Source: an optimization exercise on an open RTL-to-GDS flow (aim: small area, a short achievable clock period and few clock cycles). Production flows keep margins and buffers that such runs may drop. RTL that was checked went through simulation tests only; none was proved equivalent to the original. Some runs may be left out. An edit can pass the tests and still lose a function that they never use. For run 2, only the layout was checked, not whether the RTL still works. No activity file was given, so power comes from the tool's default toggle rates.

Run 1, register map, names as in the netlist:
Scale bar: 100 um. Other cells in grey.
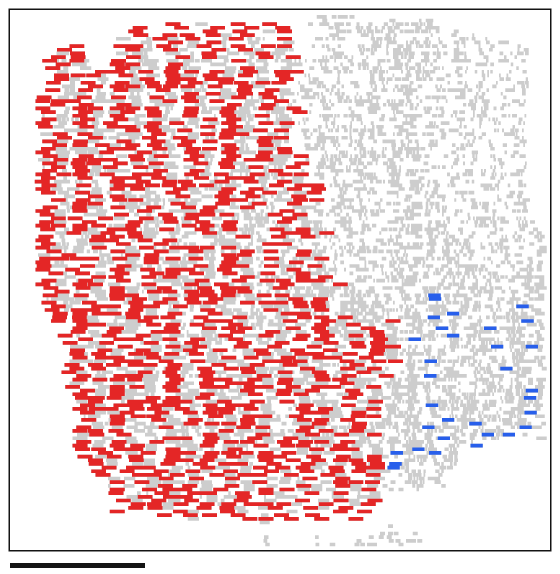
Run 1, the metal 3 layer:
Scale bar: 100 um.
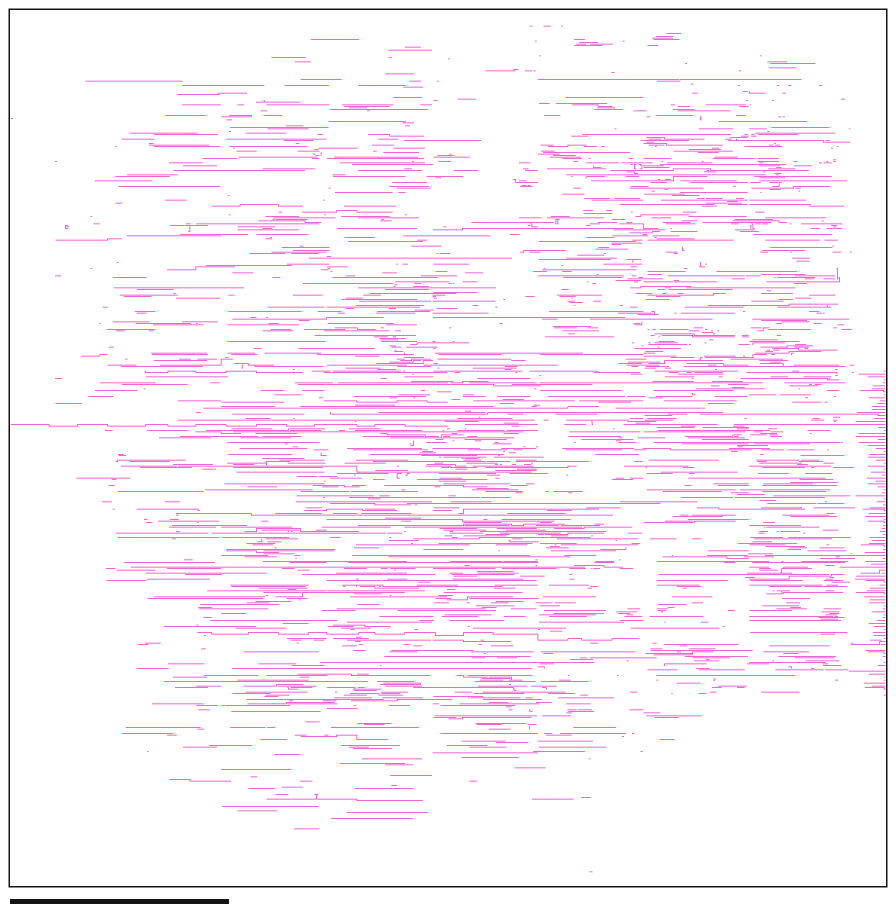
Run 1, cell sizes after repair:
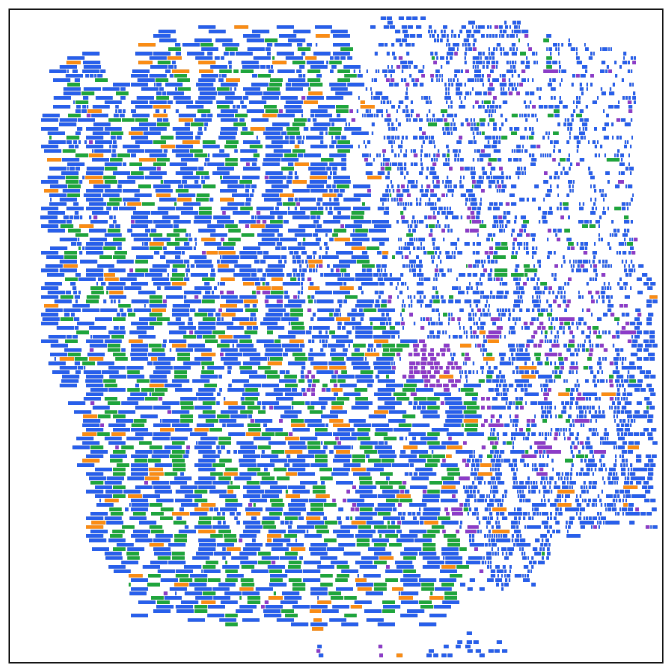
Run 1, placement by cell class:
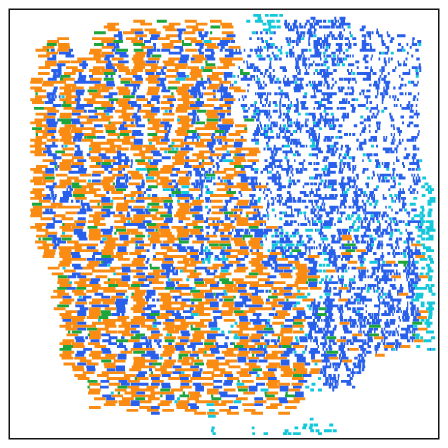
## design/flow/design.v

```verilog
module adder #(parameter WIDTH = 32) (
    input       [WIDTH-1:0] a, b,
    output      [WIDTH-1:0] sum
);
assign sum = a + b;
endmodule
module alu #(parameter WIDTH = 32) (
    input       [WIDTH-1:0] a, b,        
    input       [3:0] alu_ctrl,          
    output reg  [WIDTH-1:0] alu_out,     
    output      zero                     
);
always @(a, b, alu_ctrl) begin
    case (alu_ctrl)
        4'b0000: alu_out <= a + b;        
        4'b0001: alu_out <= a + ~b + 1;   
        4'b0010: alu_out <= a & b;        
        4'b0011: alu_out <= a | b;        
        4'b0100: alu_out <= a << b[4:0];  
        4'b0101: begin                    
                    if (a[31] != b[31]) alu_out <= a[31] ? 1 : 0;
                    else alu_out <= a < b ? 1 : 0;
                end
        4'b0110: alu_out <= a ^ b;          
        4'b0111: alu_out <= a >> b[4:0];    
        4'b1000: alu_out <= $signed(a) >>> b[4:0];   
        4'b1001: alu_out <= a < b ? 1 : 0;  
        default: alu_out = 0;
    endcase
end
assign zero = (alu_out == 0) ? 1'b1 : 1'b0;
endmodule
module alu_decoder (
    input            opb5,
    input [2:0]      funct3,
    input            funct7b5,
    input [1:0]      ALUOp,
    output reg [3:0] ALUControl
);
always @(*) begin
    case (ALUOp)
        2'b00: ALUControl = 4'b0000;              
        2'b01:                                    
            case (funct3[2:1])
                2'b10:   ALUControl = 4'b0101;    
                2'b11:   ALUControl = 4'b1001;    
                default: ALUControl = 4'b0001;    
            endcase
        default:
            case (funct3)  
                3'b000: begin
                    if   (funct7b5 & opb5) ALUControl = 4'b0001;  
                    else ALUControl = 4'b0000;  
                end
                3'b001:  ALUControl = 4'b0100;  
                3'b010:  ALUControl = 4'b0101;  
                3'b011:  ALUControl = 4'b1001;  
                3'b100:  ALUControl = 4'b0110;  
                3'b101: begin
                    if (funct7b5) ALUControl = 4'b1000;  
                    else ALUControl = 4'b0111;           
                end
                3'b110:  ALUControl = 4'b0011;  
                3'b111:  ALUControl = 4'b0010;  
                default: ALUControl = 4'bxxxx;  
            endcase
    endcase
end
endmodule
module main_decoder (
    input  [6:0] op,
    input  [2:0] funct3,
    output [1:0] ResultSrc,
    output       MemWrite, 
	output		 Branch, 
	input		 ALUR31, 
	output 		 ALUSrc,
    output       RegWrite, 
	input 		 Zero, 
	output 		 Jump, Jalr,
    output reg   Take_Branch,
    output [1:0] ImmSrc,
    output [1:0] ALUOp, Store,
    output [2:0] Load
);
reg [16:0] controls;
always @(*) begin
    case (op)
        7'b0000011: begin  
                        case (funct3)                     
                        3'b000: controls = 17'b1_00_1_0_01_0_00_0_00_000_0;  
                        3'b001: controls = 17'b1_00_1_0_01_0_00_0_00_001_0;  
                        3'b010: controls = 17'b1_00_1_0_01_0_00_0_00_010_0;  
                        3'b100: controls = 17'b1_00_1_0_01_0_00_0_00_011_0;  
                        3'b101: controls = 17'b1_00_1_0_01_0_00_0_00_100_0;  
                        default: controls = 17'b0_00_0_0_00_0_00_0_00_000_0;  
                        endcase
                    end
        7'b0100011: begin
                        case (funct3)
                        3'b010: controls = 17'b0_01_1_1_00_0_00_0_00_000_0;  
                        3'b001: controls = 17'b0_01_1_1_00_0_00_0_01_000_0;  
                        3'b000: controls = 17'b0_01_1_1_00_0_00_0_10_000_0;  
                        default: controls = 17'b0_00_0_0_00_0_00_0_00_000_0;  
                        endcase
                    end
        7'b0110011: controls = 17'b1_00_0_0_00_0_10_0_00_010_0;  
        7'b1100011: controls = 17'b0_10_0_0_00_1_01_0_00_010_0;  
        7'b0010011: controls = 17'b1_00_1_0_00_0_10_0_00_010_0;  
        7'b1100111: controls = 17'b1_00_1_0_10_0_00_0_00_010_1;  
        7'b1101111: controls = 17'b1_11_0_0_10_0_00_1_00_010_0;  
        7'b0010111: controls = 17'b1_00_0_0_11_0_00_0_00_010_0;  
        7'b0110111: controls = 17'b1_00_0_0_11_0_00_0_00_010_0;  
        default:    controls = 17'b0_00_0_0_00_0_00_0_00_000_0;  
    endcase
    Take_Branch = 0;
    if (Branch) begin
        case (funct3)
            3'b000:  Take_Branch = Zero;     
            3'b001:  Take_Branch = ~Zero;    
            3'b100:  Take_Branch = ~Zero;    
            3'b101:  Take_Branch = Zero;     
            3'b110: Take_Branch = ~Zero;     
            3'b111: Take_Branch = Zero;      
            default: Take_Branch = 0;
        endcase
    end
end
assign {RegWrite, ImmSrc, ALUSrc, MemWrite, ResultSrc, Branch, ALUOp, Jump, Store, Load, Jalr} = controls;
endmodule
module controller (
    input [6:0]  op,
    input [2:0]  funct3,
    input        funct7b5,
    input        Zero, ALUR31,
    output [1:0] ResultSrc,
    output       MemWrite,
    output       PCSrc, Jalr, ALUSrc,
    output       RegWrite, Op5,
    output [1:0] ImmSrc, Store,
    output [2:0] Load,
    output [3:0] ALUControl
);
wire [1:0] ALUOp;
wire       Branch, Jump, Take_Branch;
main_decoder    md (
    .op(op),                .funct3(funct3), 
    .ResultSrc(ResultSrc),  .MemWrite(MemWrite), 
    .Branch(Branch),        .ALUR31(ALUR31),
    .ALUSrc(ALUSrc),        .RegWrite(RegWrite), 
    .Zero(Zero),            .Jump(Jump), 
    .Jalr(Jalr),            .Take_Branch(Take_Branch),
    .ImmSrc(ImmSrc),        .ALUOp(ALUOp),
    .Store(Store),          .Load(Load)
);
alu_decoder     ad (
    .opb5(op[5]),           .funct3(funct3), 
    .funct7b5(funct7b5),    .ALUOp(ALUOp), 
    .ALUControl(ALUControl)
);
assign PCSrc = (Take_Branch) | Jump;
assign Op5 = op[5];
endmodule
module imm_extend (
    input  [31:7]     instr,
    input  [1:0]     immsrc,
    output reg [31:0] immext
);
always @(*) begin
    case(immsrc)
        2'b00:   immext = {{20{instr[31]}}, instr[31:20]};
        2'b01:   immext = {{20{instr[31]}}, instr[31:25], instr[11:7]};
        2'b10:   immext = {{20{instr[31]}}, instr[7], instr[30:25], instr[11:8], 1'b0};
        2'b11:   immext = {{12{instr[31]}}, instr[19:12], instr[20], instr[30:21], 1'b0};
        default: immext = 32'bx;  
    endcase
end
endmodule
module load_extend (
    input [31:0] y,
    input [2:0] sel,
    output reg [31:0] data
);
always @(*) begin
    case (sel)
    3'b000: data = {{24{y[7]}}, y[7:0]};  
    3'b001: data = {{16{y[15]}}, y[15:0]};  
    3'b010: data = y;  
    3'b011: data = {24'b0, y[7:0]};  
    3'b100: data = {16'b0, y[15:0]};  
    default: data = y;
    endcase
end
endmodule
module store_extend (
    input   [31:0] y,
    input   [1:0] sel,
    output reg [31:0] data
);
always @(*) begin
    case(sel)
        2'b00: data = y;  
        2'b10: data = {24'b0, y[7:0]};  
        2'b01: data = {16'b0, y[15:0]};  
        default: data = y;
    endcase
end
endmodule
module mux2 #(parameter WIDTH = 32) (
    input       [WIDTH-1:0] d0, d1,
    input       sel,
    output      [WIDTH-1:0] y
);
assign y = sel ? d1 : d0;
endmodule
module mux4 #(parameter WIDTH = 32) (
    input       [WIDTH-1:0] d0, d1, d2, d3,
    input       [1:0] sel,
    output      [WIDTH-1:0] y
);
assign y = sel[1] ? (sel[0] ? d3 : d2) : (sel[0] ? d1 : d0);
endmodule
module reg_file #(parameter DATA_WIDTH = 32) (
    input       clk,
    input       wr_en,
    input       [4:0] rd_addr1, rd_addr2, wr_addr,
    input       [DATA_WIDTH-1:0] wr_data,
    output      [DATA_WIDTH-1:0] rd_data1, rd_data2
);
reg [DATA_WIDTH-1:0] reg_file_arr [0:31];
always @(posedge clk) begin
    if (wr_en) reg_file_arr[wr_addr] <= wr_data;
end
assign rd_data1 = ( rd_addr1 != 0 ) ? reg_file_arr[rd_addr1] : 0;
assign rd_data2 = ( rd_addr2 != 0 ) ? reg_file_arr[rd_addr2] : 0;
endmodule
module reset_ff #(parameter WIDTH = 32) (
    input       clk, rst,
    input       [WIDTH-1:0] d,
    output reg  [WIDTH-1:0] q
);
always @(posedge clk or posedge rst) begin
    if (rst) q <= 0;
    else     q <= d;
end
endmodule
module datapath (
    input         clk, reset,
    input   [1:0] ResultSrc,
    input         PCSrc, Jalr, ALUSrc,
    input         RegWrite, Op5,
    input   [1:0] ImmSrc, Store,
    input   [2:0] Load,
    input   [3:0] ALUControl,
    output        Zero, ALUR31,
    output [31:0] PC,
    input  [31:0] Instr,
    output [31:0] Mem_WrAddr, Mem_WrData,
    input  [31:0] ReadData
);
wire [31:0] PCNext, PCNextJalr, PCPlus4, PCTarget;
wire [31:0] ImmExt, SrcA, SrcB, Result, WriteData, ALUResult;
wire [31:0] ReadDataMem, AUIPc, URd;
reset_ff pcreg (
    .clk(clk),                  .rst(reset), 
    .d(PCNextJalr),    
    .q(PC)
);
adder pcadd4 (
    .a(PC),         .b(32'd4), 
    .sum(PCPlus4)
);
adder pcaddbranch (
    .a(PC),            .b(ImmExt), 
    .sum(PCTarget)
);
mux2 pcjalrmux(
    .d0(PCNext),        .d1(ALUResult), 
    .sel(Jalr),
    .y(PCNextJalr)
);
mux2 pcmux (
    .d0(PCPlus4),   .d1(PCTarget), 
    .sel(PCSrc), 
    .y(PCNext)
);
reg_file rf (
    .clk(clk),                  .wr_en(RegWrite), 
    .rd_addr1(Instr[19:15]),    .rd_addr2(Instr[24:20]), 
    .wr_addr(Instr[11:7]),      .wr_data(Result), 
    .rd_data1(SrcA), .rd_data2(WriteData)
);
imm_extend ext (
    .instr(Instr[31:7]),        .immsrc(ImmSrc), 
    .immext(ImmExt)
);
mux2 srcbmux (
    .d0(WriteData),     .d1(ImmExt), 
    .sel(ALUSrc), 
    .y(SrcB)
);
alu alu (
    .a(SrcA),                  .b(SrcB), 
    .alu_ctrl(ALUControl), 
    .alu_out(ALUResult),    .zero(Zero)
);
load_extend ldextd (
    .y(ReadData),       .sel(Load), 
    .data(ReadDataMem)
);
adder auipcadd  (
    .a(PC),     .b({Instr[31:12], 12'b0}), 
    .sum(AUIPc)
);
mux2  luipcmux(
    .d0(AUIPc),     .d1({Instr[31:12], 12'b0}), 
    .sel(Op5), 
    .y(URd)
);
mux4  resultmux (
    .d0(ALUResult),     .d1(ReadDataMem), 
    .d2(PCPlus4),       .d3(URd), 
    .sel(ResultSrc), 
    .y(Result)
);
store_extend strextd (
    .y(WriteData),      .sel(Store), 
    .data(Mem_WrData)
);
assign Mem_WrAddr = ALUResult;
assign ALUR31 = ALUResult[31];
endmodule
module riscv_cpu (
    input         clk, reset,
    output [31:0] PC,
    input  [31:0] Instr,
    output        MemWrite,
    output [31:0] Mem_WrAddr, Mem_WrData,
    input  [31:0] ReadData
);
wire       ALUSrc, RegWrite, Zero, ALUR31;
wire       PCSrc, Jalr, Jump, Op5;
wire [1:0] ResultSrc, ImmSrc, Store;
wire [3:0] ALUControl;
wire [2:0] Load;
controller  c  (
    .op(Instr[6:0]),        .funct3(Instr[14:12]), 
    .funct7b5(Instr[30]),   .Zero(Zero), 
    .ALUR31(ALUR31),
    .ResultSrc(ResultSrc),      .MemWrite(MemWrite), 
    .PCSrc(PCSrc),              .Jalr(Jalr), 
    .ALUSrc(ALUSrc),            .RegWrite(RegWrite),
    .Op5(Op5),                  .ImmSrc(ImmSrc), 
    .Store(Store),              .Load(Load), 
    .ALUControl(ALUControl)
);
datapath    dp (
    .clk(clk),                  .reset(reset),
    .ResultSrc(ResultSrc),      .PCSrc(PCSrc), 
    .Jalr(Jalr),                .ALUSrc(ALUSrc), 
    .RegWrite(RegWrite),        .Op5(Op5), 
    .ImmSrc(ImmSrc),            .Store(Store), 
    .Load(Load),                .ALUControl(ALUControl), 
    .Zero(Zero),                .ALUR31(ALUR31), 
    .PC(PC),                    .Instr(Instr),
    .Mem_WrAddr(Mem_WrAddr),    .Mem_WrData(Mem_WrData), 
    .ReadData(ReadData)
);
endmodule
```

## design/flow/run.sh

```bash
#!/bin/bash
# synth_recipe.tcl (not shown) runs the flow's synth.tcl, then flattens the netlist and writes it again
# the make line also repeats each setting of config.mk as NAME=value (left out here)
make -C /OpenROAD-flow-scripts/flow DESIGN_CONFIG=/design/flow/config.mk WORK_HOME=/design/flow/orfs CLKGATE_MAP_FILE= SYNTH_SCRIPT=/design/flow/synth_recipe.tcl finish
```

## design/flow/config.mk

```make
export PLATFORM = sky130hd
export DESIGN_NAME = riscv_cpu
export DESIGN_NICKNAME = riscv_cpu
export VERILOG_FILES = /design/flow/design.v
export SDC_FILE = /design/flow/constraint.sdc
export NUM_CORES = 8
export LEC_CHECK = 0
export CAP_MARGIN = 20
export CORE_MARGIN = 2
export CORE_UTILIZATION = 40
export SETUP_SLACK_MARGIN = 0.5
export SLEW_MARGIN = 20
```

## design/flow/constraint.sdc

```tcl
create_clock -name core_clock -period 12.0 [get_ports {clk}]
set_input_delay 2.4000 -clock core_clock [delete_from_list [all_inputs] [get_ports {clk}]]
set_output_delay 2.4000 -clock core_clock [all_outputs]
set_load 0.01 [all_outputs]
```

==> key figures, run 1 <==
Floorplanning
  • Chip height: 400.8 um
  • I/O Pins: 163

Setup path
  • Worst-path fanout max: 57
  • CP arrival: 9.03 ns
  • CP Launch Type: input port

Yosys
  • Area leader, netlist: edfxtp_1
  • Most numerous cell in the Yosys netlist: edfxtp_1
  • Syn. warnings: 8
  • Synth cell count leaders: 1023 x edfxtp_1, 472 x mux4_2, 361 x nand2_1, 344 x nor2_1, 292 x mux2i_1
  • Syn Nets: 5041
  • Sequential area share after synthesis: 0.5005
  • Main flop type after synthesis: edfxtp_1
  • Post-synth EDFFs: approximately 1000
  • Synth top area cells: edfxtp_1 49%, mux4_2 17%, mux2i_1 4.6%
  • Yosys cell types: 102
  • Post-synthesis compound-gate area fraction: 0.1113
  • Synth Area in Adders: 0.03107
  • Cell count after synthesis: 4821

CTS
  • CTS tree: yes
  • Clock root buffer: clkbuf_16
  • Total CTS buffers: approximately 110
  • Clock slew seen by the registers of the worst setup and hold paths: approximately 0.060 ns
  • CTS resizes: 9
  • # H-tree levels: 3
  • Clk sinks: 1055
  • Clk Latency, worst-skew pair: between 0.7 and 0.8 ns
  • # Post-CTS Setup Buffers: 0

GRT
  • Antenna violations before repair: 15
  • Global Route Usage Sum: 0.3196
  • Largest net degree at the start of global routing: 90
  • Vias in the first global route: 46540
  • Gr ovfl total: 0

Placed design
  • # port buffers: 162
  • RePlAce Congestion: 1.045
  • Hpwl dp: between 150000 and 200000 um

Pwr
  • Pleak: 25.22 nW

Min path
  • Worst Hold Class: reg -> reg

Cells and area
  • Register area: 0.03152 mm^2
  • Multi-input logic area: 0.03017 mm^2
  • Layout cells sized above 1: 0.2256
  • Most common cell after layout, fill and taps aside: edfxtp_1
  • Fill cells: 13730

Timing
  • Slew headroom: 0.2222
  • Setup TNS: 0 ns
  • Clock skew: 0.06824 ns
  • Period minus WS final: 11.43 ns
  • # setup viols final: 0

Detailed routing
  • Avg Vias per Cell: roughly 6.7
  • Routed vias: between 40000 and 50000
  • Number of remaining DRC errors: 0
  • ANT nets after route: 0
  • DR pass1 iterations: 6
  • DR WL/cell: 36.42 um
  • Final wirelength: 263200 um

Outcome
  • Status: finished clean

Flow run
  • Max Cap Violations: 0
Testbench counts for the RTL of run 1, summed over its fixed seeds: cycles 731,729.
Notes on 'register map, names as in the netlist' above:
[dp.pcreg.q] blue | placed flops: 32
[dp.rf.reg_file_arr] red | placed flops: 1023

Notes on 'the metal 3 layer' above:
main direction: horizontal
wire length on this layer: 29.5 mm

Notes on 'cell sizes after repair' above:
[_2 cells] green | cells: 621 | most used: mux4_2
[_6 and larger] orange | cells: 173 | most used: clkbuf_16
[_3 and _4 cells] purple | cells: 372 | most used: buf_4
[_0 and _1 cells] blue | cells: 4002 | most used: edfxtp_1
Final WS setup: 0.5672 ns
Layout area overhead: 15.91%
Final Cell Area: 0.07300 mm^2
Buffers, non-clock: 492

Notes on 'placement by cell class' above:
[combinational and other logic] blue | cells: 3414 | share of their area: 43%
[other buffers and delay cells] cyan | cells: 492 | share of their area: 6.3%
[clock drivers and dummy loads] green | cells: 207 | share of their area: 5.4%
[flops] orange | cells: 1055 | share of their area: 45%
Core ar.: 0.1562 mm^2
register fraction of the total cell area: 0.4318
Rows: 145

==> run 1: layer usage <==
metal,part of all wire,GRT usage
met5,0.00032,0
met4,0.067,0.1766
met1,0.38,0.4283
met3,0.11,0.07098
met2,0.44,0.4828
==> run 1: where the power goes <==
| group | leakage [nW] | switching, mW | internal, mW |
|---|---|---|---|
| clock network | 1.87 | 1.49 | 2.14 |
| registers | 9.53 | 0.142 | 4.57 |
| logic | 13.8 | 2.68 | 1.43 |
==> run 1: through the flow <==
step                      std cells    util  worst slack, ns  area, um^2  power, mW
final                          7227  0.4673           0.5672       73000      12.45
after CTS                      7221  0.4662           0.4657       72820      12.37
after global routing           7227  0.4673           0.4747       73000      12.84
after detailed placement       7014  0.4415           0.2535       68960      8.764
after floorplan                4821       -           0.5212       62980      6.924
after global placement         7013  0.4413           0.2037       68930      8.738
==> run 1: final cells by class <==
cell class,count,share of cell area
tap,2058,0.03527
multi-input combinational,3291,0.4133
sequential,1055,0.4318
inverter,123,0.006324
antenna,1,0.00003428
timing repair buffer,492,0.06090
clock buffer,135,0.03987
clock inverter,72,0.01255
==> run 1: worst max-delay path: stages <==
cell and delay (ns):
buf_8 0.36, buf_4 0.41, mux4_2 0.35, mux4_2 0.49
mux2i_1 0.33, or2_2 0.23, o21ai_0 0.13, ha_1 0.34
o21a_1 0.12, a21oi_1 0.24, a21oi_1 0.10, a211oi_1 0.35
a2bb2oi_1 0.21, o31ai_1 0.12, o41ai_2 0.40, buf_4 0.23
o2111ai_1 0.15, a31o_2 0.27, a2111o_1 0.43, nand3_1 0.09
or3b_2 0.59, clkdlybuf4s50_1 0.53
==> run 1: path summary, 6_finish.rpt <==
check	to	cells past startpoint	startpoint	slack [ns]
worst min register to register	dp.pcreg.q[0]	3	dp.pcreg.q[0]	0.78
worst max-delay path	Mem_WrAddr[30]	22	Instr[21]	0.57
max in group asynchronous	dp.pcreg.q[27]	3	reset	9.55
worst max register to register	dp.pcreg.q[1]	28	dp.rf.reg_file_arr[23][0]	3.48
worst min-delay path	dp.pcreg.q[0]	3	dp.pcreg.q[0]	0.78
min in group asynchronous	dp.pcreg.q[14]	3	reset	2.08
==> run 1: registers in the layout, summed over array words and instances, names as in the netlist <==
register,flops
dp.pcreg.q,32
dp.rf.reg_file_arr,1023
==> run 2: a larger rewrite; changed files in full <==
removed: design/flow/run.sh
==> design/flow/design.v <==
module reg_file (
    input             clk,
    input             we,
    input      [4:0]  wa,
    input      [31:0] wd,
    input      [31:1] s1, s2,      
    output reg [31:0] rd1, rd2,
    output     [31:0] x1           
);
wire [32*32-1:0] q;
assign q[31:0] = 32'b0;
genvar g;
generate
    for (g = 1; g < 32; g = g + 1) begin : r
        reg [31:0] x;
        always @(posedge clk)
            if (we && wa == g) x <= wd;
        assign q[g*32 +: 32] = x;
    end
endgenerate
assign x1 = q[63:32];
integer i;
always @(*) begin
    rd1 = 32'b0;
    rd2 = 32'b0;
    for (i = 1; i < 32; i = i + 1) begin
        rd1 = rd1 | (q[i*32 +: 32] & {32{s1[i]}});
        rd2 = rd2 | (q[i*32 +: 32] & {32{s2[i]}});
    end
end
endmodule
module riscv_cpu (
    input         clk, reset,
    output [31:0] PC,
    input  [31:0] Instr,
    output        MemWrite,
    output [31:0] Mem_WrAddr, Mem_WrData,
    input  [31:0] ReadData
);
reg  [31:0] pc_q;                     
reg  [31:0] ir;                       
reg         ir_v;
reg  [31:0] e_a, e_b, e_x;            
reg  [4:0]  e_rd;
reg  [1:0]  e_sz;                     
reg         e_wr, e_ld, e_st, e_jalr, e_jp;
reg         k_eq, k_ne, k_lt, k_ge, k_ltu, k_geu;    
reg         e_sub, e_sra, e_shl;
reg         r_sum, r_sh, r_slt, r_sltu, r_xor, r_or, r_and, r_link;
reg  [31:0] m_res, m_wd;
reg  [4:0]  m_rd;
reg  [2:0]  m_f3;
reg         m_wr, m_ld, m_mw;
assign PC         = pc_q;
assign Mem_WrAddr = m_res;
assign Mem_WrData = m_wd;
assign MemWrite   = m_mw;
wire [31:0] ldv = m_f3[1] ? ReadData :
                  m_f3[0] ? {{16{~m_f3[2] & ReadData[15]}}, ReadData[15:0]} :
                            {{24{~m_f3[2] & ReadData[7]}},  ReadData[7:0]};
wire [31:0] wb  = m_ld ? ldv : m_res;
wire [4:0] op  = ir[6:2];
wire [2:0] f3  = ir[14:12];
wire [4:0] rd  = ir[11:7];
wire [4:0] rs1 = ir[19:15];
wire [4:0] rs2 = ir[24:20];
wire d_jal  = op[4] & op[1];                     
wire d_jalr = op[4] & ~op[1] & op[0];            
wire d_br   = op[4] & ~op[0];                    
wire d_u    = ~op[4] & op[0];                    
wire d_lui  = d_u & op[3];
wire d_alu  = ~op[4] & ~op[0] & op[2];           
wire d_r    = d_alu & op[3];
wire d_ld   = ~op[4] & ~op[0] & ~op[2] & ~op[3];
wire d_st   = ~op[4] & ~op[0] & ~op[2] & op[3];
wire d_link = d_jal | d_jalr;
wire d_wr   = ~(d_br | d_st) & (rd != 5'd0);
wire use1   = ~(d_jal | d_u);
wire use2   = d_r | d_br | d_st;
wire [31:0] immI = {{20{ir[31]}}, ir[31:20]};
wire [31:0] immS = {{20{ir[31]}}, ir[31:25], ir[11:7]};
wire [31:0] immU = {ir[31:12], 12'b0};
wire [31:0] imm  = d_u ? immU : d_st ? immS : immI;
wire [31:0] immB = {{20{ir[31]}}, ir[7], ir[30:25], ir[11:8], 1'b0};
wire [31:0] immJ = {{12{ir[31]}}, ir[19:12], ir[20], ir[30:21], 1'b0};
wire [31:0] pc_d   = pc_q - 32'd4;                
wire [31:0] immT   = op[1] ? immJ : immB;
wire [31:0] t_s    = {~(pc_q[31:2] ^ immT[31:2]), pc_q[1:0] ^ immT[1:0]};
wire [31:0] t_c    = {pc_q[30:2] | immT[30:2], pc_q[1:0] & immT[1:0], 1'b0};
wire [31:0] target = t_s + t_c;
wire [31:0] pcp4   = pc_q + 32'd4;
wire [31:0] ex_res;
wire e_hit1 = e_wr & (e_rd == rs1);
wire e_hit2 = e_wr & (e_rd == rs2);
wire m_hit1 = m_wr & (m_rd == rs1);
wire m_hit2 = m_wr & (m_rd == rs2);
wire [31:0] dec1 = 32'b1 << rs1;
wire [31:0] dec2 = 32'b1 << rs2;
wire rf_a = ~d_u & ~e_hit1 & ~m_hit1;            
wire rf_b = ~e_hit2 & ~m_hit2;
wire [31:0] rf1, rf2, ra;
reg_file rf (
    .clk(clk), .we(m_wr), .wa(m_rd), .wd(wb),
    .s1(dec1[31:1] & {31{rf_a}}), .s2(dec2[31:1] & {31{rf_b}}),
    .rd1(rf1), .rd2(rf2), .x1(ra)
);
wire ex_a = ~d_u & e_hit1;
wire wb_a = ~d_u & ~e_hit1 & m_hit1;
wire pc_a = d_u & ~d_lui;
wire [31:0] a_in = rf1 | (ex_res & {32{ex_a}}) | (wb & {32{wb_a}}) | (pc_d & {32{pc_a}});
wire [31:0] v2   = rf2 | (ex_res & {32{e_hit2}}) | (wb & {32{~e_hit2 & m_hit2}});
wire stall = ir_v & e_ld & ((e_hit1 & use1) | (e_hit2 & use2));
wire p      = ir[31];                             
wire pred_j = ir_v & (d_jal | (d_br & p));
wire pred_r = ir_v & d_jalr & (rs1 == 5'd1);
wire [31:0] bx = e_b ^ {32{e_sub}};
wire [32:0] sum33 = {1'b0, e_a} + {1'b0, bx} + {32'b0, e_sub};
wire [31:0] sum = sum33[31:0];
wire lt_u = ~sum33[32];
wire lt_s = lt_u ^ e_a[31] ^ e_b[31];
wire eq   = (e_a == e_b);
wire br_miss = (eq & k_eq) | (~eq & k_ne) | (lt_s & k_lt) | (~lt_s & k_ge) |
               (lt_u & k_ltu) | (~lt_u & k_geu);
wire [31:0] kin  = e_a ^ e_b ^ pc_q;                                
wire [31:0] kout = (e_a & e_b) | ((e_a | e_b) & kin);               
wire jalr_ok   = ~kin[0] & ~|(kin[31:1] ^ kout[30:0]);
wire jalr_miss = e_jalr & ~(e_jp & jalr_ok);
wire redirect  = br_miss | jalr_miss;
wire [31:0] redirect_pc = e_jalr ? sum : e_x;
reg  [31:0] a_rev, s_rev;
wire [31:0] sh_in = e_shl ? a_rev : e_a;
wire [32:0] sh_x  = {e_sra & e_a[31], sh_in};
wire [32:0] sh_o  = $signed(sh_x) >>> e_b[4:0];
integer k;
always @(*) begin
    for (k = 0; k < 32; k = k + 1) begin
        a_rev[k] = e_a[31-k];
        s_rev[k] = sh_o[31-k];
    end
end
wire [31:0] shres = e_shl ? s_rev : sh_o[31:0];
assign ex_res = (sum   & {32{r_sum}}) |
                (shres & {32{r_sh}})  |
                {31'b0, (lt_s & r_slt) | (lt_u & r_sltu)} |
                ((e_a ^ e_b) & {32{r_xor}}) |
                ((e_a | e_b) & {32{r_or}})  |
                ((e_a & e_b) & {32{r_and}}) |
                (e_x   & {32{r_link}});
wire [31:0] pc_next = redirect ? redirect_pc :
                      stall    ? pc_q :
                      pred_j   ? target :
                      pred_r   ? ra : pcp4;
wire go = ir_v & ~redirect & ~stall;
wire gb = go & d_br;
wire b_eq  = f3 == 3'b000, b_ne  = f3 == 3'b001;
wire b_lt  = f3 == 3'b100, b_ge  = f3 == 3'b101;
wire b_ltu = f3 == 3'b110, b_geu = f3 == 3'b111;
always @(posedge clk or posedge reset) begin
    if (reset) begin
        pc_q   <= 32'b0;
        ir_v   <= 1'b0;
        e_wr   <= 1'b0;
        e_ld   <= 1'b0;
        e_st   <= 1'b0;
        e_jalr <= 1'b0;
        k_eq   <= 1'b0;
        k_ne   <= 1'b0;
        k_lt   <= 1'b0;
        k_ge   <= 1'b0;
        k_ltu  <= 1'b0;
        k_geu  <= 1'b0;
        m_wr   <= 1'b0;
        m_mw   <= 1'b0;
    end else begin
        pc_q   <= pc_next;
        ir_v   <= stall | ~(redirect | pred_j | pred_r);
        e_wr   <= go & d_wr;
        e_ld   <= go & d_ld;
        e_st   <= go & d_st;
        e_jalr <= go & d_jalr;
        k_eq   <= gb & ((b_eq & ~p) | (b_ne & p));
        k_ne   <= gb & ((b_ne & ~p) | (b_eq & p));
        k_lt   <= gb & ((b_lt & ~p) | (b_ge & p));
        k_ge   <= gb & ((b_ge & ~p) | (b_lt & p));
        k_ltu  <= gb & ((b_ltu & ~p) | (b_geu & p));
        k_geu  <= gb & ((b_geu & ~p) | (b_ltu & p));
        m_wr   <= e_wr;
        m_mw   <= e_st;
    end
end
always @(posedge clk) begin
    if (!stall) ir <= Instr;
    e_a    <= a_in;
    e_b    <= (d_r | d_br) ? v2 : imm;
    e_x    <= d_link ? pc_q : d_br ? (p ? pc_q : target) : v2;
    e_rd   <= rd;
    e_sz   <= f3[1:0];
    e_jp   <= pred_r;
    e_sub  <= d_br | (d_r & ir[30] & (f3 == 3'b000)) | (d_alu & (f3[2:1] == 2'b01));
    e_sra  <= ir[30];
    e_shl  <= ~f3[2];
    r_sum  <= ~d_alu & ~d_link | d_alu & (f3 == 3'b000);
    r_sh   <= d_alu & (f3[1:0] == 2'b01);
    r_slt  <= d_alu & (f3 == 3'b010);
    r_sltu <= d_alu & (f3 == 3'b011);
    r_xor  <= d_alu & (f3 == 3'b100);
    r_or   <= d_alu & (f3 == 3'b110);
    r_and  <= d_alu & (f3 == 3'b111);
    r_link <= d_link;
    m_res  <= ex_res;
    m_wd   <= {e_x[31:16] & {16{e_sz[1]}}, e_x[15:8] & {8{e_sz[1] | e_sz[0]}}, e_x[7:0]};
    m_rd   <= e_rd;
    m_f3   <= {~e_shl, e_sz};
    m_ld   <= e_ld;
end
endmodule
==> design/flow/flow/run.sh <==
#!/bin/bash
set -euo pipefail
bash standard.sh SETUP_SLACK_MARGIN=8.5 finish > flow.log 2>&1
==> design/flow/standard.sh <==
#!/bin/bash
# synth_recipe.tcl (not shown) runs the flow's synth.tcl, then flattens the netlist and writes it again
# the make line also repeats each setting of config.mk as NAME=value (left out here)
make -C /OpenROAD-flow-scripts/flow DESIGN_CONFIG=/design/flow/config.mk WORK_HOME=/design/flow/orfs CLKGATE_MAP_FILE= SYNTH_SCRIPT=/design/flow/synth_recipe.tcl "${@:-finish}"
Run 2, the metal 3 layer:
Scale bar: 100 um.
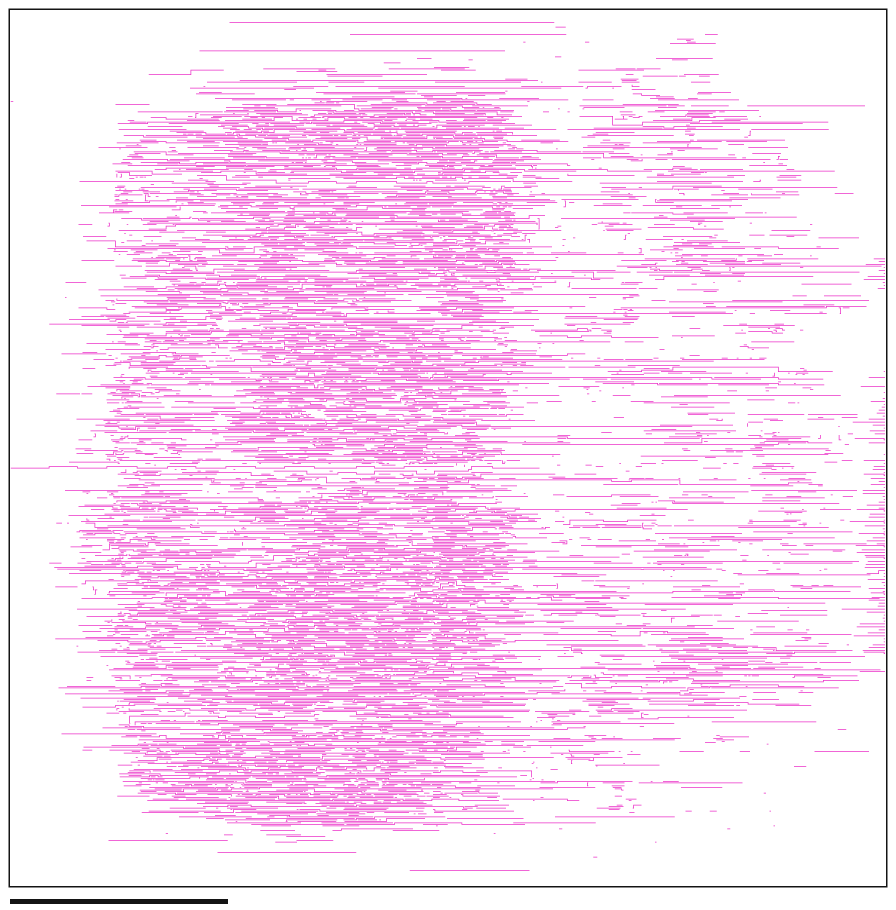
longest straight run: 227 um
share of all routed wire: 18%
main direction: horizontal
wire length on this layer: 72.6 mm
nets with wire on the layer: 1597

Run 2, placement by cell class:
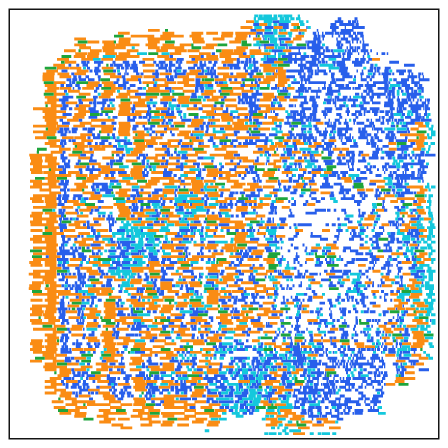
[clock drivers and dummy loads] green | cells: 260 | share of their area: 5.7%
[flops] orange | cells: 1255 | share of their area: 43%
[other buffers and delay cells] cyan | cells: 1050 | share of their area: 14%
[combinational and other logic] blue | cells: 3608 | share of their area: 37%
Final Cell Area: 0.08613 mm^2
Core ar.: 0.1564 mm^2
register fraction of the total cell area: 0.4149
Layout Utilization: 0.5507

==> key figures, run 2 <==
Yosys
  • Synth top area cells: edfxtp_1 49%, a22oi_1 7.0%, dfxtp_1 6.0%
  • Synth Area in Adders: 0.04139
  • Main flop type after synthesis: edfxtp_1
  • Sequential area share after synthesis: 0.5636

Cells and area
  • Max-area cell class: sequential cells
  • Register area: between 0.03 and 0.04 mm^2
  • Top reg by flops: rf.r.x
  • Multi-input logic area: 0.03020 mm^2
  • Non-CTS inverters: about 230
  • Multi-input combinational area share: 0.3507
  • Signal buf overhead: 0.1361

CTS
  • Clock slew seen by the registers of the worst setup and hold paths: 0.06 ns
  • Clk sinks: ~1300
  • Clk Latency, worst-skew pair: 0.83 ns

GRT
  • Antenna violations before repair: 31
  • Met2 usage: 0.6450

Placed design
  • Hpwl dp: 236600 um
  • # port buffers: 160
  • RePlAce Congestion: approximately 1.1

Setup path
  • R2R cell count: 14
  • Worst-path fanout max: 16
  • Reg2reg start: ir[20]
  • CP arrival: 4.86 ns
  • Worst r2r dst: e_b[30]
  • Reg2Reg Setup Slack: 7.82 ns

Outcome
  • Status: finished clean

Timing
  • Slew headroom: 0.1156
  • Setup TNS: 0 ns

Detailed routing
  • Final wirelength: 409200 um
  • DR pass1 iterations: 17
  • Top sig layer: met5
  • ANT nets after route: 0
  • Met2 routed WL: 155800 um
  • Number of remaining DRC errors: 0

Floorplanning
  • TAP cells: about 2000
  • Rows: 145

Min path
  • WHS Path Cells: 0
  • Hold Crit Start: e_sz[0]
  • Worst hold endpoint: m_f3[0]

Flow run
  • Max Cap Violations: 0
Run 2, register map, names as in the netlist:
Scale bar: 100 um. Other sequential cells in the stronger grey, the rest of the logic in the fainter grey.
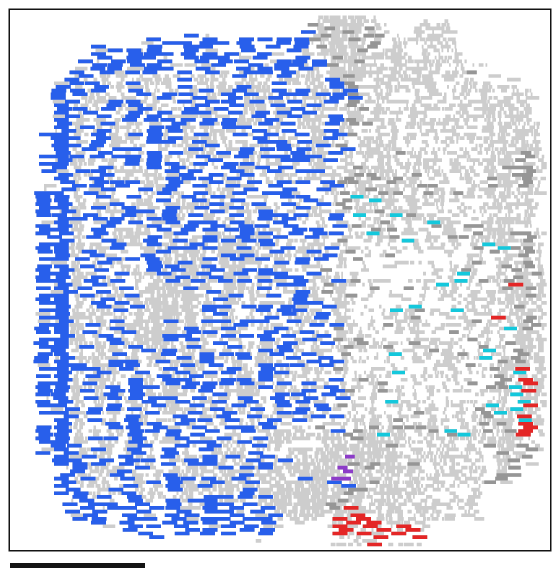
[pc_q] cyan | placed flops: 32
[ir] red | placed flops: 30
[rf.r.x] blue | placed flops: 992
[m_rd] purple | placed flops: 5
not coloured: 196

Run 2, cell sizes after repair:
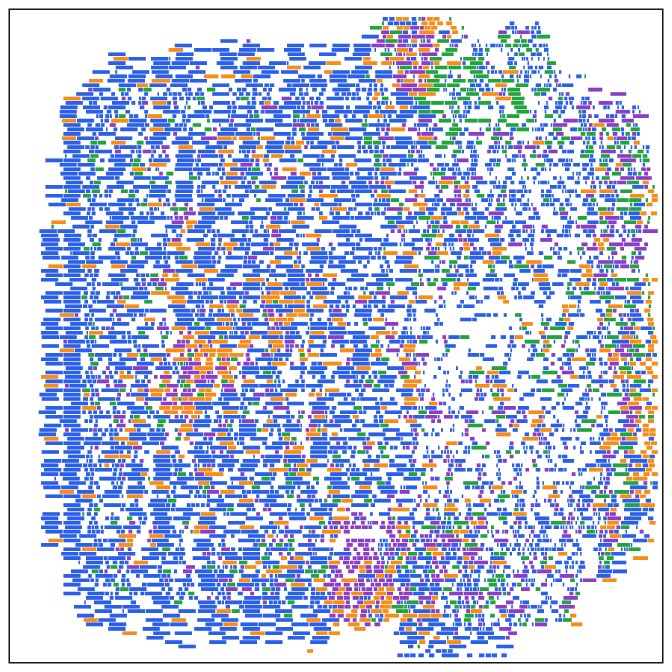
[_2 cells] green | cells: 558 | most used: a221oi_2
[_6 and larger] orange | cells: 626 | most used: buf_6
[_3 and _4 cells] purple | cells: 888 | most used: buf_4
[_0 and _1 cells] blue | cells: 4101 | most used: edfxtp_1
Final WS setup: 7.816 ns
Layout area overhead: 36.44%
Buffers, non-clock: 1050

## run 2: cell types whose count changed after synthesis, moves of 160 or more
cell      delta
mux4_2     -431
a22oi_1    +428
mux2i_1    -171
a22o_1     +160
a221oi_1   +161
dfxtp_1    +188
## run 2: report_power, final
part	internal, mW	leakage, nW	switching [mW]
logic	3.09	16.9	5.00
clock network	2.59	2.30	1.96
registers	5.51	11.4	0.425
## run 2: critical path: stages (launching register included)
cell	delay (ns)
edfxtp_1	0.42
buf_12	0.16
xor2_2	0.18
nor4_2	0.35
buf_4	0.18
and3_4	0.35
buf_8	0.19
buf_16	0.13
nor4_4	0.06
buf_12	0.24
a22oi_1	0.23
nand4_1	0.21
nor4_4	0.74
nand3_2	0.23
a221o_1	0.36
## run 2: through the flow
step | setup WS (ns) | cells | util | cell area [um^2] | hold WS (ns)
3_3_place_gp | 6.004 | 7333 | 0.4428 | 69250 | 0.3321
6_report | 7.816 | 8274 | 0.5507 | 86130 | 0.3443
2_1_floorplan | 7.731 | 5210 | - | 63840 | 0.3312
5_1_grt | 7.846 | 8235 | 0.5501 | 86030 | 0.3558
4_1_cts | 7.961 | 8048 | 0.5254 | 82170 | 0.3476
3_5_place_dp | 6.048 | 7334 | 0.4429 | 69270 | 0.3364
## run 2: cell families (layout without fill, tap and decap cells)
logic type / after synthesis / after routing
buffers and inverters: 582 / 1536
AO/OA/AOI/OAI: 1697 / 1703
XOR/XNOR: 194 / 194
flip-flops: 1255 / 1255
adder cells (fa/ha/maj): 189 / 189
multiplexers: 207 / 210
AND/OR/NAND/NOR: 1086 / 1086
other: 0 / 43
## run 2: worst max-delay path by stage
stage                 start  endpoint  slack, ns  cells past startpoint
2_1_floorplan   ReadData[7]   e_b[15]       7.73                      8
3_3_place_gp    ReadData[7]   e_a[25]       6.00                     10
3_5_place_dp    ReadData[7]   e_b[17]       6.05                     10
4_1_cts        ReadData[15]   e_a[25]       7.96                     13
5_1_grt              ir[21]   e_b[30]       7.85                     14
6_report             ir[20]   e_b[30]       7.82                     14
## run 2: what timing repair did
action	in CTS	in global routing
cloned	43	20
endpoints found under the setup margin	1063	388
resized for setup	1340	417
buffers inserted	411	162
pin swaps	229	244
hold endpoints to repair	0	0
==> run 2 -> run 3 <==
--- a/design/flow/design.v
+++ b/design/flow/design.v
@@ -38,12 +38,12 @@
     input  [31:0] ReadData
 );
 reg  [31:0] pc_q;                     
-reg  [31:0] ir;                       
-reg         ir_v;
+reg  [31:0] ir, d_pc;                 
+reg         ir_v, d_fp, d_fx;         
 reg  [31:0] e_a, e_b, e_x;            
 reg  [4:0]  e_rd;
 reg  [1:0]  e_sz;                     
-reg         e_wr, e_ld, e_st, e_jalr, e_jp;
+reg         e_wr, e_ld, e_st, e_jalr;
 reg         k_eq, k_ne, k_lt, k_ge, k_ltu, k_geu;    
 reg         e_sub, e_sra, e_shl;
 reg         r_sum, r_sh, r_slt, r_sltu, r_xor, r_or, r_and, r_link;
@@ -59,6 +59,17 @@
                   m_f3[0] ? {{16{~m_f3[2] & ReadData[15]}}, ReadData[15:0]} :
                             {{24{~m_f3[2] & ReadData[7]}},  ReadData[7:0]};
 wire [31:0] wb  = m_ld ? ldv : m_res;
+wire        f_jal  = Instr[6] & Instr[3];
+wire        f_br   = Instr[6] & ~Instr[2];
+wire        f_jalr = Instr[6] & ~Instr[3] & Instr[2] & (Instr[19:15] == 5'd1);
+wire        f_pj   = f_jal | (f_br & Instr[31]);
+wire [11:0] f_off  = Instr[3] ? {Instr[20], Instr[30:21], 1'b0}
+                              : {Instr[7], Instr[30:25], Instr[11:8], 1'b0};
+wire        f_hi0  = Instr[3] ? (Instr[19:12] == {8{Instr[31]}}) : 1'b1;
+wire [12:0] f_lo   = {1'b0, pc_q[11:0]} + {1'b0, f_off};
+wire        f_short = f_hi0 & (f_lo[12] == Instr[31]);
+wire [31:0] f_tgt  = {pc_q[31:12], f_lo[11:0]};
+wire [31:0] pcp4   = pc_q + 32'd4;
 wire [4:0] op  = ir[6:2];
 wire [2:0] f3  = ir[14:12];
 wire [4:0] rd  = ir[11:7];
@@ -83,12 +94,8 @@
 wire [31:0] imm  = d_u ? immU : d_st ? immS : immI;
 wire [31:0] immB = {{20{ir[31]}}, ir[7], ir[30:25], ir[11:8], 1'b0};
 wire [31:0] immJ = {{12{ir[31]}}, ir[19:12], ir[20], ir[30:21], 1'b0};
-wire [31:0] pc_d   = pc_q - 32'd4;                
-wire [31:0] immT   = op[1] ? immJ : immB;
-wire [31:0] t_s    = {~(pc_q[31:2] ^ immT[31:2]), pc_q[1:0] ^ immT[1:0]};
-wire [31:0] t_c    = {pc_q[30:2] | immT[30:2], pc_q[1:0] & immT[1:0], 1'b0};
-wire [31:0] target = t_s + t_c;
-wire [31:0] pcp4   = pc_q + 32'd4;
+wire [31:0] d_tgt  = d_pc + (op[1] ? immJ : immB);
+wire [31:0] d_pcp4 = d_pc + 32'd4;
 wire [31:0] ex_res;
 wire e_hit1 = e_wr & (e_rd == rs1);
 wire e_hit2 = e_wr & (e_rd == rs2);
@@ -107,12 +114,11 @@
 wire ex_a = ~d_u & e_hit1;
 wire wb_a = ~d_u & ~e_hit1 & m_hit1;
 wire pc_a = d_u & ~d_lui;
-wire [31:0] a_in = rf1 | (ex_res & {32{ex_a}}) | (wb & {32{wb_a}}) | (pc_d & {32{pc_a}});
+wire [31:0] a_in = rf1 | (ex_res & {32{ex_a}}) | (wb & {32{wb_a}}) | (d_pc & {32{pc_a}});
 wire [31:0] v2   = rf2 | (ex_res & {32{e_hit2}}) | (wb & {32{~e_hit2 & m_hit2}});
 wire stall = ir_v & e_ld & ((e_hit1 & use1) | (e_hit2 & use2));
-wire p      = ir[31];                             
-wire pred_j = ir_v & (d_jal | (d_br & p));
-wire pred_r = ir_v & d_jalr & (rs1 == 5'd1);
+wire p       = ir[31];                            
+wire d_redir = ir_v & d_fp & ~d_fx;
 wire [31:0] bx = e_b ^ {32{e_sub}};
 wire [32:0] sum33 = {1'b0, e_a} + {1'b0, bx} + {32'b0, e_sub};
 wire [31:0] sum = sum33[31:0];
@@ -121,10 +127,10 @@
 wire eq   = (e_a == e_b);
 wire br_miss = (eq & k_eq) | (~eq & k_ne) | (lt_s & k_lt) | (~lt_s & k_ge) |
                (lt_u & k_ltu) | (~lt_u & k_geu);
-wire [31:0] kin  = e_a ^ e_b ^ pc_q;                                
+wire [31:0] kin  = e_a ^ e_b ^ d_pc;                                
 wire [31:0] kout = (e_a & e_b) | ((e_a | e_b) & kin);               
 wire jalr_ok   = ~kin[0] & ~|(kin[31:1] ^ kout[30:0]);
-wire jalr_miss = e_jalr & ~(e_jp & jalr_ok);
+wire jalr_miss = e_jalr & ~jalr_ok;
 wire redirect  = br_miss | jalr_miss;
 wire [31:0] redirect_pc = e_jalr ? sum : e_x;
 reg  [31:0] a_rev, s_rev;
@@ -148,8 +154,9 @@
                 (e_x   & {32{r_link}});
 wire [31:0] pc_next = redirect ? redirect_pc :
                       stall    ? pc_q :
-                      pred_j   ? target :
-                      pred_r   ? ra : pcp4;
+                      d_redir  ? d_tgt :
+                      f_pj     ? f_tgt :
+                      f_jalr   ? ra : pcp4;
 wire go = ir_v & ~redirect & ~stall;
 wire gb = go & d_br;
 wire b_eq  = f3 == 3'b000, b_ne  = f3 == 3'b001;
@@ -173,7 +180,7 @@
         m_mw   <= 1'b0;
     end else begin
         pc_q   <= pc_next;
-        ir_v   <= stall | ~(redirect | pred_j | pred_r);
+        ir_v   <= stall | ~(redirect | d_redir);
         e_wr   <= go & d_wr;
         e_ld   <= go & d_ld;
         e_st   <= go & d_st;
@@ -189,13 +196,17 @@
     end
 end
 always @(posedge clk) begin
-    if (!stall) ir <= Instr;
+    if (!stall) begin
+        ir   <= Instr;
+        d_pc <= pc_q;
+        d_fp <= f_pj;
+        d_fx <= f_short;
+    end
     e_a    <= a_in;
     e_b    <= (d_r | d_br) ? v2 : imm;
-    e_x    <= d_link ? pc_q : d_br ? (p ? pc_q : target) : v2;
+    e_x    <= d_link ? d_pcp4 : d_br ? (p ? d_pcp4 : d_tgt) : v2;
     e_rd   <= rd;
     e_sz   <= f3[1:0];
-    e_jp   <= pred_r;
     e_sub  <= d_br | (d_r & ir[30] & (f3 == 3'b000)) | (d_alu & (f3[2:1] == 2'b01));
     e_sra  <= ir[30];
     e_shl  <= ~f3[2];
==> design/flow/flow/run.sh (replaced) <==
#!/bin/bash
# The standard layout (standard.sh), with timing repair aimed at a setup
# margin of 7.9 ns; the SDC and its clock period are unchanged.
# make's full output goes to flow.log in this folder.
set -euo pipefail
bash standard.sh SETUP_SLACK_MARGIN=7.9 finish > flow.log 2>&1
--- a/design/flow/config.mk
+++ b/design/flow/config.mk
@@ -7,6 +7,6 @@
 export LEC_CHECK = 0
 export CAP_MARGIN = 20
 export CORE_MARGIN = 2
-export CORE_UTILIZATION = 40
-export SETUP_SLACK_MARGIN = 0.5
+export CORE_UTILIZATION = 35
+export SETUP_SLACK_MARGIN = 5
 export SLEW_MARGIN = 20
Run 3, placement by cell class:
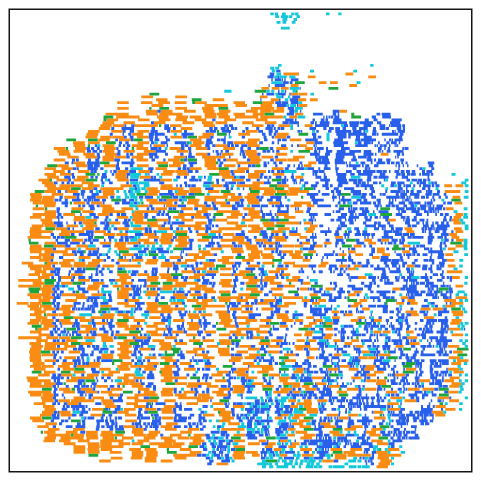
[combinational and other logic] blue | cells: 3837 | share of their area: 39%
[clock drivers and dummy loads] green | cells: 260 | share of their area: 6.1%
[other buffers and delay cells] cyan | cells: 663 | share of their area: 8.0%
[flops] orange | cells: 1288 | share of their area: 47%

Run 3, the metal 3 layer:
Scale bar: 100 um.
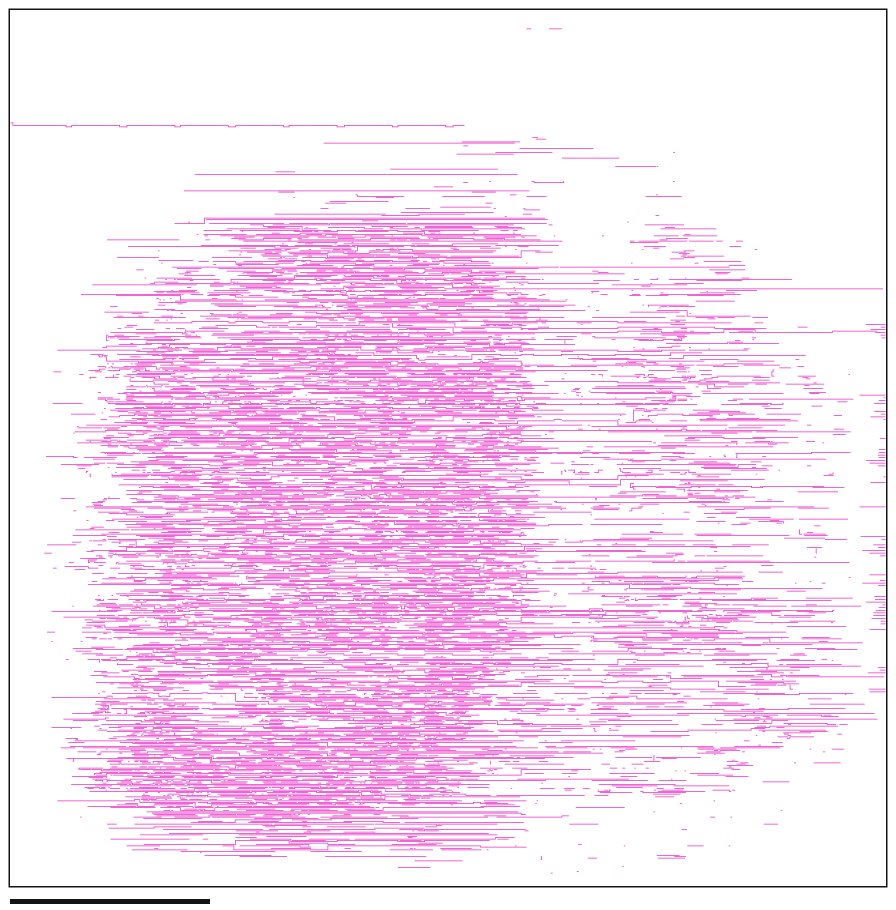
final wirelength: 406800 um
met3 usage: 0.2488
routed vias: 65550

==> key figures, run 3 <==
Floorplanning
  • Rows: 159
  • I/O Pins: around 160
  • Chip height: ~440 um

Yosys
  • Most numerous cell in the Yosys netlist: edfxtp_1
  • Main flop type after synthesis: edfxtp_1
  • Synth cell count leaders: 1056 x edfxtp_1, 496 x a22oi_1, 381 x nand2_1, 289 x clkbuf_1, 233 x nor2_1
  • Yosys cell types: 99

Min path
  • Worst Hold Class: reg -> reg

Setup path
  • Crit-path most repeated cell: buf_12
  • CP arrival: 5.05 ns
  • CP Launch Type: register

Placed design
  • # port buffers: 160

Detailed routing
  • ANT nets after route: 0
  • Number of remaining DRC errors: 0
  • Avg Vias per Cell: 7.627
  • DR pass1 iterations: 17
  • Met1 WL: 126300 um

CTS
  • Total CTS buffers: 142
  • CTS tree: yes
  • Clock slew seen by the registers of the worst setup and hold paths: 0.06 ns
  • Clock root buffer: clkbuf_16

Cells and area
  • CLK BUF: around 180
  • Max-area cell class: sequential cells
  • Clock-cell share: 0.05864
  • Layout cells sized above 1: 0.2120
  • Fill cells: 17130
  • Seq_cells: 1288
  • Multi-input logic area: ~0.03 mm^2

Timing
  • # setup viols final: 0
  • Period minus WS final: 4.336 ns
  • Setup TNS: 0 ns
  • Clock skew: roughly 0.076 ns

GRT
  • Vias in the first global route: 58530
  • Met1 usage: 0.4380
  • Gr ovfl total: 0
  • Largest net degree at the start of global routing: 71
  • Most used routing layer in global routing: met2

Outcome
  • Status: finished clean
Testbench counts for the RTL of run 3, summed over its fixed seeds: cycles 811,556.
Run 3, cell sizes after repair:
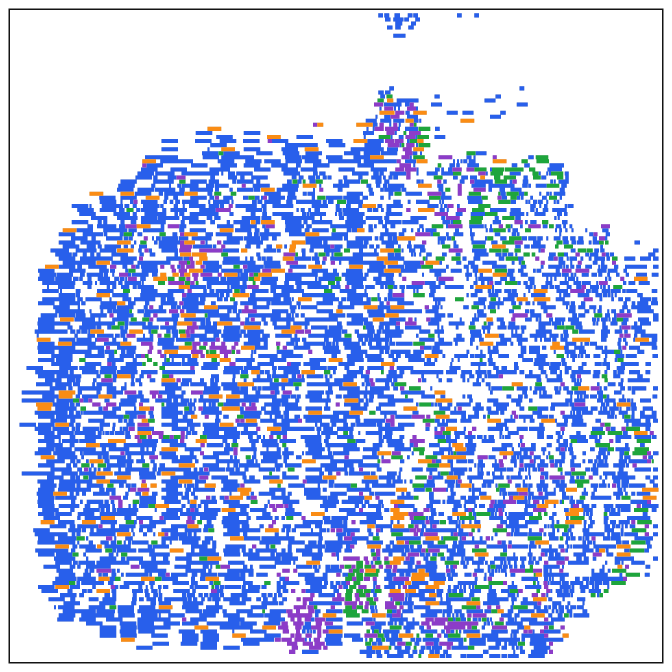
Buffers, non-clock: 663
Layout area overhead: 23.75%
Final WS setup: 7.664 ns

Run 3, register map, names as in the netlist:
Scale bar: 100 um. Other sequential cells in the stronger grey, the rest of the logic in the fainter grey.
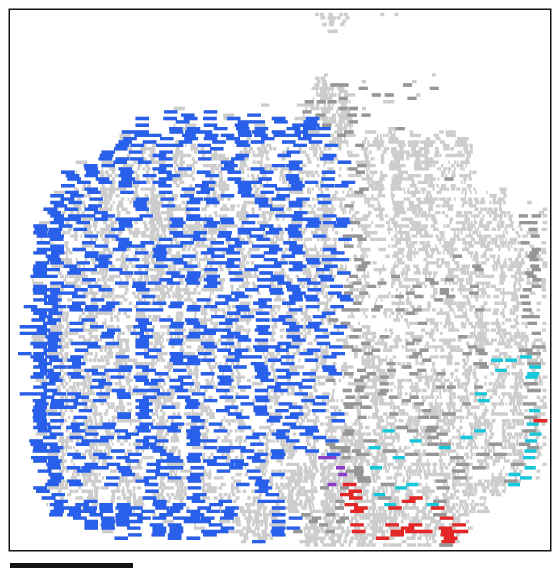
register fraction of the total cell area: 0.4506
Layout Utilization: 0.4347
register area: 0.03667 mm^2

## run 3: cell count changes after synthesis, sizes merged, moves of 22 or more
| cell | previous run | this run |
|---|---|---|
| a222oi | 38 | 102 |
| a22oi | 591 | 496 |
| nor4 | 76 | 137 |
| nand2 | 262 | 381 |
| mux2i | 122 | 100 |
| inv | 211 | 161 |
| a21oi | 158 | 189 |
| edfxtp | 1022 | 1056 |
| mux2 | 44 | 71 |
## run 3: path summary, 6_finish.rpt
check / startpoint / depth (start not counted) / slack, ns / to
min: e_st / 0 / 0.35 / m_mw
max reg2reg: ir[20] / 15 / 7.66 / e_x[0]
max in group asynchronous: reset / 3 / 9.33 / pc_q[10]
min in group asynchronous: reset / 3 / 2.09 / pc_q[26]
max: ir[20] / 15 / 7.66 / e_x[0]
min reg2reg: e_st / 0 / 0.35 / m_mw
## run 3: worst max-delay path: cells and delay by family, from the launching register on
kind / cells / cell delay [ns]
AO/OA/AOI/OAI: 2 / 0.35
XOR/XNOR: 1 / 0.18
buffers and inverters: 6 / 1.09
flip-flops: 1 / 0.51
multiplexers: 1 / 0.29
AND/OR/NAND/NOR: 5 / 1.75
## run 3: repair_timing
| item | in CTS | in global routing |
|---|---|---|
| resized for setup | 347 | 216 |
| setup buffers | 115 | 118 |
| pin swaps | 74 | 72 |
| gates cloned | 26 | 7 |
| endpoints found under the hold margin | 0 | 0 |
| endpoints found under the setup margin | 227 | 127 |
## run 3: cell families after synthesis
kind of cell	share of synthesized area
compound gates	0.1971
flops	0.5563
xor+xnor	0.02571
simple gates	0.1050
fa+ha+maj	0.03661
buf+inv	0.03394
mux	0.04538
## run 3: power by group
part	leakage (nW)	switching, mW	internal, mW
registers	11.8	0.643	5.76
clock network	2.32	2.02	2.59
logic	14.3	4.23	1.98
## run 3: stage by stage
stage          cells  setup WS, ns  area (um^2)  hold WS [ns]  total power [mW]
2_1_floorplan   5491         7.375        66230        0.3312             8.884
3_3_place_gp    8016         5.900        72090        0.3320             11.56
3_5_place_dp    8017         5.951        72100        0.3365             11.59
4_1_cts         8418         7.794        79180        0.3503             16.50
5_1_grt         8554         7.784        81280        0.3821             17.40
6_report        8594         7.664        81380        0.3494             17.24
--- run 4 (changed files replaced; the others as in run 3) ---
==> design/flow/design.v <==
module alu_add (
    input  [31:0] a, b,
    input         sub,
    output [31:0] sum,
    output        cout
);
assign {cout, sum} = {1'b0, a} + {1'b0, b ^ {32{sub}}} + {32'b0, sub};
endmodule
module fetch_target (
    input  [11:0] pc,
    input  [31:0] instr,
    output [11:0] lo
);
wire [11:0] off = instr[3] ? {instr[20], instr[30:21], 1'b0}
                           : {instr[7], instr[30:25], instr[11:8], 1'b0};
assign lo = pc + off;
endmodule
module reg_file (
    input             clk,
    input             we,
    input      [4:0]  wa,
    input      [31:0] wd,
    input      [31:1] s1, s2,      
    output reg [31:0] rd1, rd2,
    output     [31:0] x1           
);
wire [32*32-1:0] q;
assign q[31:0] = 32'b0;
genvar g;
generate
    for (g = 1; g < 32; g = g + 1) begin : r
        reg [31:0] x;
        always @(posedge clk)
            if (we && wa == g) x <= wd;
        assign q[g*32 +: 32] = x;
    end
endgenerate
assign x1 = q[63:32];
integer i;
always @(*) begin
    rd1 = 32'b0;
    rd2 = 32'b0;
    for (i = 1; i < 32; i = i + 1) begin
        rd1 = rd1 | (q[i*32 +: 32] & {32{s1[i]}});
        rd2 = rd2 | (q[i*32 +: 32] & {32{s2[i]}});
    end
end
endmodule
module riscv_cpu (
    input         clk, reset,
    output [31:0] PC,
    input  [31:0] Instr,
    output        MemWrite,
    output [31:0] Mem_WrAddr, Mem_WrData,
    input  [31:0] ReadData
);
reg  [31:0] pc_q;                     
reg  [31:0] ir, d_pc;                 
reg         ir_v, d_fp;               
reg  [7:0]  bht;                      
reg  [2:0]  e_bi;                     
reg         e_br, e_bp;               
reg  [31:0] e_a, e_b, e_x;            
reg  [4:0]  e_rd;
reg  [1:0]  e_sz;                     
reg         e_wr, e_ld, e_st, e_jalr;
reg         k_eq, k_ne, k_lt, k_ge, k_ltu, k_geu;    
reg         e_sub, e_sra, e_shl;
reg         r_sum, r_sh, r_slt, r_sltu, r_link;
reg  [3:0]  r_lt;                     
reg  [31:0] m_res, m_wd;
reg  [4:0]  m_rd;
reg  [2:0]  m_f3;
reg         m_wr, m_ld, m_mw;
assign PC         = pc_q;
assign Mem_WrAddr = m_res;
assign Mem_WrData = m_wd;
assign MemWrite   = m_mw;
wire [31:0] ldv = m_f3[1] ? ReadData :
                  m_f3[0] ? {{16{~m_f3[2] & ReadData[15]}}, ReadData[15:0]} :
                            {{24{~m_f3[2] & ReadData[7]}},  ReadData[7:0]};
wire [31:0] wb  = m_ld ? ldv : m_res;
wire        f_jal  = Instr[6] & Instr[3];
wire        f_br   = Instr[6] & ~Instr[2];
wire        f_jalr = Instr[6] & ~Instr[3] & Instr[2] & (Instr[19:15] == 5'd1);
wire        f_pj   = f_jal | (f_br & (Instr[31] | bht[pc_q[4:2]]));
wire [11:0] f_lo;
fetch_target ft (.pc(pc_q[11:0]), .instr(Instr), .lo(f_lo));
wire [31:0] f_tgt  = {pc_q[31:12], f_lo};
wire [31:0] pcp4   = pc_q + 32'd4;
wire [4:0] op  = ir[6:2];
wire [2:0] f3  = ir[14:12];
wire [4:0] rd  = ir[11:7];
wire [4:0] rs1 = ir[19:15];
wire [4:0] rs2 = ir[24:20];
wire d_jal  = op[4] & op[1];                     
wire d_jalr = op[4] & ~op[1] & op[0];            
wire d_br   = op[4] & ~op[0];                    
wire d_u    = ~op[4] & op[0];                    
wire d_lui  = d_u & op[3];
wire d_alu  = ~op[4] & ~op[0] & op[2];           
wire d_r    = d_alu & op[3];
wire d_ld   = ~op[4] & ~op[0] & ~op[2] & ~op[3];
wire d_st   = ~op[4] & ~op[0] & ~op[2] & op[3];
wire d_link = d_jal | d_jalr;
wire d_wr   = ~(d_br | d_st) & (rd != 5'd0);
wire use1   = ~(d_jal | d_u);
wire use2   = d_r | d_br | d_st;
wire [31:0] immI = {{20{ir[31]}}, ir[31:20]};
wire [31:0] immS = {{20{ir[31]}}, ir[31:25], ir[11:7]};
wire [31:0] immU = {ir[31:12], 12'b0};
wire [31:0] imm  = d_u ? immU : d_st ? immS : immI;
wire [31:0] immB = {{20{ir[31]}}, ir[7], ir[30:25], ir[11:8], 1'b0};
wire [31:0] immJ = {{12{ir[31]}}, ir[19:12], ir[20], ir[30:21], 1'b0};
wire [31:0] d_tgt  = d_pc + (op[1] ? immJ : immB);
wire [12:0] d_lo   = {1'b0, d_pc[11:0]} + {1'b0, immJ[11:0] & {12{op[1]}} | immB[11:0] & {12{~op[1]}}};
wire        d_hi0  = op[1] ? (ir[19:12] == {8{ir[31]}}) : 1'b1;
wire        d_fx   = d_hi0 & (d_lo[12] == ir[31]);
wire [31:0] d_pcp4 = d_pc + 32'd4;
wire [31:0] ex_res;
wire e_hit1 = e_wr & (e_rd == rs1);
wire e_hit2 = e_wr & (e_rd == rs2);
wire m_hit1 = m_wr & (m_rd == rs1);
wire m_hit2 = m_wr & (m_rd == rs2);
wire [31:0] dec1 = 32'b1 << rs1;
wire [31:0] dec2 = 32'b1 << rs2;
wire rf_a = ~d_u & ~e_hit1 & ~m_hit1;            
wire rf_b = ~e_hit2 & ~m_hit2;
wire [31:0] rf1, rf2, ra;
reg_file rf (
    .clk(clk), .we(m_wr), .wa(m_rd), .wd(wb),
    .s1(dec1[31:1] & {31{rf_a}}), .s2(dec2[31:1] & {31{rf_b}}),
    .rd1(rf1), .rd2(rf2), .x1(ra)
);
wire ex_a = ~d_u & e_hit1;
wire wb_a = ~d_u & ~e_hit1 & m_hit1;
wire pc_a = d_u & ~d_lui;
wire [31:0] a_in = rf1 | (ex_res & {32{ex_a}}) | (wb & {32{wb_a}}) | (d_pc & {32{pc_a}});
wire [31:0] v2   = rf2 | (ex_res & {32{e_hit2}}) | (wb & {32{~e_hit2 & m_hit2}});
wire stall = ir_v & e_ld & ((e_hit1 & use1) | (e_hit2 & use2));
wire p       = d_fp;                              
wire d_redir = ir_v & d_fp & ~d_fx;
wire [31:0] sum;
wire        cout;
alu_add add (.a(e_a), .b(e_b), .sub(e_sub), .sum(sum), .cout(cout));
wire lt_u = ~cout;
wire lt_s = lt_u ^ e_a[31] ^ e_b[31];
wire eq   = (e_a == e_b);
wire br_miss = (eq & k_eq) | (~eq & k_ne) | (lt_s & k_lt) | (~lt_s & k_ge) |
               (lt_u & k_ltu) | (~lt_u & k_geu);
wire jalr_ok   = (sum == d_pc);
wire jalr_miss = e_jalr & ~jalr_ok;
wire redirect  = br_miss | jalr_miss;
wire br_taken  = e_bp ^ br_miss;
wire [31:0] redirect_pc = e_jalr ? sum : e_x;
reg  [31:0] a_rev, s_rev;
integer k;
wire        fill = e_sra & e_a[31];
wire [31:0] s0 = e_shl ? a_rev : e_a;
wire [31:0] s1 = e_b[4] ? {{16{fill}}, s0[31:16]} : s0;
wire [31:0] s2 = e_b[3] ? {{8{fill}},  s1[31:8]}  : s1;
wire [31:0] s3 = e_b[2] ? {{4{fill}},  s2[31:4]}  : s2;
wire [31:0] s4 = e_b[1] ? {{2{fill}},  s3[31:2]}  : s3;
wire [31:0] s5 = e_b[0] ? {fill,       s4[31:1]}  : s4;
always @(*) begin
    for (k = 0; k < 32; k = k + 1) begin
        a_rev[k] = e_a[31-k];
        s_rev[k] = s5[31-k];
    end
end
wire [31:0] shres = e_shl ? s_rev : s5;
reg [31:0] lres;
integer q;
always @(*)
    for (q = 0; q < 32; q = q + 1)
        lres[q] = r_lt[{e_a[q], e_b[q]}];
assign ex_res = (sum   & {32{r_sum}}) |
                (shres & {32{r_sh}})  |
                {31'b0, (lt_s & r_slt) | (lt_u & r_sltu)} |
                lres |
                (e_x   & {32{r_link}});
wire [31:0] pc_next = redirect ? redirect_pc :
                      stall    ? pc_q :
                      d_redir  ? d_tgt :
                      f_pj     ? f_tgt :
                      f_jalr   ? ra : pcp4;
wire go = ir_v & ~redirect & ~stall;
wire gb = go & d_br;
wire b_eq  = f3 == 3'b000, b_ne  = f3 == 3'b001;
wire b_lt  = f3 == 3'b100, b_ge  = f3 == 3'b101;
wire b_ltu = f3 == 3'b110, b_geu = f3 == 3'b111;
always @(posedge clk or posedge reset) begin
    if (reset) begin
        pc_q   <= 32'b0;
        ir_v   <= 1'b0;
        e_wr   <= 1'b0;
        e_ld   <= 1'b0;
        e_st   <= 1'b0;
        e_jalr <= 1'b0;
        k_eq   <= 1'b0;
        e_br   <= 1'b0;
        bht    <= 8'b0;
        k_ne   <= 1'b0;
        k_lt   <= 1'b0;
        k_ge   <= 1'b0;
        k_ltu  <= 1'b0;
        k_geu  <= 1'b0;
        m_wr   <= 1'b0;
        m_mw   <= 1'b0;
    end else begin
        pc_q   <= pc_next;
        ir_v   <= stall | ~(redirect | d_redir);
        e_wr   <= go & d_wr;
        e_ld   <= go & d_ld;
        e_st   <= go & d_st;
        e_jalr <= go & d_jalr;
        k_eq   <= gb & ((b_eq & ~p) | (b_ne & p));
        e_br   <= gb;
        if (e_br) bht[e_bi] <= br_taken;
        k_ne   <= gb & ((b_ne & ~p) | (b_eq & p));
        k_lt   <= gb & ((b_lt & ~p) | (b_ge & p));
        k_ge   <= gb & ((b_ge & ~p) | (b_lt & p));
        k_ltu  <= gb & ((b_ltu & ~p) | (b_geu & p));
        k_geu  <= gb & ((b_geu & ~p) | (b_ltu & p));
        m_wr   <= e_wr;
        m_mw   <= e_st;
    end
end
always @(posedge clk) begin
    if (!stall) begin
        ir   <= Instr;
        d_pc <= pc_q;
        d_fp <= f_pj;
    end
    e_a    <= a_in;
    e_b    <= (d_r | d_br) ? v2 : imm;
    e_x    <= d_link ? d_pcp4 : d_br ? (p ? d_pcp4 : d_tgt) : v2;
    e_bi   <= d_pc[4:2];
    e_bp   <= p;
    e_rd   <= rd;
    e_sz   <= f3[1:0];
    e_sub  <= d_br | (d_r & ir[30] & (f3 == 3'b000)) | (d_alu & (f3[2:1] == 2'b01));
    e_sra  <= ir[30];
    e_shl  <= ~f3[2];
    r_sum  <= ~d_alu & ~d_link | d_alu & (f3 == 3'b000);
    r_sh   <= d_alu & (f3[1:0] == 2'b01);
    r_slt  <= d_alu & (f3 == 3'b010);
    r_sltu <= d_alu & (f3 == 3'b011);
    r_lt   <= {4{d_alu & f3[2] & (f3[1:0] != 2'b01)}} &
              (f3[1] ? (f3[0] ? 4'b1000 : 4'b1110) : 4'b0110);
    r_link <= d_link;
    m_res  <= ex_res;
    m_wd   <= {e_x[31:16] & {16{e_sz[1]}}, e_x[15:8] & {8{e_sz[1] | e_sz[0]}}, e_x[7:0]};
    m_rd   <= e_rd;
    m_f3   <= {~e_shl, e_sz};
    m_ld   <= e_ld;
end
endmodule
==> design/flow/flow/run.sh <==
#!/bin/bash
# The standard layout (standard.sh) with these changes to how it is made:
#  - timing repair aims at a setup margin of 7.9 ns (the SDC, with its clock
#    period, is unchanged)
#  - port buffers start as buf_4 instead of the delay buffer ORFS picks
#  - CTS: clkbuf_8 sink buffers, no dummy loads
# make's full output goes to flow.log in this folder.
set -euo pipefail
bash standard.sh \
  SETUP_SLACK_MARGIN=7.9 \
  "BUFFER_PORTS_ARGS=-buffer_cell sky130_fd_sc_hd__buf_4" \
  "CTS_ARGS=-sink_clustering_enable -repair_clock_nets -dont_use_dummy_load -sink_clustering_buffer sky130_fd_sc_hd__clkbuf_8" \
  finish > flow.log 2>&1
Run 4, placement by cell class:
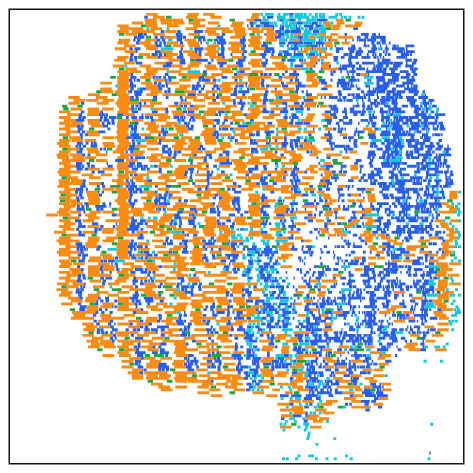
Core ar.: 0.1805 mm^2
register fraction of the total cell area: 0.4785
Layout Utilization: 0.4269
Rows: 156
Final Cell Area: 0.07707 mm^2

Run 4, cell sizes after repair:
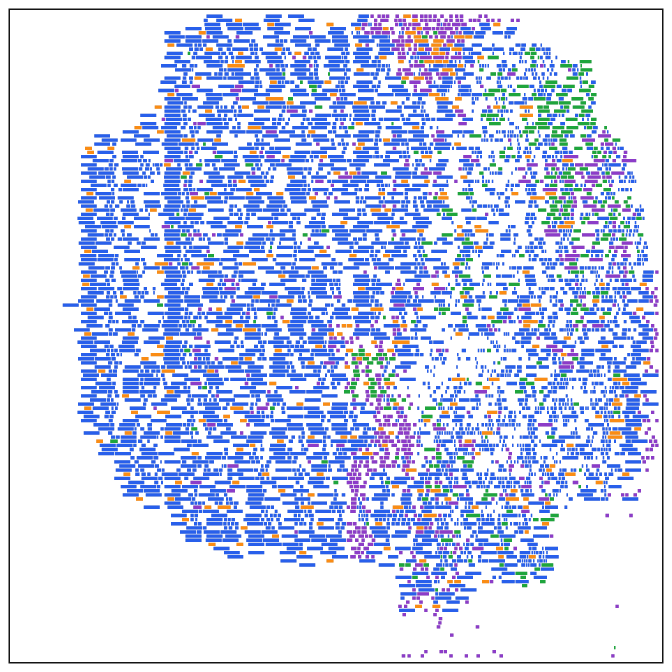
[_6 and larger] orange | cells: 312 | most used: clkbuf_8
[_3 and _4 cells] purple | cells: 754 | most used: buf_4
[_2 cells] green | cells: 356 | most used: mux2_2
[_0 and _1 cells] blue | cells: 4236 | most used: edfxtp_1

==> key figures, run 4 <==
Pwr
  • P_comb: 6.13 mW
  • Heaviest power group: sequential cells
  • Switching Share: 0.4024
  • Design internal power: 9.650 mW
  • Clock power frac: 0.207
  • Register share of total power: 0.413
  • Switching power: about 6.5 mW
  • Comb pwr share: 0.380

Min path
  • Worst Hold Class: reg -> reg

Floorplanning
  • Chip height: 429.8 um

Setup path
  • Setup crit end: e_a[21]
  • CP Launch Point: ReadData[7]
  • Crit-path most repeated cell: buf_12
  • CP Launch Type: input port
  • Peak per-stage delay on the critical path: roughly 1.0 ns
  • Reg2reg start: ir[24]
  • CP arrival: 5.21 ns

Outcome
  • Status: finished clean

Yosys
  • Syn Nets: 5351
  • Area leader, netlist: edfxtp_1
  • Synth top area cells: edfxtp_1 50%, dfxtp_1 6.0%, a22oi_1 5.9%
  • Syn. warnings: 2
  • Most numerous cell in the Yosys netlist: edfxtp_1

Detailed routing
  • Number of remaining DRC errors: 0
  • DR pass1 iterations: 14
  • Final wirelength: approximately 340000 um
  • DR WL/cell: approximately 43 um
  • Avg Vias per Cell: 7.316

Cells and area
  • Layout area overhead: 21.44%
  • Fill cells: 16480
  • Largest register FFs: just under 1000
  • Top reg by flops: rf.r.x
  • Layout cells sized above 1: 0.2513

GRT
  • Vias in the first global route: roughly 54000
  • Antenna violations before repair: 34
  • Global Route Usage Sum: 0.3511

Timing
  • Setup TNS: 0 ns
  • Clock skew: 0.08158 ns
  • Final WS setup: 7.435 ns

CTS
  • Clk sinks: 1299
  • Total CTS buffers: 211

Placed design
  • Worst slack at placement: 5.785 ns
Testbench counts for the RTL of run 4, summed over its fixed seeds: cycles 780,720.
Run 4, register map, names as in the netlist:
Scale bar: 100 um. Other sequential cells in the stronger grey, the rest of the logic in the fainter grey.
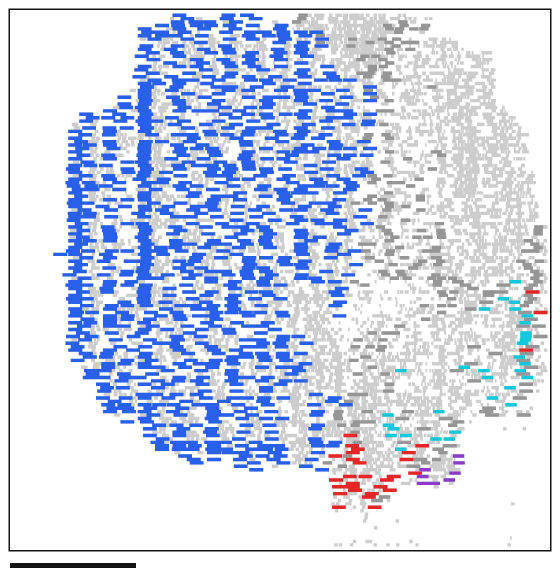
[pc_q] cyan | placed flops: 32
[rf.r.x] blue | placed flops: 992
[bht] purple | placed flops: 8 | where: south-east
[ir] red | placed flops: 30
register area: 0.03688 mm^2
Seq. pwr: 6.67 mW

Run 4, the metal 3 layer:
Scale bar: 100 um.
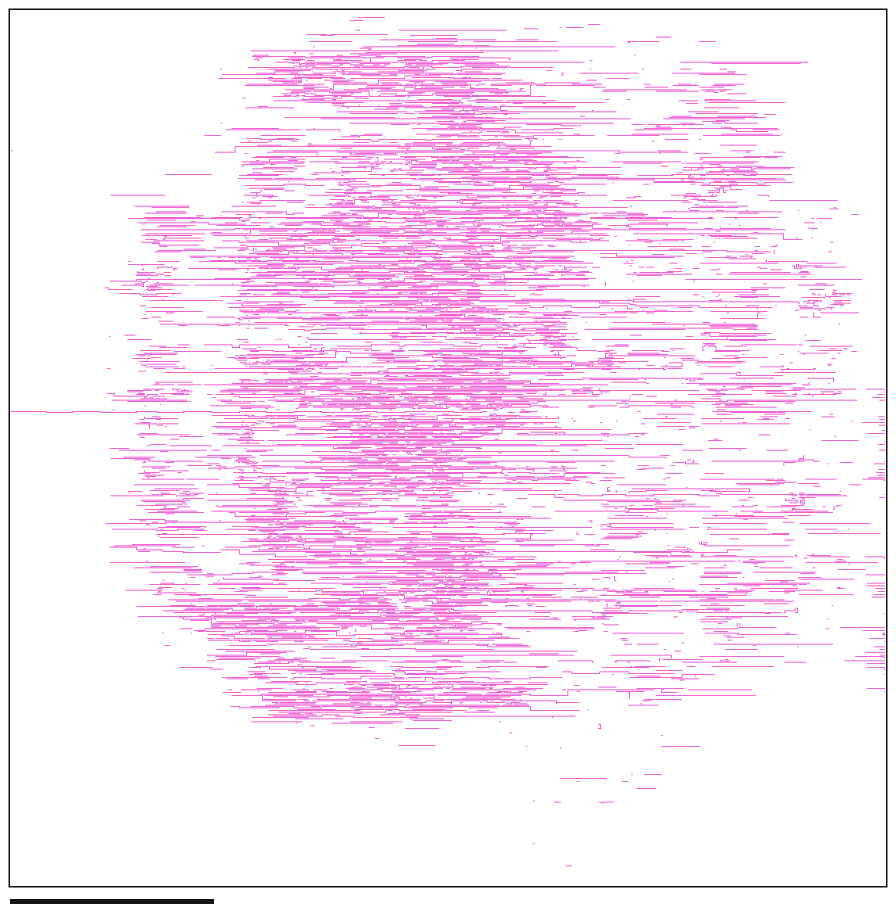
wire length on this layer: 57.1 mm
nets with wire on the layer: 1264
longest straight run: 177 um
main direction: horizontal

## run 4: cell type report
cell class / instances / area (um^2) / share of cell area
Clock buffer: 211 / 3095 / 0.04017
Timing Repair Buffer: 621 / 5547 / 0.07197
Tap cell: 2370 / 2965 / 0.03848
Timing Repair inverter: 4 / 20.02 / 0.0002598
Inverter: 86 / 359.1 / 0.004659
Antenna cell: 26 / 65.06 / 0.0008442
Multi-Input combinational cell: 3437 / 28140 / 0.3651
Sequential cell: 1299 / 36880 / 0.4785
## run 4: metrics by stage
stage,hold slack (ns),util,instances,power [mW]
2_1_floorplan,0.3312,-,5204,8.868
3_3_place_gp,0.3371,0.3814,7551,11.29
3_5_place_dp,0.3381,0.3814,7551,11.32
4_1_cts,0.3475,0.4161,7920,15.22
5_1_grt,0.3562,0.4265,8032,16.37
6_report,0.3499,0.4269,8054,16.15
## run 4: worst max-delay path: cells and delay by family
family                 cells  cell delay, ns
AOI/OAI and AO/OA          4            1.34
buffers and inverters      4            0.63
muxes                      1            0.16
and+or+nand+nor            3            0.67
## run 4: logic make-up after synthesis
| group | count (synthesis) | synth area share |
|---|---|---|
| AO/OA/AOI/OAI | 1716 | 0.2017 |
| flip-flops | 1299 | 0.5805 |
| AND/OR/NAND/NOR | 1139 | 0.09028 |
| buffers and inverters | 483 | 0.02916 |
| multiplexers | 254 | 0.04827 |
| XOR/XNOR | 232 | 0.03385 |
| adder cells (fa/ha/maj) | 81 | 0.01633 |
## run 4: timing repair
item | in CTS | in global routing
pin swaps | 129 | 142
setup buffers | 137 | 92
gates resized for setup | 348 | 206
gates cloned | 21 | 12
setup endpoints to repair | 227 | 133
## run 4: worst min path at each step
| stage | startpoint | slack, ns | depth (start not counted) | endpoint |
|---|---|---|---|---|
| floorplan | e_st | 0.33 | 0 | m_mw |
| global placement | e_sz[0] | 0.34 | 0 | m_f3[0] |
| detailed placement | e_st | 0.34 | 0 | m_mw |
| CTS | e_sz[0] | 0.35 | 0 | m_f3[0] |
| global route | e_sz[0] | 0.36 | 0 | m_f3[0] |
| finish | e_sz[0] | 0.35 | 0 | m_f3[0] |
## run 4: routing by layer
metal | track usage | share of wire
met4 | 0.2834 | 0.11
met2 | 0.4978 | 0.40
met5 | 0.02004 | 0.0029
met3 | 0.1759 | 0.17
met1 | 0.3949 | 0.32
==> run 4 -> run 5 <==
--- a/design/flow/design.v
+++ b/design/flow/design.v
@@ -14,6 +14,28 @@
 wire [11:0] off = instr[3] ? {instr[20], instr[30:21], 1'b0}
                            : {instr[7], instr[30:25], instr[11:8], 1'b0};
 assign lo = pc + off;
+endmodule
+module compare (
+    input  [31:0] a, b,
+    output        eq, lt_u, lt_s
+);
+reg [31:0] l, e;
+integer s, i;
+always @(*) begin
+    l = ~a & b;
+    e = ~(a ^ b);
+    l[31] = 1'b0;              
+    e[31] = 1'b1;
+    for (s = 1; s < 32; s = s * 2)
+        for (i = 0; i + s < 32; i = i + 2 * s) begin
+            l[i + 2*s - 1] = l[i + 2*s - 1] | (e[i + 2*s - 1] & l[i + s - 1]);
+            e[i + 2*s - 1] = e[i + 2*s - 1] & e[i + s - 1];
+        end
+end
+wire e31 = ~(a[31] ^ b[31]);
+assign eq   = e31 & e[31];
+assign lt_u = (~a[31] & b[31]) | (e31 & l[31]);
+assign lt_s = (a[31] & ~b[31]) | (e31 & l[31]);
 endmodule
 module reg_file (
     input             clk,
@@ -63,7 +85,7 @@
 reg  [31:0] e_a, e_b, e_x;            
 reg  [4:0]  e_rd;
 reg  [1:0]  e_sz;                     
-reg         e_wr, e_ld, e_st, e_jalr;
+reg         e_wr, e_ld, e_st, e_jalr, e_j0;
 reg         k_eq, k_ne, k_lt, k_ge, k_ltu, k_geu;    
 reg         e_sub, e_sra, e_shl;
 reg         r_sum, r_sh, r_slt, r_sltu, r_link;
@@ -143,13 +165,11 @@
 wire [31:0] sum;
 wire        cout;
 alu_add add (.a(e_a), .b(e_b), .sub(e_sub), .sum(sum), .cout(cout));
-wire lt_u = ~cout;
-wire lt_s = lt_u ^ e_a[31] ^ e_b[31];
-wire eq   = (e_a == e_b);
+wire eq, lt_u, lt_s;
+compare cmp (.a(e_a), .b(e_b), .eq(eq), .lt_u(lt_u), .lt_s(lt_s));
 wire br_miss = (eq & k_eq) | (~eq & k_ne) | (lt_s & k_lt) | (~lt_s & k_ge) |
                (lt_u & k_ltu) | (~lt_u & k_geu);
-wire jalr_ok   = (sum == d_pc);
-wire jalr_miss = e_jalr & ~jalr_ok;
+wire jalr_miss = e_jalr & ~(e_j0 & (e_a == d_pc));
 wire redirect  = br_miss | jalr_miss;
 wire br_taken  = e_bp ^ br_miss;
 wire [31:0] redirect_pc = e_jalr ? sum : e_x;
@@ -236,10 +256,11 @@
     e_b    <= (d_r | d_br) ? v2 : imm;
     e_x    <= d_link ? d_pcp4 : d_br ? (p ? d_pcp4 : d_tgt) : v2;
     e_bi   <= d_pc[4:2];
+    e_j0   <= ir[31:20] == 12'b0;
     e_bp   <= p;
     e_rd   <= rd;
     e_sz   <= f3[1:0];
-    e_sub  <= d_br | (d_r & ir[30] & (f3 == 3'b000)) | (d_alu & (f3[2:1] == 2'b01));
+    e_sub  <= d_r & ir[30] & (f3 == 3'b000);
     e_sra  <= ir[30];
     e_shl  <= ~f3[2];
     r_sum  <= ~d_alu & ~d_link | d_alu & (f3 == 3'b000);
Run 5, the metal 3 layer:
Scale bar: 100 um.
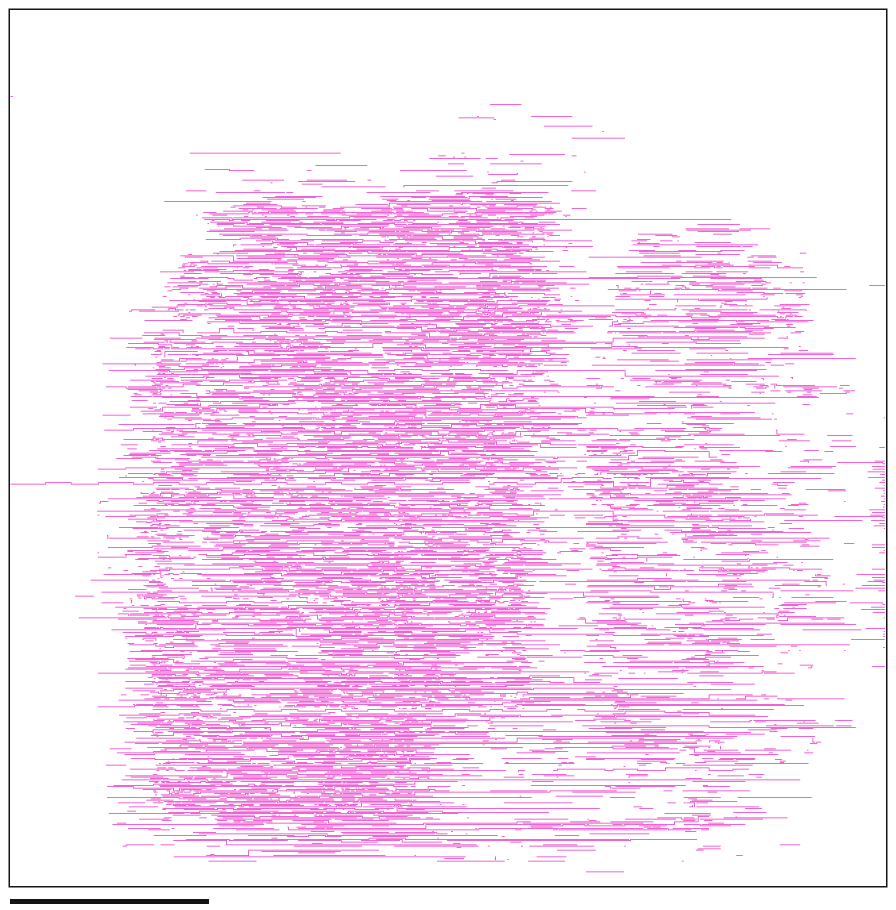
main direction: horizontal
wire length on this layer: 76.5 mm
share of all routed wire: 19%
nets with wire on the layer: 1494

Run 5, register map, names as in the netlist:
Scale bar: 100 um. Other sequential cells in the stronger grey, the rest of the logic in the fainter grey.
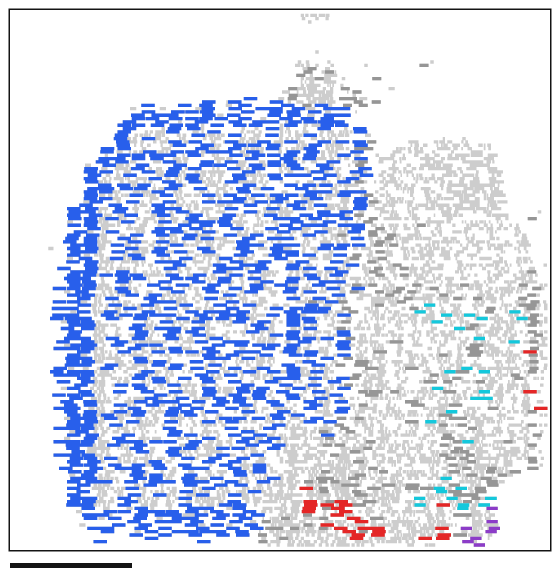
register fraction of the total cell area: 0.4733
Layout Utilization: 0.4104
Seq. pwr: 6.51 mW

==> key figures, run 5 <==
Cells and area
  • Most common cell after layout, fill and taps aside: edfxtp_1
  • Layout cells sized above 1: 0.2025
  • Top reg by flops: rf.r.x
  • Register area: 0.03690 mm^2
  • Largest register FFs: 992
  • Multi-input logic area: 0.02961 mm^2
  • Layout area overhead: 16.69%
  • Fill cells: 17850

Yosys
  • Cell count after synthesis: around 5700
  • Main flop type after synthesis: edfxtp_1
  • Syn. warnings: 3
  • Post-synth EDFFs: about 1100
  • Yosys cell types: 107
  • Synth cell count leaders: 1055 x edfxtp_1, 427 x a22oi_1, 357 x clkbuf_1, 354 x nand2_1, 311 x a21oi_1

CTS
  • Total CTS buffers: 216
  • Clk Latency, worst-skew pair: about 0.86 ns
  • Clock slew seen by the registers of the worst setup and hold paths: about 0.06 ns
  • Clock root buffer: clkbuf_16
  • # H-tree levels: 4
  • CTS tree: yes

Min path
  • Worst Hold Class: reg -> reg
  • Hold Crit Start: e_st

GRT
  • Global Route Usage Sum: 0.3917
  • Gr ovfl total: 0
  • Largest net degree at the start of global routing: 65

Setup path
  • CP arrival: 4.98 ns
  • Reg2reg start: ir[24]
  • CP Launch Type: register
  • CP Launch Point: ir[24]
  • Worst-path fanout max: 43

Outcome
  • Status: finished clean

Timing
  • Worst hold slack: approximately 0.33 ns
  • Setup TNS: 0 ns
  • # setup viols final: 0

Detailed routing
  • DR WL/cell: 47.03 um
  • ANT nets after route: 0
  • DR pass1 iterations: 17
  • Top sig layer: met5
  • Routed vias: 66560
  • Final wirelength: 402100 um

Placed design
  • RePlAce Congestion: 1.082
  • Hpwl dp: 246300 um

Pwr
  • Pleak: 26.49 nW

Floorplanning
  • I/O Pins: 163

Flow run
  • Max Cap Violations: 0
Testbench counts for the RTL of run 5, summed over its fixed seeds: cycles 781,420.
Run 5, cell sizes after repair:
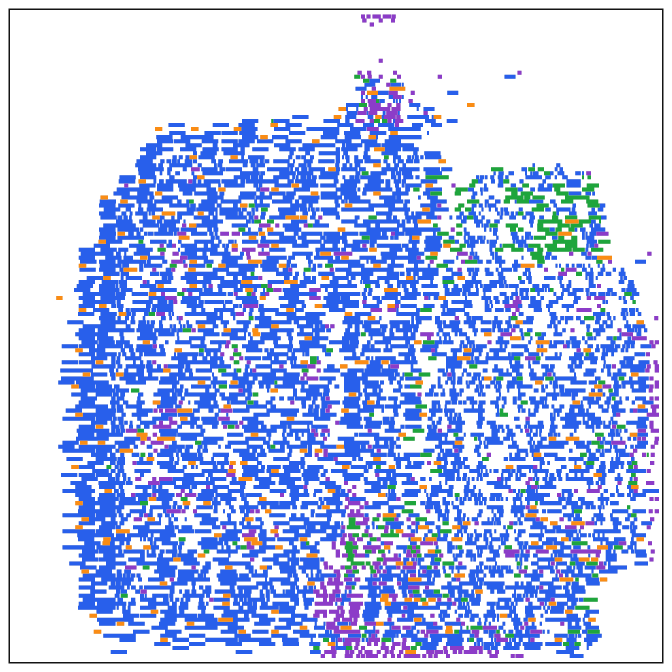
[_3 and _4 cells] purple | cells: 628 | most used: buf_4
[_0 and _1 cells] blue | cells: 4772 | most used: edfxtp_1
[_2 cells] green | cells: 311 | most used: mux2_2
[_6 and larger] orange | cells: 273 | most used: clkbuf_8

Run 5, placement by cell class:
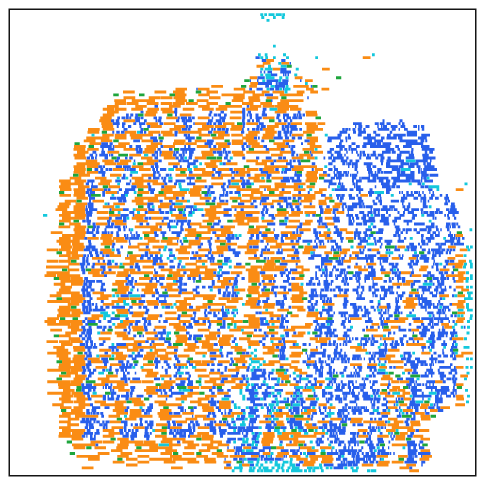
[combinational and other logic] blue | cells: 3933 | share of their area: 40%
[other buffers and delay cells] cyan | cells: 535 | share of their area: 6.1%
[flops] orange | cells: 1300 | share of their area: 49%
[clock drivers] green | cells: 216 | share of their area: 4.2%
Rows: 160
Final Cell Area: 0.07797 mm^2
Core ar.: 0.1900 mm^2

==> run 5: timing repair <==
item                                   in CTS  in global routing
pin swaps                                  38                 55
buffers inserted                           57                 36
endpoints found under the hold margin       0                  0
cloned                                      6                 15
setup endpoints to repair                 164                132
gates resized for setup                   146                112
hold buffers                                0                  0
==> run 5: worst max-delay path, cell delays in order (launching register included) <==
cell,delay (ns)
edfxtp_1,0.54
buf_6,0.60
buf_4,0.67
nor4_2,0.24
buf_6,0.30
a22oi_1,0.25
nand3_1,0.14
nor4_4,0.87
a21oi_1,0.18
a21o_1,0.24
==> run 5: worst paths after layout <==
check	endpoint	slack (ns)	depth (start not counted)
max	e_b[11]	7.69	9
min	m_mw	0.33	0
max reg2reg	e_b[11]	7.69	9
min reg2reg	m_mw	0.33	0
max in group asynchronous	pc_q[4]	9.43	3
min in group asynchronous	pc_q[29]	1.87	3
==> run 5: logic make-up after synthesis <==
kind of cell / Yosys count / synth area share
flip-flops: 1300 / 0.5516
XOR/XNOR: 193 / 0.02530
AO/OA/AOI/OAI: 1945 / 0.2163
adder cells (fa/ha/maj): 114 / 0.02168
multiplexers: 223 / 0.04485
AND/OR/NAND/NOR: 1332 / 0.1010
buffers and inverters: 590 / 0.03934
==> run 5: where the power goes <==
| group | internal [mW] | total (mW) | switching, mW | leakage, nW |
|---|---|---|---|---|
| combinational | 1.71 | 5.41 | 3.70 | 13.0 |
| clock | 1.70 | 3.47 | 1.76 | 1.64 |
| sequential | 5.71 | 6.51 | 0.796 | 11.8 |
==> run 5: layout make-up <==
class,instances,area share
clock buffers,216,0.04058
diodes,56,0.001797
repair buffers,535,0.05865
inverters,111,0.005504
well taps,2511,0.04030
flip-flops and latches,1300,0.4733
repair inverters,1,0.00006419
multi-input cells,3821,0.3798
==> run 5: per-stage QoR <==
stage | setup WS, ns | instances | cell area, um^2 | total power, mW
5_1_grt | 7.823 | 8503 | 77850 | 15.55
2_1_floorplan | 7.268 | 5697 | 67240 | 8.790
3_3_place_gp | 6.600 | 8162 | 72290 | 11.13
4_1_cts | 7.838 | 8442 | 76790 | 14.69
3_5_place_dp | 6.504 | 8163 | 72330 | 11.17
6_report | 7.690 | 8551 | 77970 | 15.39
==> run 5: layer usage <==
metal  vias to the layer above  GRT usage
met2                      8338     0.5197
met3                      2733     0.2361
met4                        48     0.3137
met1                     31800     0.4449
met5                         -    0.03251
li1                      23640          -
==> run 5 -> run 6 <==
--- a/design/flow/config.mk
+++ b/design/flow/config.mk
@@ -10,3 +10,5 @@
 export CORE_UTILIZATION = 35
 export SETUP_SLACK_MARGIN = 5
 export SLEW_MARGIN = 20
+export SYNTH_HIERARCHICAL = 1
+export SYNTH_MINIMUM_KEEP_SIZE = 3000
Run 6, cell sizes after repair:
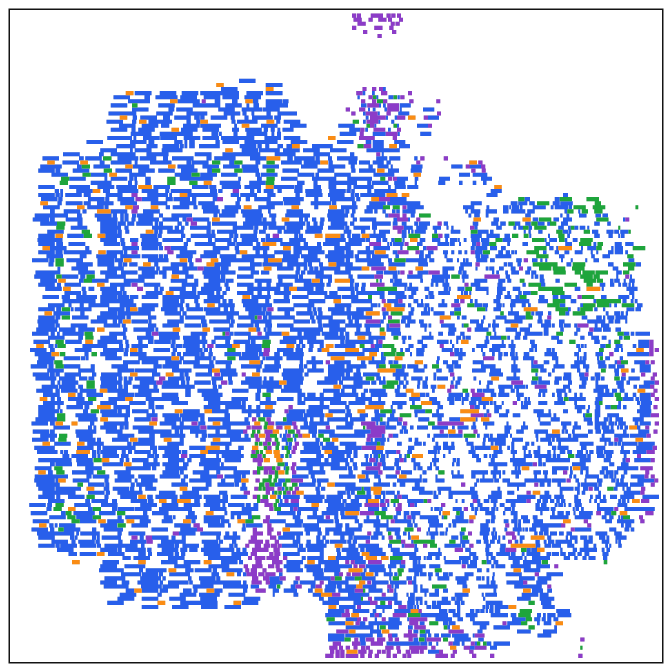
[_6 and larger] orange | cells: 262 | most used: clkbuf_8
[_0 and _1 cells] blue | cells: 4493 | most used: edfxtp_1
[_2 cells] green | cells: 349 | most used: a221oi_2
[_3 and _4 cells] purple | cells: 551 | most used: buf_4
Buffers, non-clock: 453
Final WS setup: 7.698 ns
Layout area overhead: 15.28%
Final Cell Area: 0.07491 mm^2

Run 6, the metal 3 layer:
Scale bar: 100 um.
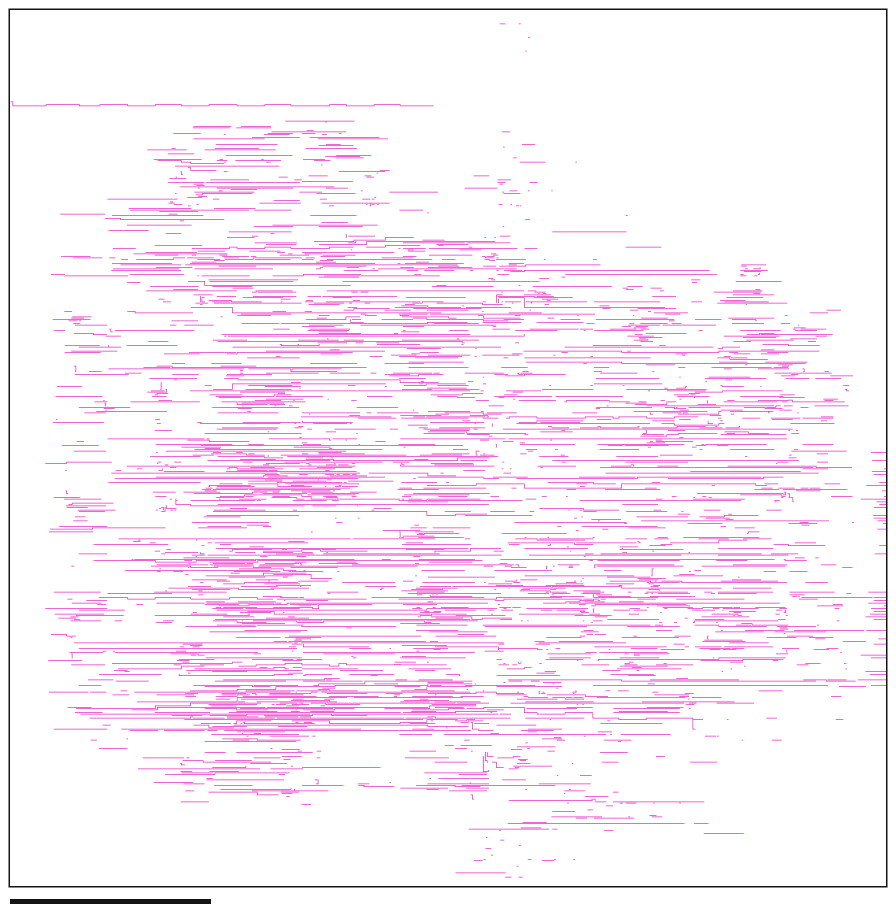
routed vias: 54350
met3 usage: 0.08349
final wirelength: 291700 um

==> key figures, run 6 <==
Outcome
  • Status: finished clean

CTS
  • Clk sinks: 1300
  • Clock root buffer: clkbuf_16
  • # H-tree levels: 4
  • Clk Latency, worst-skew pair: a little over 0.8 ns
  • CTS Hold Bufs: 0

Detailed routing
  • DR pass1 iterations: 9
  • Number of remaining DRC errors: 0
  • ANT nets after route: 0

Min path
  • Worst Hold Class: reg -> reg

GRT
  • Vias in the first global route: 50530
  • Largest net degree at the start of global routing: 69
  • Global Route Usage Sum: 0.2947
  • Gr ovfl total: 0
  • Antenna violations before repair: 10

Floorplanning
  • Core ar.: 0.1850 mm^2

Timing
  • Worst hold slack: 0.3531 ns
  • Clock skew: 0.1300 ns
  • # setup viols final: 0

Cells and area
  • Most common cell after layout, fill and taps aside: edfxtp_1
  • Largest register FFs: 992
  • Top reg by flops: rf.r.x

Pwr
  • Comb pwr share: 0.349

Setup path
  • CP Launch Type: input port
  • Worst-path fanout max: 4
  • Crit-path slowest cell: or4_4
  • Critical-path cell list: buf_12, buf_8, mux2_4, ha_4, a21oi_4, o211ai_1, or4_4, a31o_4, a21oi_2, xor2_1, o211ai_1, o211ai_1, a31oi_1

Placed design
  • Worst slack at placement: around 6.2 ns
  • RePlAce Congestion: around 1
  • # port buffers: 160

Yosys
  • Syn Nets: between 5000 and 6000
  • Yosys cell types: 88
Run 6, register map, names as in the netlist:
Scale bar: 100 um. Other sequential cells in the stronger grey, the rest of the logic in the fainter grey.
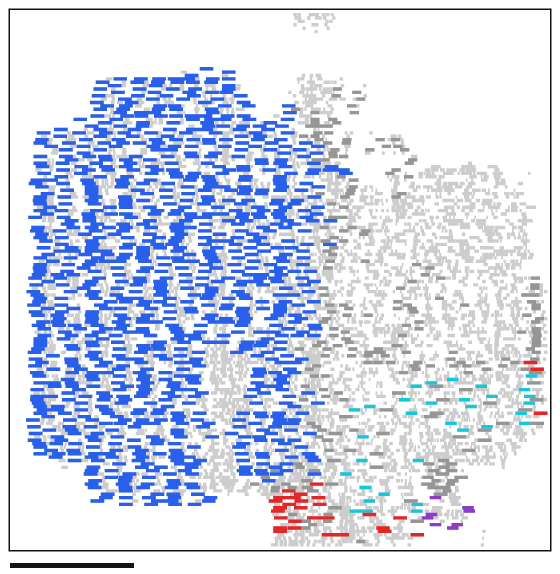
[bht] purple | placed flops: 8 | where: south-east
[pc_q] cyan | placed flops: 32 | where: south-east
[ir] red | placed flops: 30 | where: south
[rf.r.x] blue | placed flops: 992

Run 6, placement by cell class:
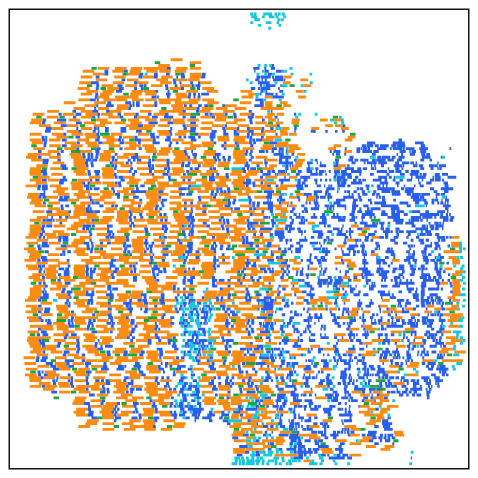
[combinational and other logic] blue | cells: 3690 | share of their area: 39%
[flops] orange | cells: 1300 | share of their area: 51%
[clock drivers] green | cells: 212 | share of their area: 4.3%
[other buffers and delay cells] cyan | cells: 453 | share of their area: 5.4%

[run 6: cell types whose count changed after synthesis, sizes merged, moves of 68 or more]
cell    before  now
a22oi      427  778
nor4        85   17
a221oi     238  116
nand3      142  212
nand2      354  267
a22o       186   72
[run 6: logic make-up (layout without fill, tap and decap cells)]
family          Yosys count  after routing  share of synthesized area
mux                     206            206                    0.04107
compound gates         1855           1855                     0.2129
other cells               0              6                          0
flops                  1300           1300                     0.5671
xor+xnor                193            193                    0.02601
buf+inv                 544            762                    0.03533
fa+ha+maj               113            113                    0.02210
simple gates           1226           1226                    0.09544
[run 6: power by group through the flow]
stage	Combinational, mW	Clock, mW	Sequential, mW
floorplan	2.58	0	6.15
global placement	4.61	0	6.38
detailed placement	4.65	0	6.39
CTS	4.87	3.36	6.30
global route	5.38	3.56	6.33
finish	5.19	3.34	6.32
[run 6: area by class of cell]
class	instances	area [um^2]	area share
timing repair buffer	453	3887	0.05189
tap	2480	3103	0.04142
sequential	1300	36890	0.4925
timing repair inverter	2	10.01	0.0001336
antenna	6	15.01	0.0002004
clock buffer	212	3109	0.04151
multi-input combinational	3593	27530	0.3675
inverter	95	367.9	0.004910
[run 6: per-module statistics from Yosys, one instance, submodules excluded]
module | cell area (um^2) | cells inside
reg_file | 40840 | 2540
riscv_cpu | 24140 | 2897
[run 6: critical path: cells and delay by family]
family | cells | cell delay [ns]
AOI/OAI and AO/OA | 7 | 1.32
and+or+nand+nor | 1 | 0.45
muxes | 1 | 0.31
buffers and inverters | 2 | 0.22
adders and majority gates | 1 | 0.18
xor gates and xnor gates | 1 | 0.08
[run 6: worst paths after layout]
check                      slack, ns     start  cells after the start       end
max                             7.70  Instr[3]                     13  pc_q[10]
min                             0.35      e_st                      0      m_mw
max reg2reg                     7.83    ir[23]                     17    e_b[2]
min reg2reg                     0.35      e_st                      0      m_mw
max in group asynchronous       9.45     reset                      3   pc_q[4]
min in group asynchronous       1.93     reset                      3  pc_q[10]
[run 6: metal layers]
layer	global-route usage	part of all wire	wire length, um
met3	0.08349	0.13	38380
met2	0.4510	0.44	128700
met5	0	0.000045	13
met4	0.1611	0.067	19410
met1	0.3760	0.36	105200
[run 6: timing repair]
item                                    in CTS  in global routing
endpoints found under the hold margin        0                  0
endpoints found under the setup margin     227                125
setup buffers                               55                 34
pin swaps                                   35                 39
gates resized for setup                    176                 97
gates cloned                                 4                  3
==> run 6 -> run 7 <==
--- a/design/flow/design.v
+++ b/design/flow/design.v
@@ -5,15 +5,6 @@
     output        cout
 );
 assign {cout, sum} = {1'b0, a} + {1'b0, b ^ {32{sub}}} + {32'b0, sub};
-endmodule
-module fetch_target (
-    input  [11:0] pc,
-    input  [31:0] instr,
-    output [11:0] lo
-);
-wire [11:0] off = instr[3] ? {instr[20], instr[30:21], 1'b0}
-                           : {instr[7], instr[30:25], instr[11:8], 1'b0};
-assign lo = pc + off;
 endmodule
 module compare (
     input  [31:0] a, b,
@@ -106,8 +97,9 @@
 wire        f_br   = Instr[6] & ~Instr[2];
 wire        f_jalr = Instr[6] & ~Instr[3] & Instr[2] & (Instr[19:15] == 5'd1);
 wire        f_pj   = f_jal | (f_br & (Instr[31] | bht[pc_q[4:2]]));
-wire [11:0] f_lo;
-fetch_target ft (.pc(pc_q[11:0]), .instr(Instr), .lo(f_lo));
+wire [11:0] f_lo_j = pc_q[11:0] + {Instr[20], Instr[30:21], 1'b0};
+wire [11:0] f_lo_b = pc_q[11:0] + {Instr[7], Instr[30:25], Instr[11:8], 1'b0};
+wire [11:0] f_lo   = Instr[3] ? f_lo_j : f_lo_b;
 wire [31:0] f_tgt  = {pc_q[31:12], f_lo};
 wire [31:0] pcp4   = pc_q + 32'd4;
 wire [4:0] op  = ir[6:2];
@@ -151,14 +143,14 @@
 wire [31:0] rf1, rf2, ra;
 reg_file rf (
     .clk(clk), .we(m_wr), .wa(m_rd), .wd(wb),
-    .s1(dec1[31:1] & {31{rf_a}}), .s2(dec2[31:1] & {31{rf_b}}),
+    .s1(dec1[31:1]), .s2(dec2[31:1]),
     .rd1(rf1), .rd2(rf2), .x1(ra)
 );
 wire ex_a = ~d_u & e_hit1;
 wire wb_a = ~d_u & ~e_hit1 & m_hit1;
 wire pc_a = d_u & ~d_lui;
-wire [31:0] a_in = rf1 | (ex_res & {32{ex_a}}) | (wb & {32{wb_a}}) | (d_pc & {32{pc_a}});
-wire [31:0] v2   = rf2 | (ex_res & {32{e_hit2}}) | (wb & {32{~e_hit2 & m_hit2}});
+wire [31:0] a_in = (rf1 & {32{rf_a}}) | (ex_res & {32{ex_a}}) | (wb & {32{wb_a}}) | (d_pc & {32{pc_a}});
+wire [31:0] v2   = (rf2 & {32{rf_b}}) | (ex_res & {32{e_hit2}}) | (wb & {32{~e_hit2 & m_hit2}});
 wire stall = ir_v & e_ld & ((e_hit1 & use1) | (e_hit2 & use2));
 wire p       = d_fp;                              
 wire d_redir = ir_v & d_fp & ~d_fx;
Run 7, the metal 3 layer:
Scale bar: 100 um.
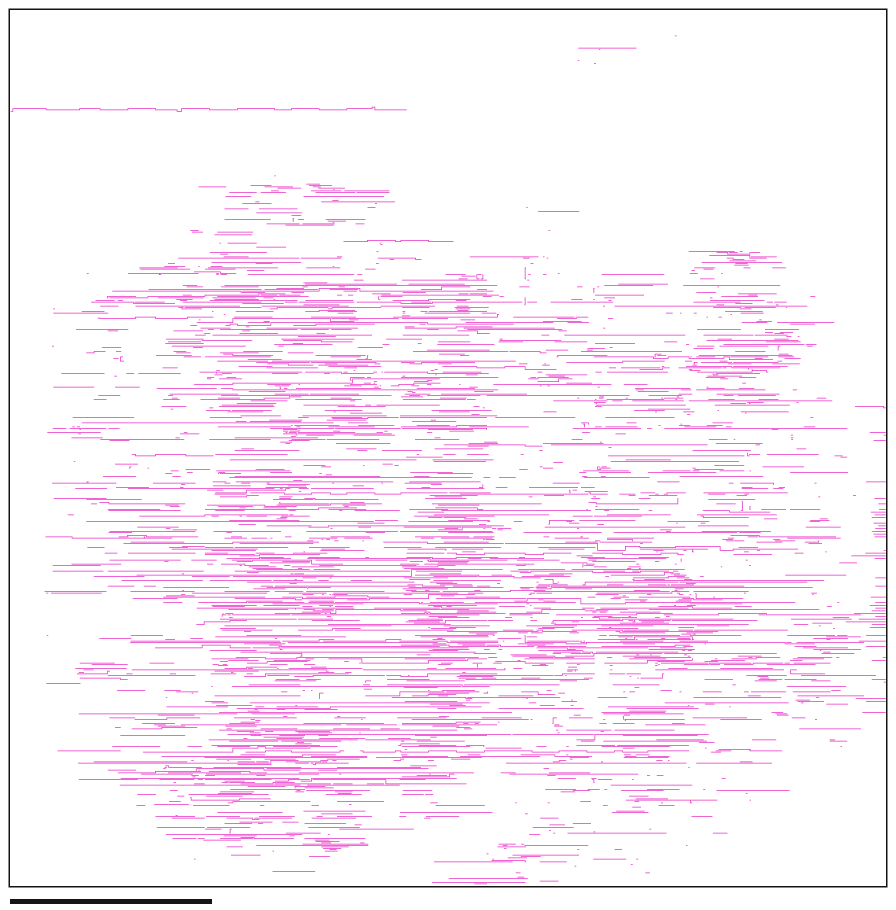
final wirelength: 280800 um
routed vias: 53210

Run 7, register map, names as in the netlist:
Scale bar: 100 um. Other sequential cells in the stronger grey, the rest of the logic in the fainter grey.
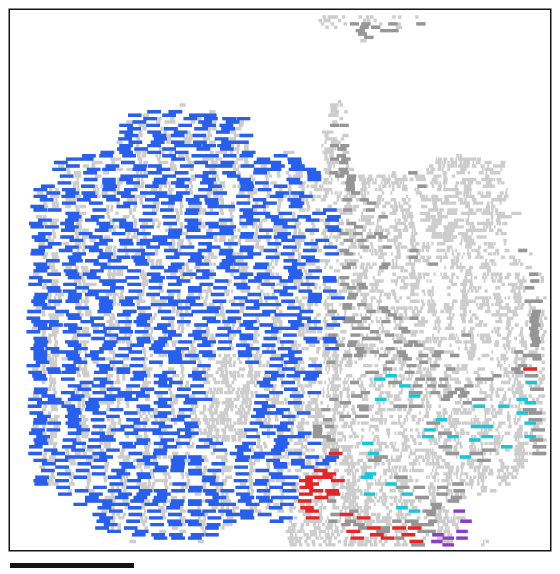
register fraction of the total cell area: 0.5028
Layout Utilization: 0.3999

==> key figures, run 7 <==
Setup path
  • Cell family with most CP delay: compound AO/OA/AOI/OAI gates
  • Worst-path fanout max: 6
  • R2R cell count: 12
  • Crit-path most repeated cell: a211oi_1
  • Peak per-stage delay on the critical path: 0.39 ns
  • Critical-path cell list: buf_12, mux2i_4, inv_1, ha_1, a21o_1, a21oi_2, o21ai_2, a2111o_1, o311a_1, buf_4, xor2_1, a211oi_1, a211oi_1, a211oi_1, a21oi_1
  • CP arrival: 4.85 ns
  • Reg2Reg Setup Slack: slightly below 8 ns
  • CP Launch Type: input port
  • Reg2reg start: ir[20]
  • Crit-path slowest cell: a2111o_1

CTS
  • Clk sinks: 1300
  • Clock slew seen by the registers of the worst setup and hold paths: 0.07 ns
  • # H-tree levels: 4
  • CTS Hold Bufs: 0
  • Clock root buffer: clkbuf_16
  • CTS tree: yes

Placed design
  • Dpl cells: 7744
  • RePlAce Congestion: 1.039
  • Hpwl dp: 185700 um
  • Worst slack at placement: 6.622 ns
  • # port buffers: 160
  • Placed instance area: between 0.06 and 0.07 mm^2

Yosys
  • Post-synth EDFFs: 1055
  • Synth cell count leaders: 1055 x edfxtp_1, 786 x a22oi_1, 327 x clkbuf_1, 307 x nor2_1, 266 x a21oi_1
  • Synth top area cells: edfxtp_1 49%, a22oi_1 9.1%, dfxtp_1 5.9%
  • Sequential area share after synthesis: 0.5693
  • Syn. warnings: 9
  • Syn Nets: between 5000 and 6000
  • Area leader, netlist: edfxtp_1
  • Yosys cell types: 89
  • Cell count after synthesis: 5394
  • Main flop type after synthesis: edfxtp_1

Cells and area
  • Largest register FFs: 992
  • Fill cells: ~18000
  • Top reg by flops: rf.r.x
  • Non-filler cells, final: between 8000 and 9000
  • Layout cells sized above 1: 0.1821

Detailed routing
  • ANT nets after route: 0
  • Avg Vias per Cell: 6.633
  • DR pass1 iterations: 11
  • DR WL/cell: 35.00 um

Outcome
  • Status: finished clean

Floorplanning
  • I/O Pins: 163

Timing
  • # setup viols final: 0
  • Slew headroom: 0.1063
  • Worst hold slack: roughly 0.36 ns
  • Final WS setup: 7.781 ns

GRT
  • Antenna violations before repair: 30
  • Largest net degree at the start of global routing: 70

Pwr
  • Pleak: around 25 nW
  • Tot Pwr: 14.34 mW
Testbench counts for the RTL of run 7, summed over its fixed seeds: cycles 781,420.
Run 7, cell sizes after repair:
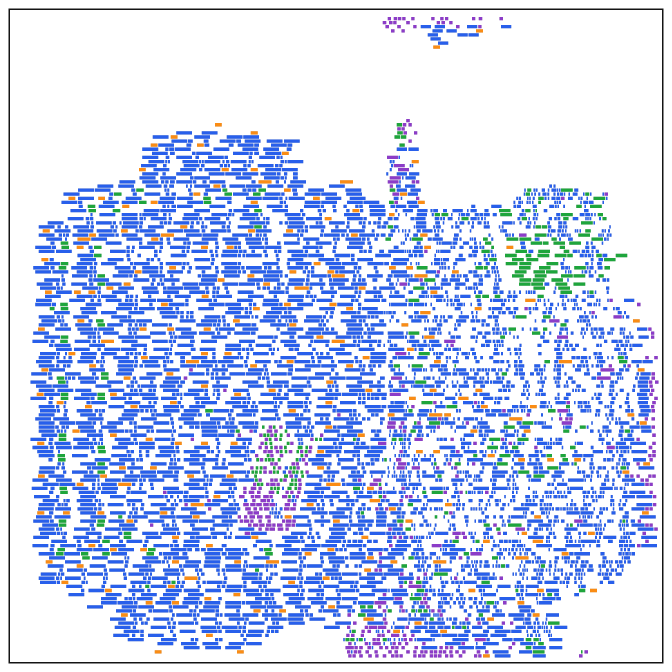
[_2 cells] green | cells: 342 | most used: a221oi_2
[_6 and larger] orange | cells: 230 | most used: clkbuf_8
[_0 and _1 cells] blue | cells: 4541 | most used: edfxtp_1
[_3 and _4 cells] purple | cells: 439 | most used: buf_4
Final Cell Area: 0.07337 mm^2
Layout area overhead: 13.33%
Buffers, non-clock: 369

Run 7, placement by cell class:
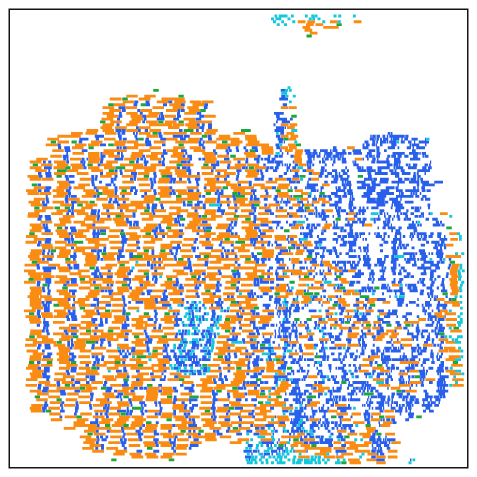
[other buffers and delay cells] cyan | cells: 369 | share of their area: 4.2%
[clock drivers] green | cells: 217 | share of their area: 4.5%
[flops] orange | cells: 1300 | share of their area: 52%
[combinational and other logic] blue | cells: 3666 | share of their area: 39%
Core ar.: 0.1835 mm^2
Rows: 157

-- run 7: how the worst max path moves through the flow --
stage | endpoint | depth (start not counted) | start | slack [ns]
2_1_floorplan | pc_q[10] | 14 | Instr[3] | 7.13
3_3_place_gp | pc_q[30] | 9 | Instr[31] | 6.62
3_5_place_dp | pc_q[30] | 9 | Instr[31] | 6.62
4_1_cts | pc_q[10] | 14 | Instr[3] | 7.78
5_1_grt | pc_q[8] | 15 | Instr[3] | 7.64
6_report | pc_q[8] | 15 | Instr[3] | 7.78
-- run 7: metal layers --
metal / GRT usage / up-vias / part of all wire
li1: - / 21860 / -
met1: 0.3708 / 26570 / 0.36
met2: 0.4412 / 4065 / 0.44
met3: 0.08562 / 698 / 0.14
met4: 0.1528 / 24 / 0.065
met5: 0 / - / 0.00058
-- run 7: what timing repair did --
item,in CTS,in global routing
pin swaps,24,11
gates cloned,5,3
buffers inserted,28,18
resized for setup,81,69
endpoints found under the setup margin,150,88
-- run 7: per-module statistics from Yosys (local to each module, per instance) --
module / cell area [um^2] / cells inside / flip-flops and latches / times used
reg_file: 40840 / 2540 / 992 / 1
riscv_cpu: 23890 / 2854 / 308 / 1
-- run 7: area by class of cell --
type	instances	area, um^2	area share
Multi-Input combinational cell	3563	26880	0.3663
Timing Repair inverter	1	7.507	0.0001023
Tap cell	2464	3083	0.04202
Inverter	102	386.6	0.005270
Timing Repair Buffer	369	2930	0.03994
Sequential cell	1300	36890	0.5028
Antenna cell	7	17.52	0.0002387
Clock buffer	217	3178	0.04332
-- run 7: logic make-up (layout without fill, tap and decap cells) --
group	count (synthesis)	in the layout	share of synthesized area
muxes	258	258	0.05043
xor gates and xnor gates	187	187	0.02530
other	0	7	0
adders and majority gates	113	113	0.02219
DFF	1300	1300	0.5693
buffers and inverters	537	689	0.03516
and+or+nand+nor	1198	1198	0.09190
AOI/OAI and AO/OA	1801	1807	0.2057
-- run 7: where the power goes --
| part | leakage [nW] | total, mW | switching (mW) | internal [mW] |
|---|---|---|---|---|
| combinational | 11.2 | 4.59 | 3.10 | 1.50 |
| sequential | 11.8 | 6.37 | 0.643 | 5.73 |
| clock | 1.65 | 3.38 | 1.67 | 1.71 |
| total | 24.7 | 14.3 | 5.41 | 8.93 |

what the ideal ports hide:
No port has a modelled driver above. Below, the same layouts with a new extraction and two added sets of constraints. Step 1 sets driving cells, clkbuf_16 on the clock port and buf_2 on the other inputs (assumed; they add their load-dependent delay and slew). Step 2, shift: input delay + t, output delay - t, t = (earliest + latest rising clock arrival at the registers) / 2. This alone moves slack from input paths to output paths. Slacks: ideal / step 1 / step 2; pairs: ideal / step 1.
run | t (ns) | setup slack, ns | worst setup path at the end
run 1 | 0.795 | 0.567 / 0.508 / 0.508 | input to output
run 2 | 0.891 | 7.816 / 7.816 / 6.967 | input to register
run 3 | 0.897 | 7.664 / 7.664 / 6.878 | input to register
run 4 | 0.866 | 7.435 / 7.472 / 6.606 | input to register
run 5 | 0.889 | 7.690 / 7.690 / 6.986 | input to register
run 6 | 0.826 | 7.698 / 7.733 / 6.907 | input to register
run 7 | 0.849 | 7.781 / 7.781 / 6.932 | input to register
After both steps every run listed still meets setup and hold.
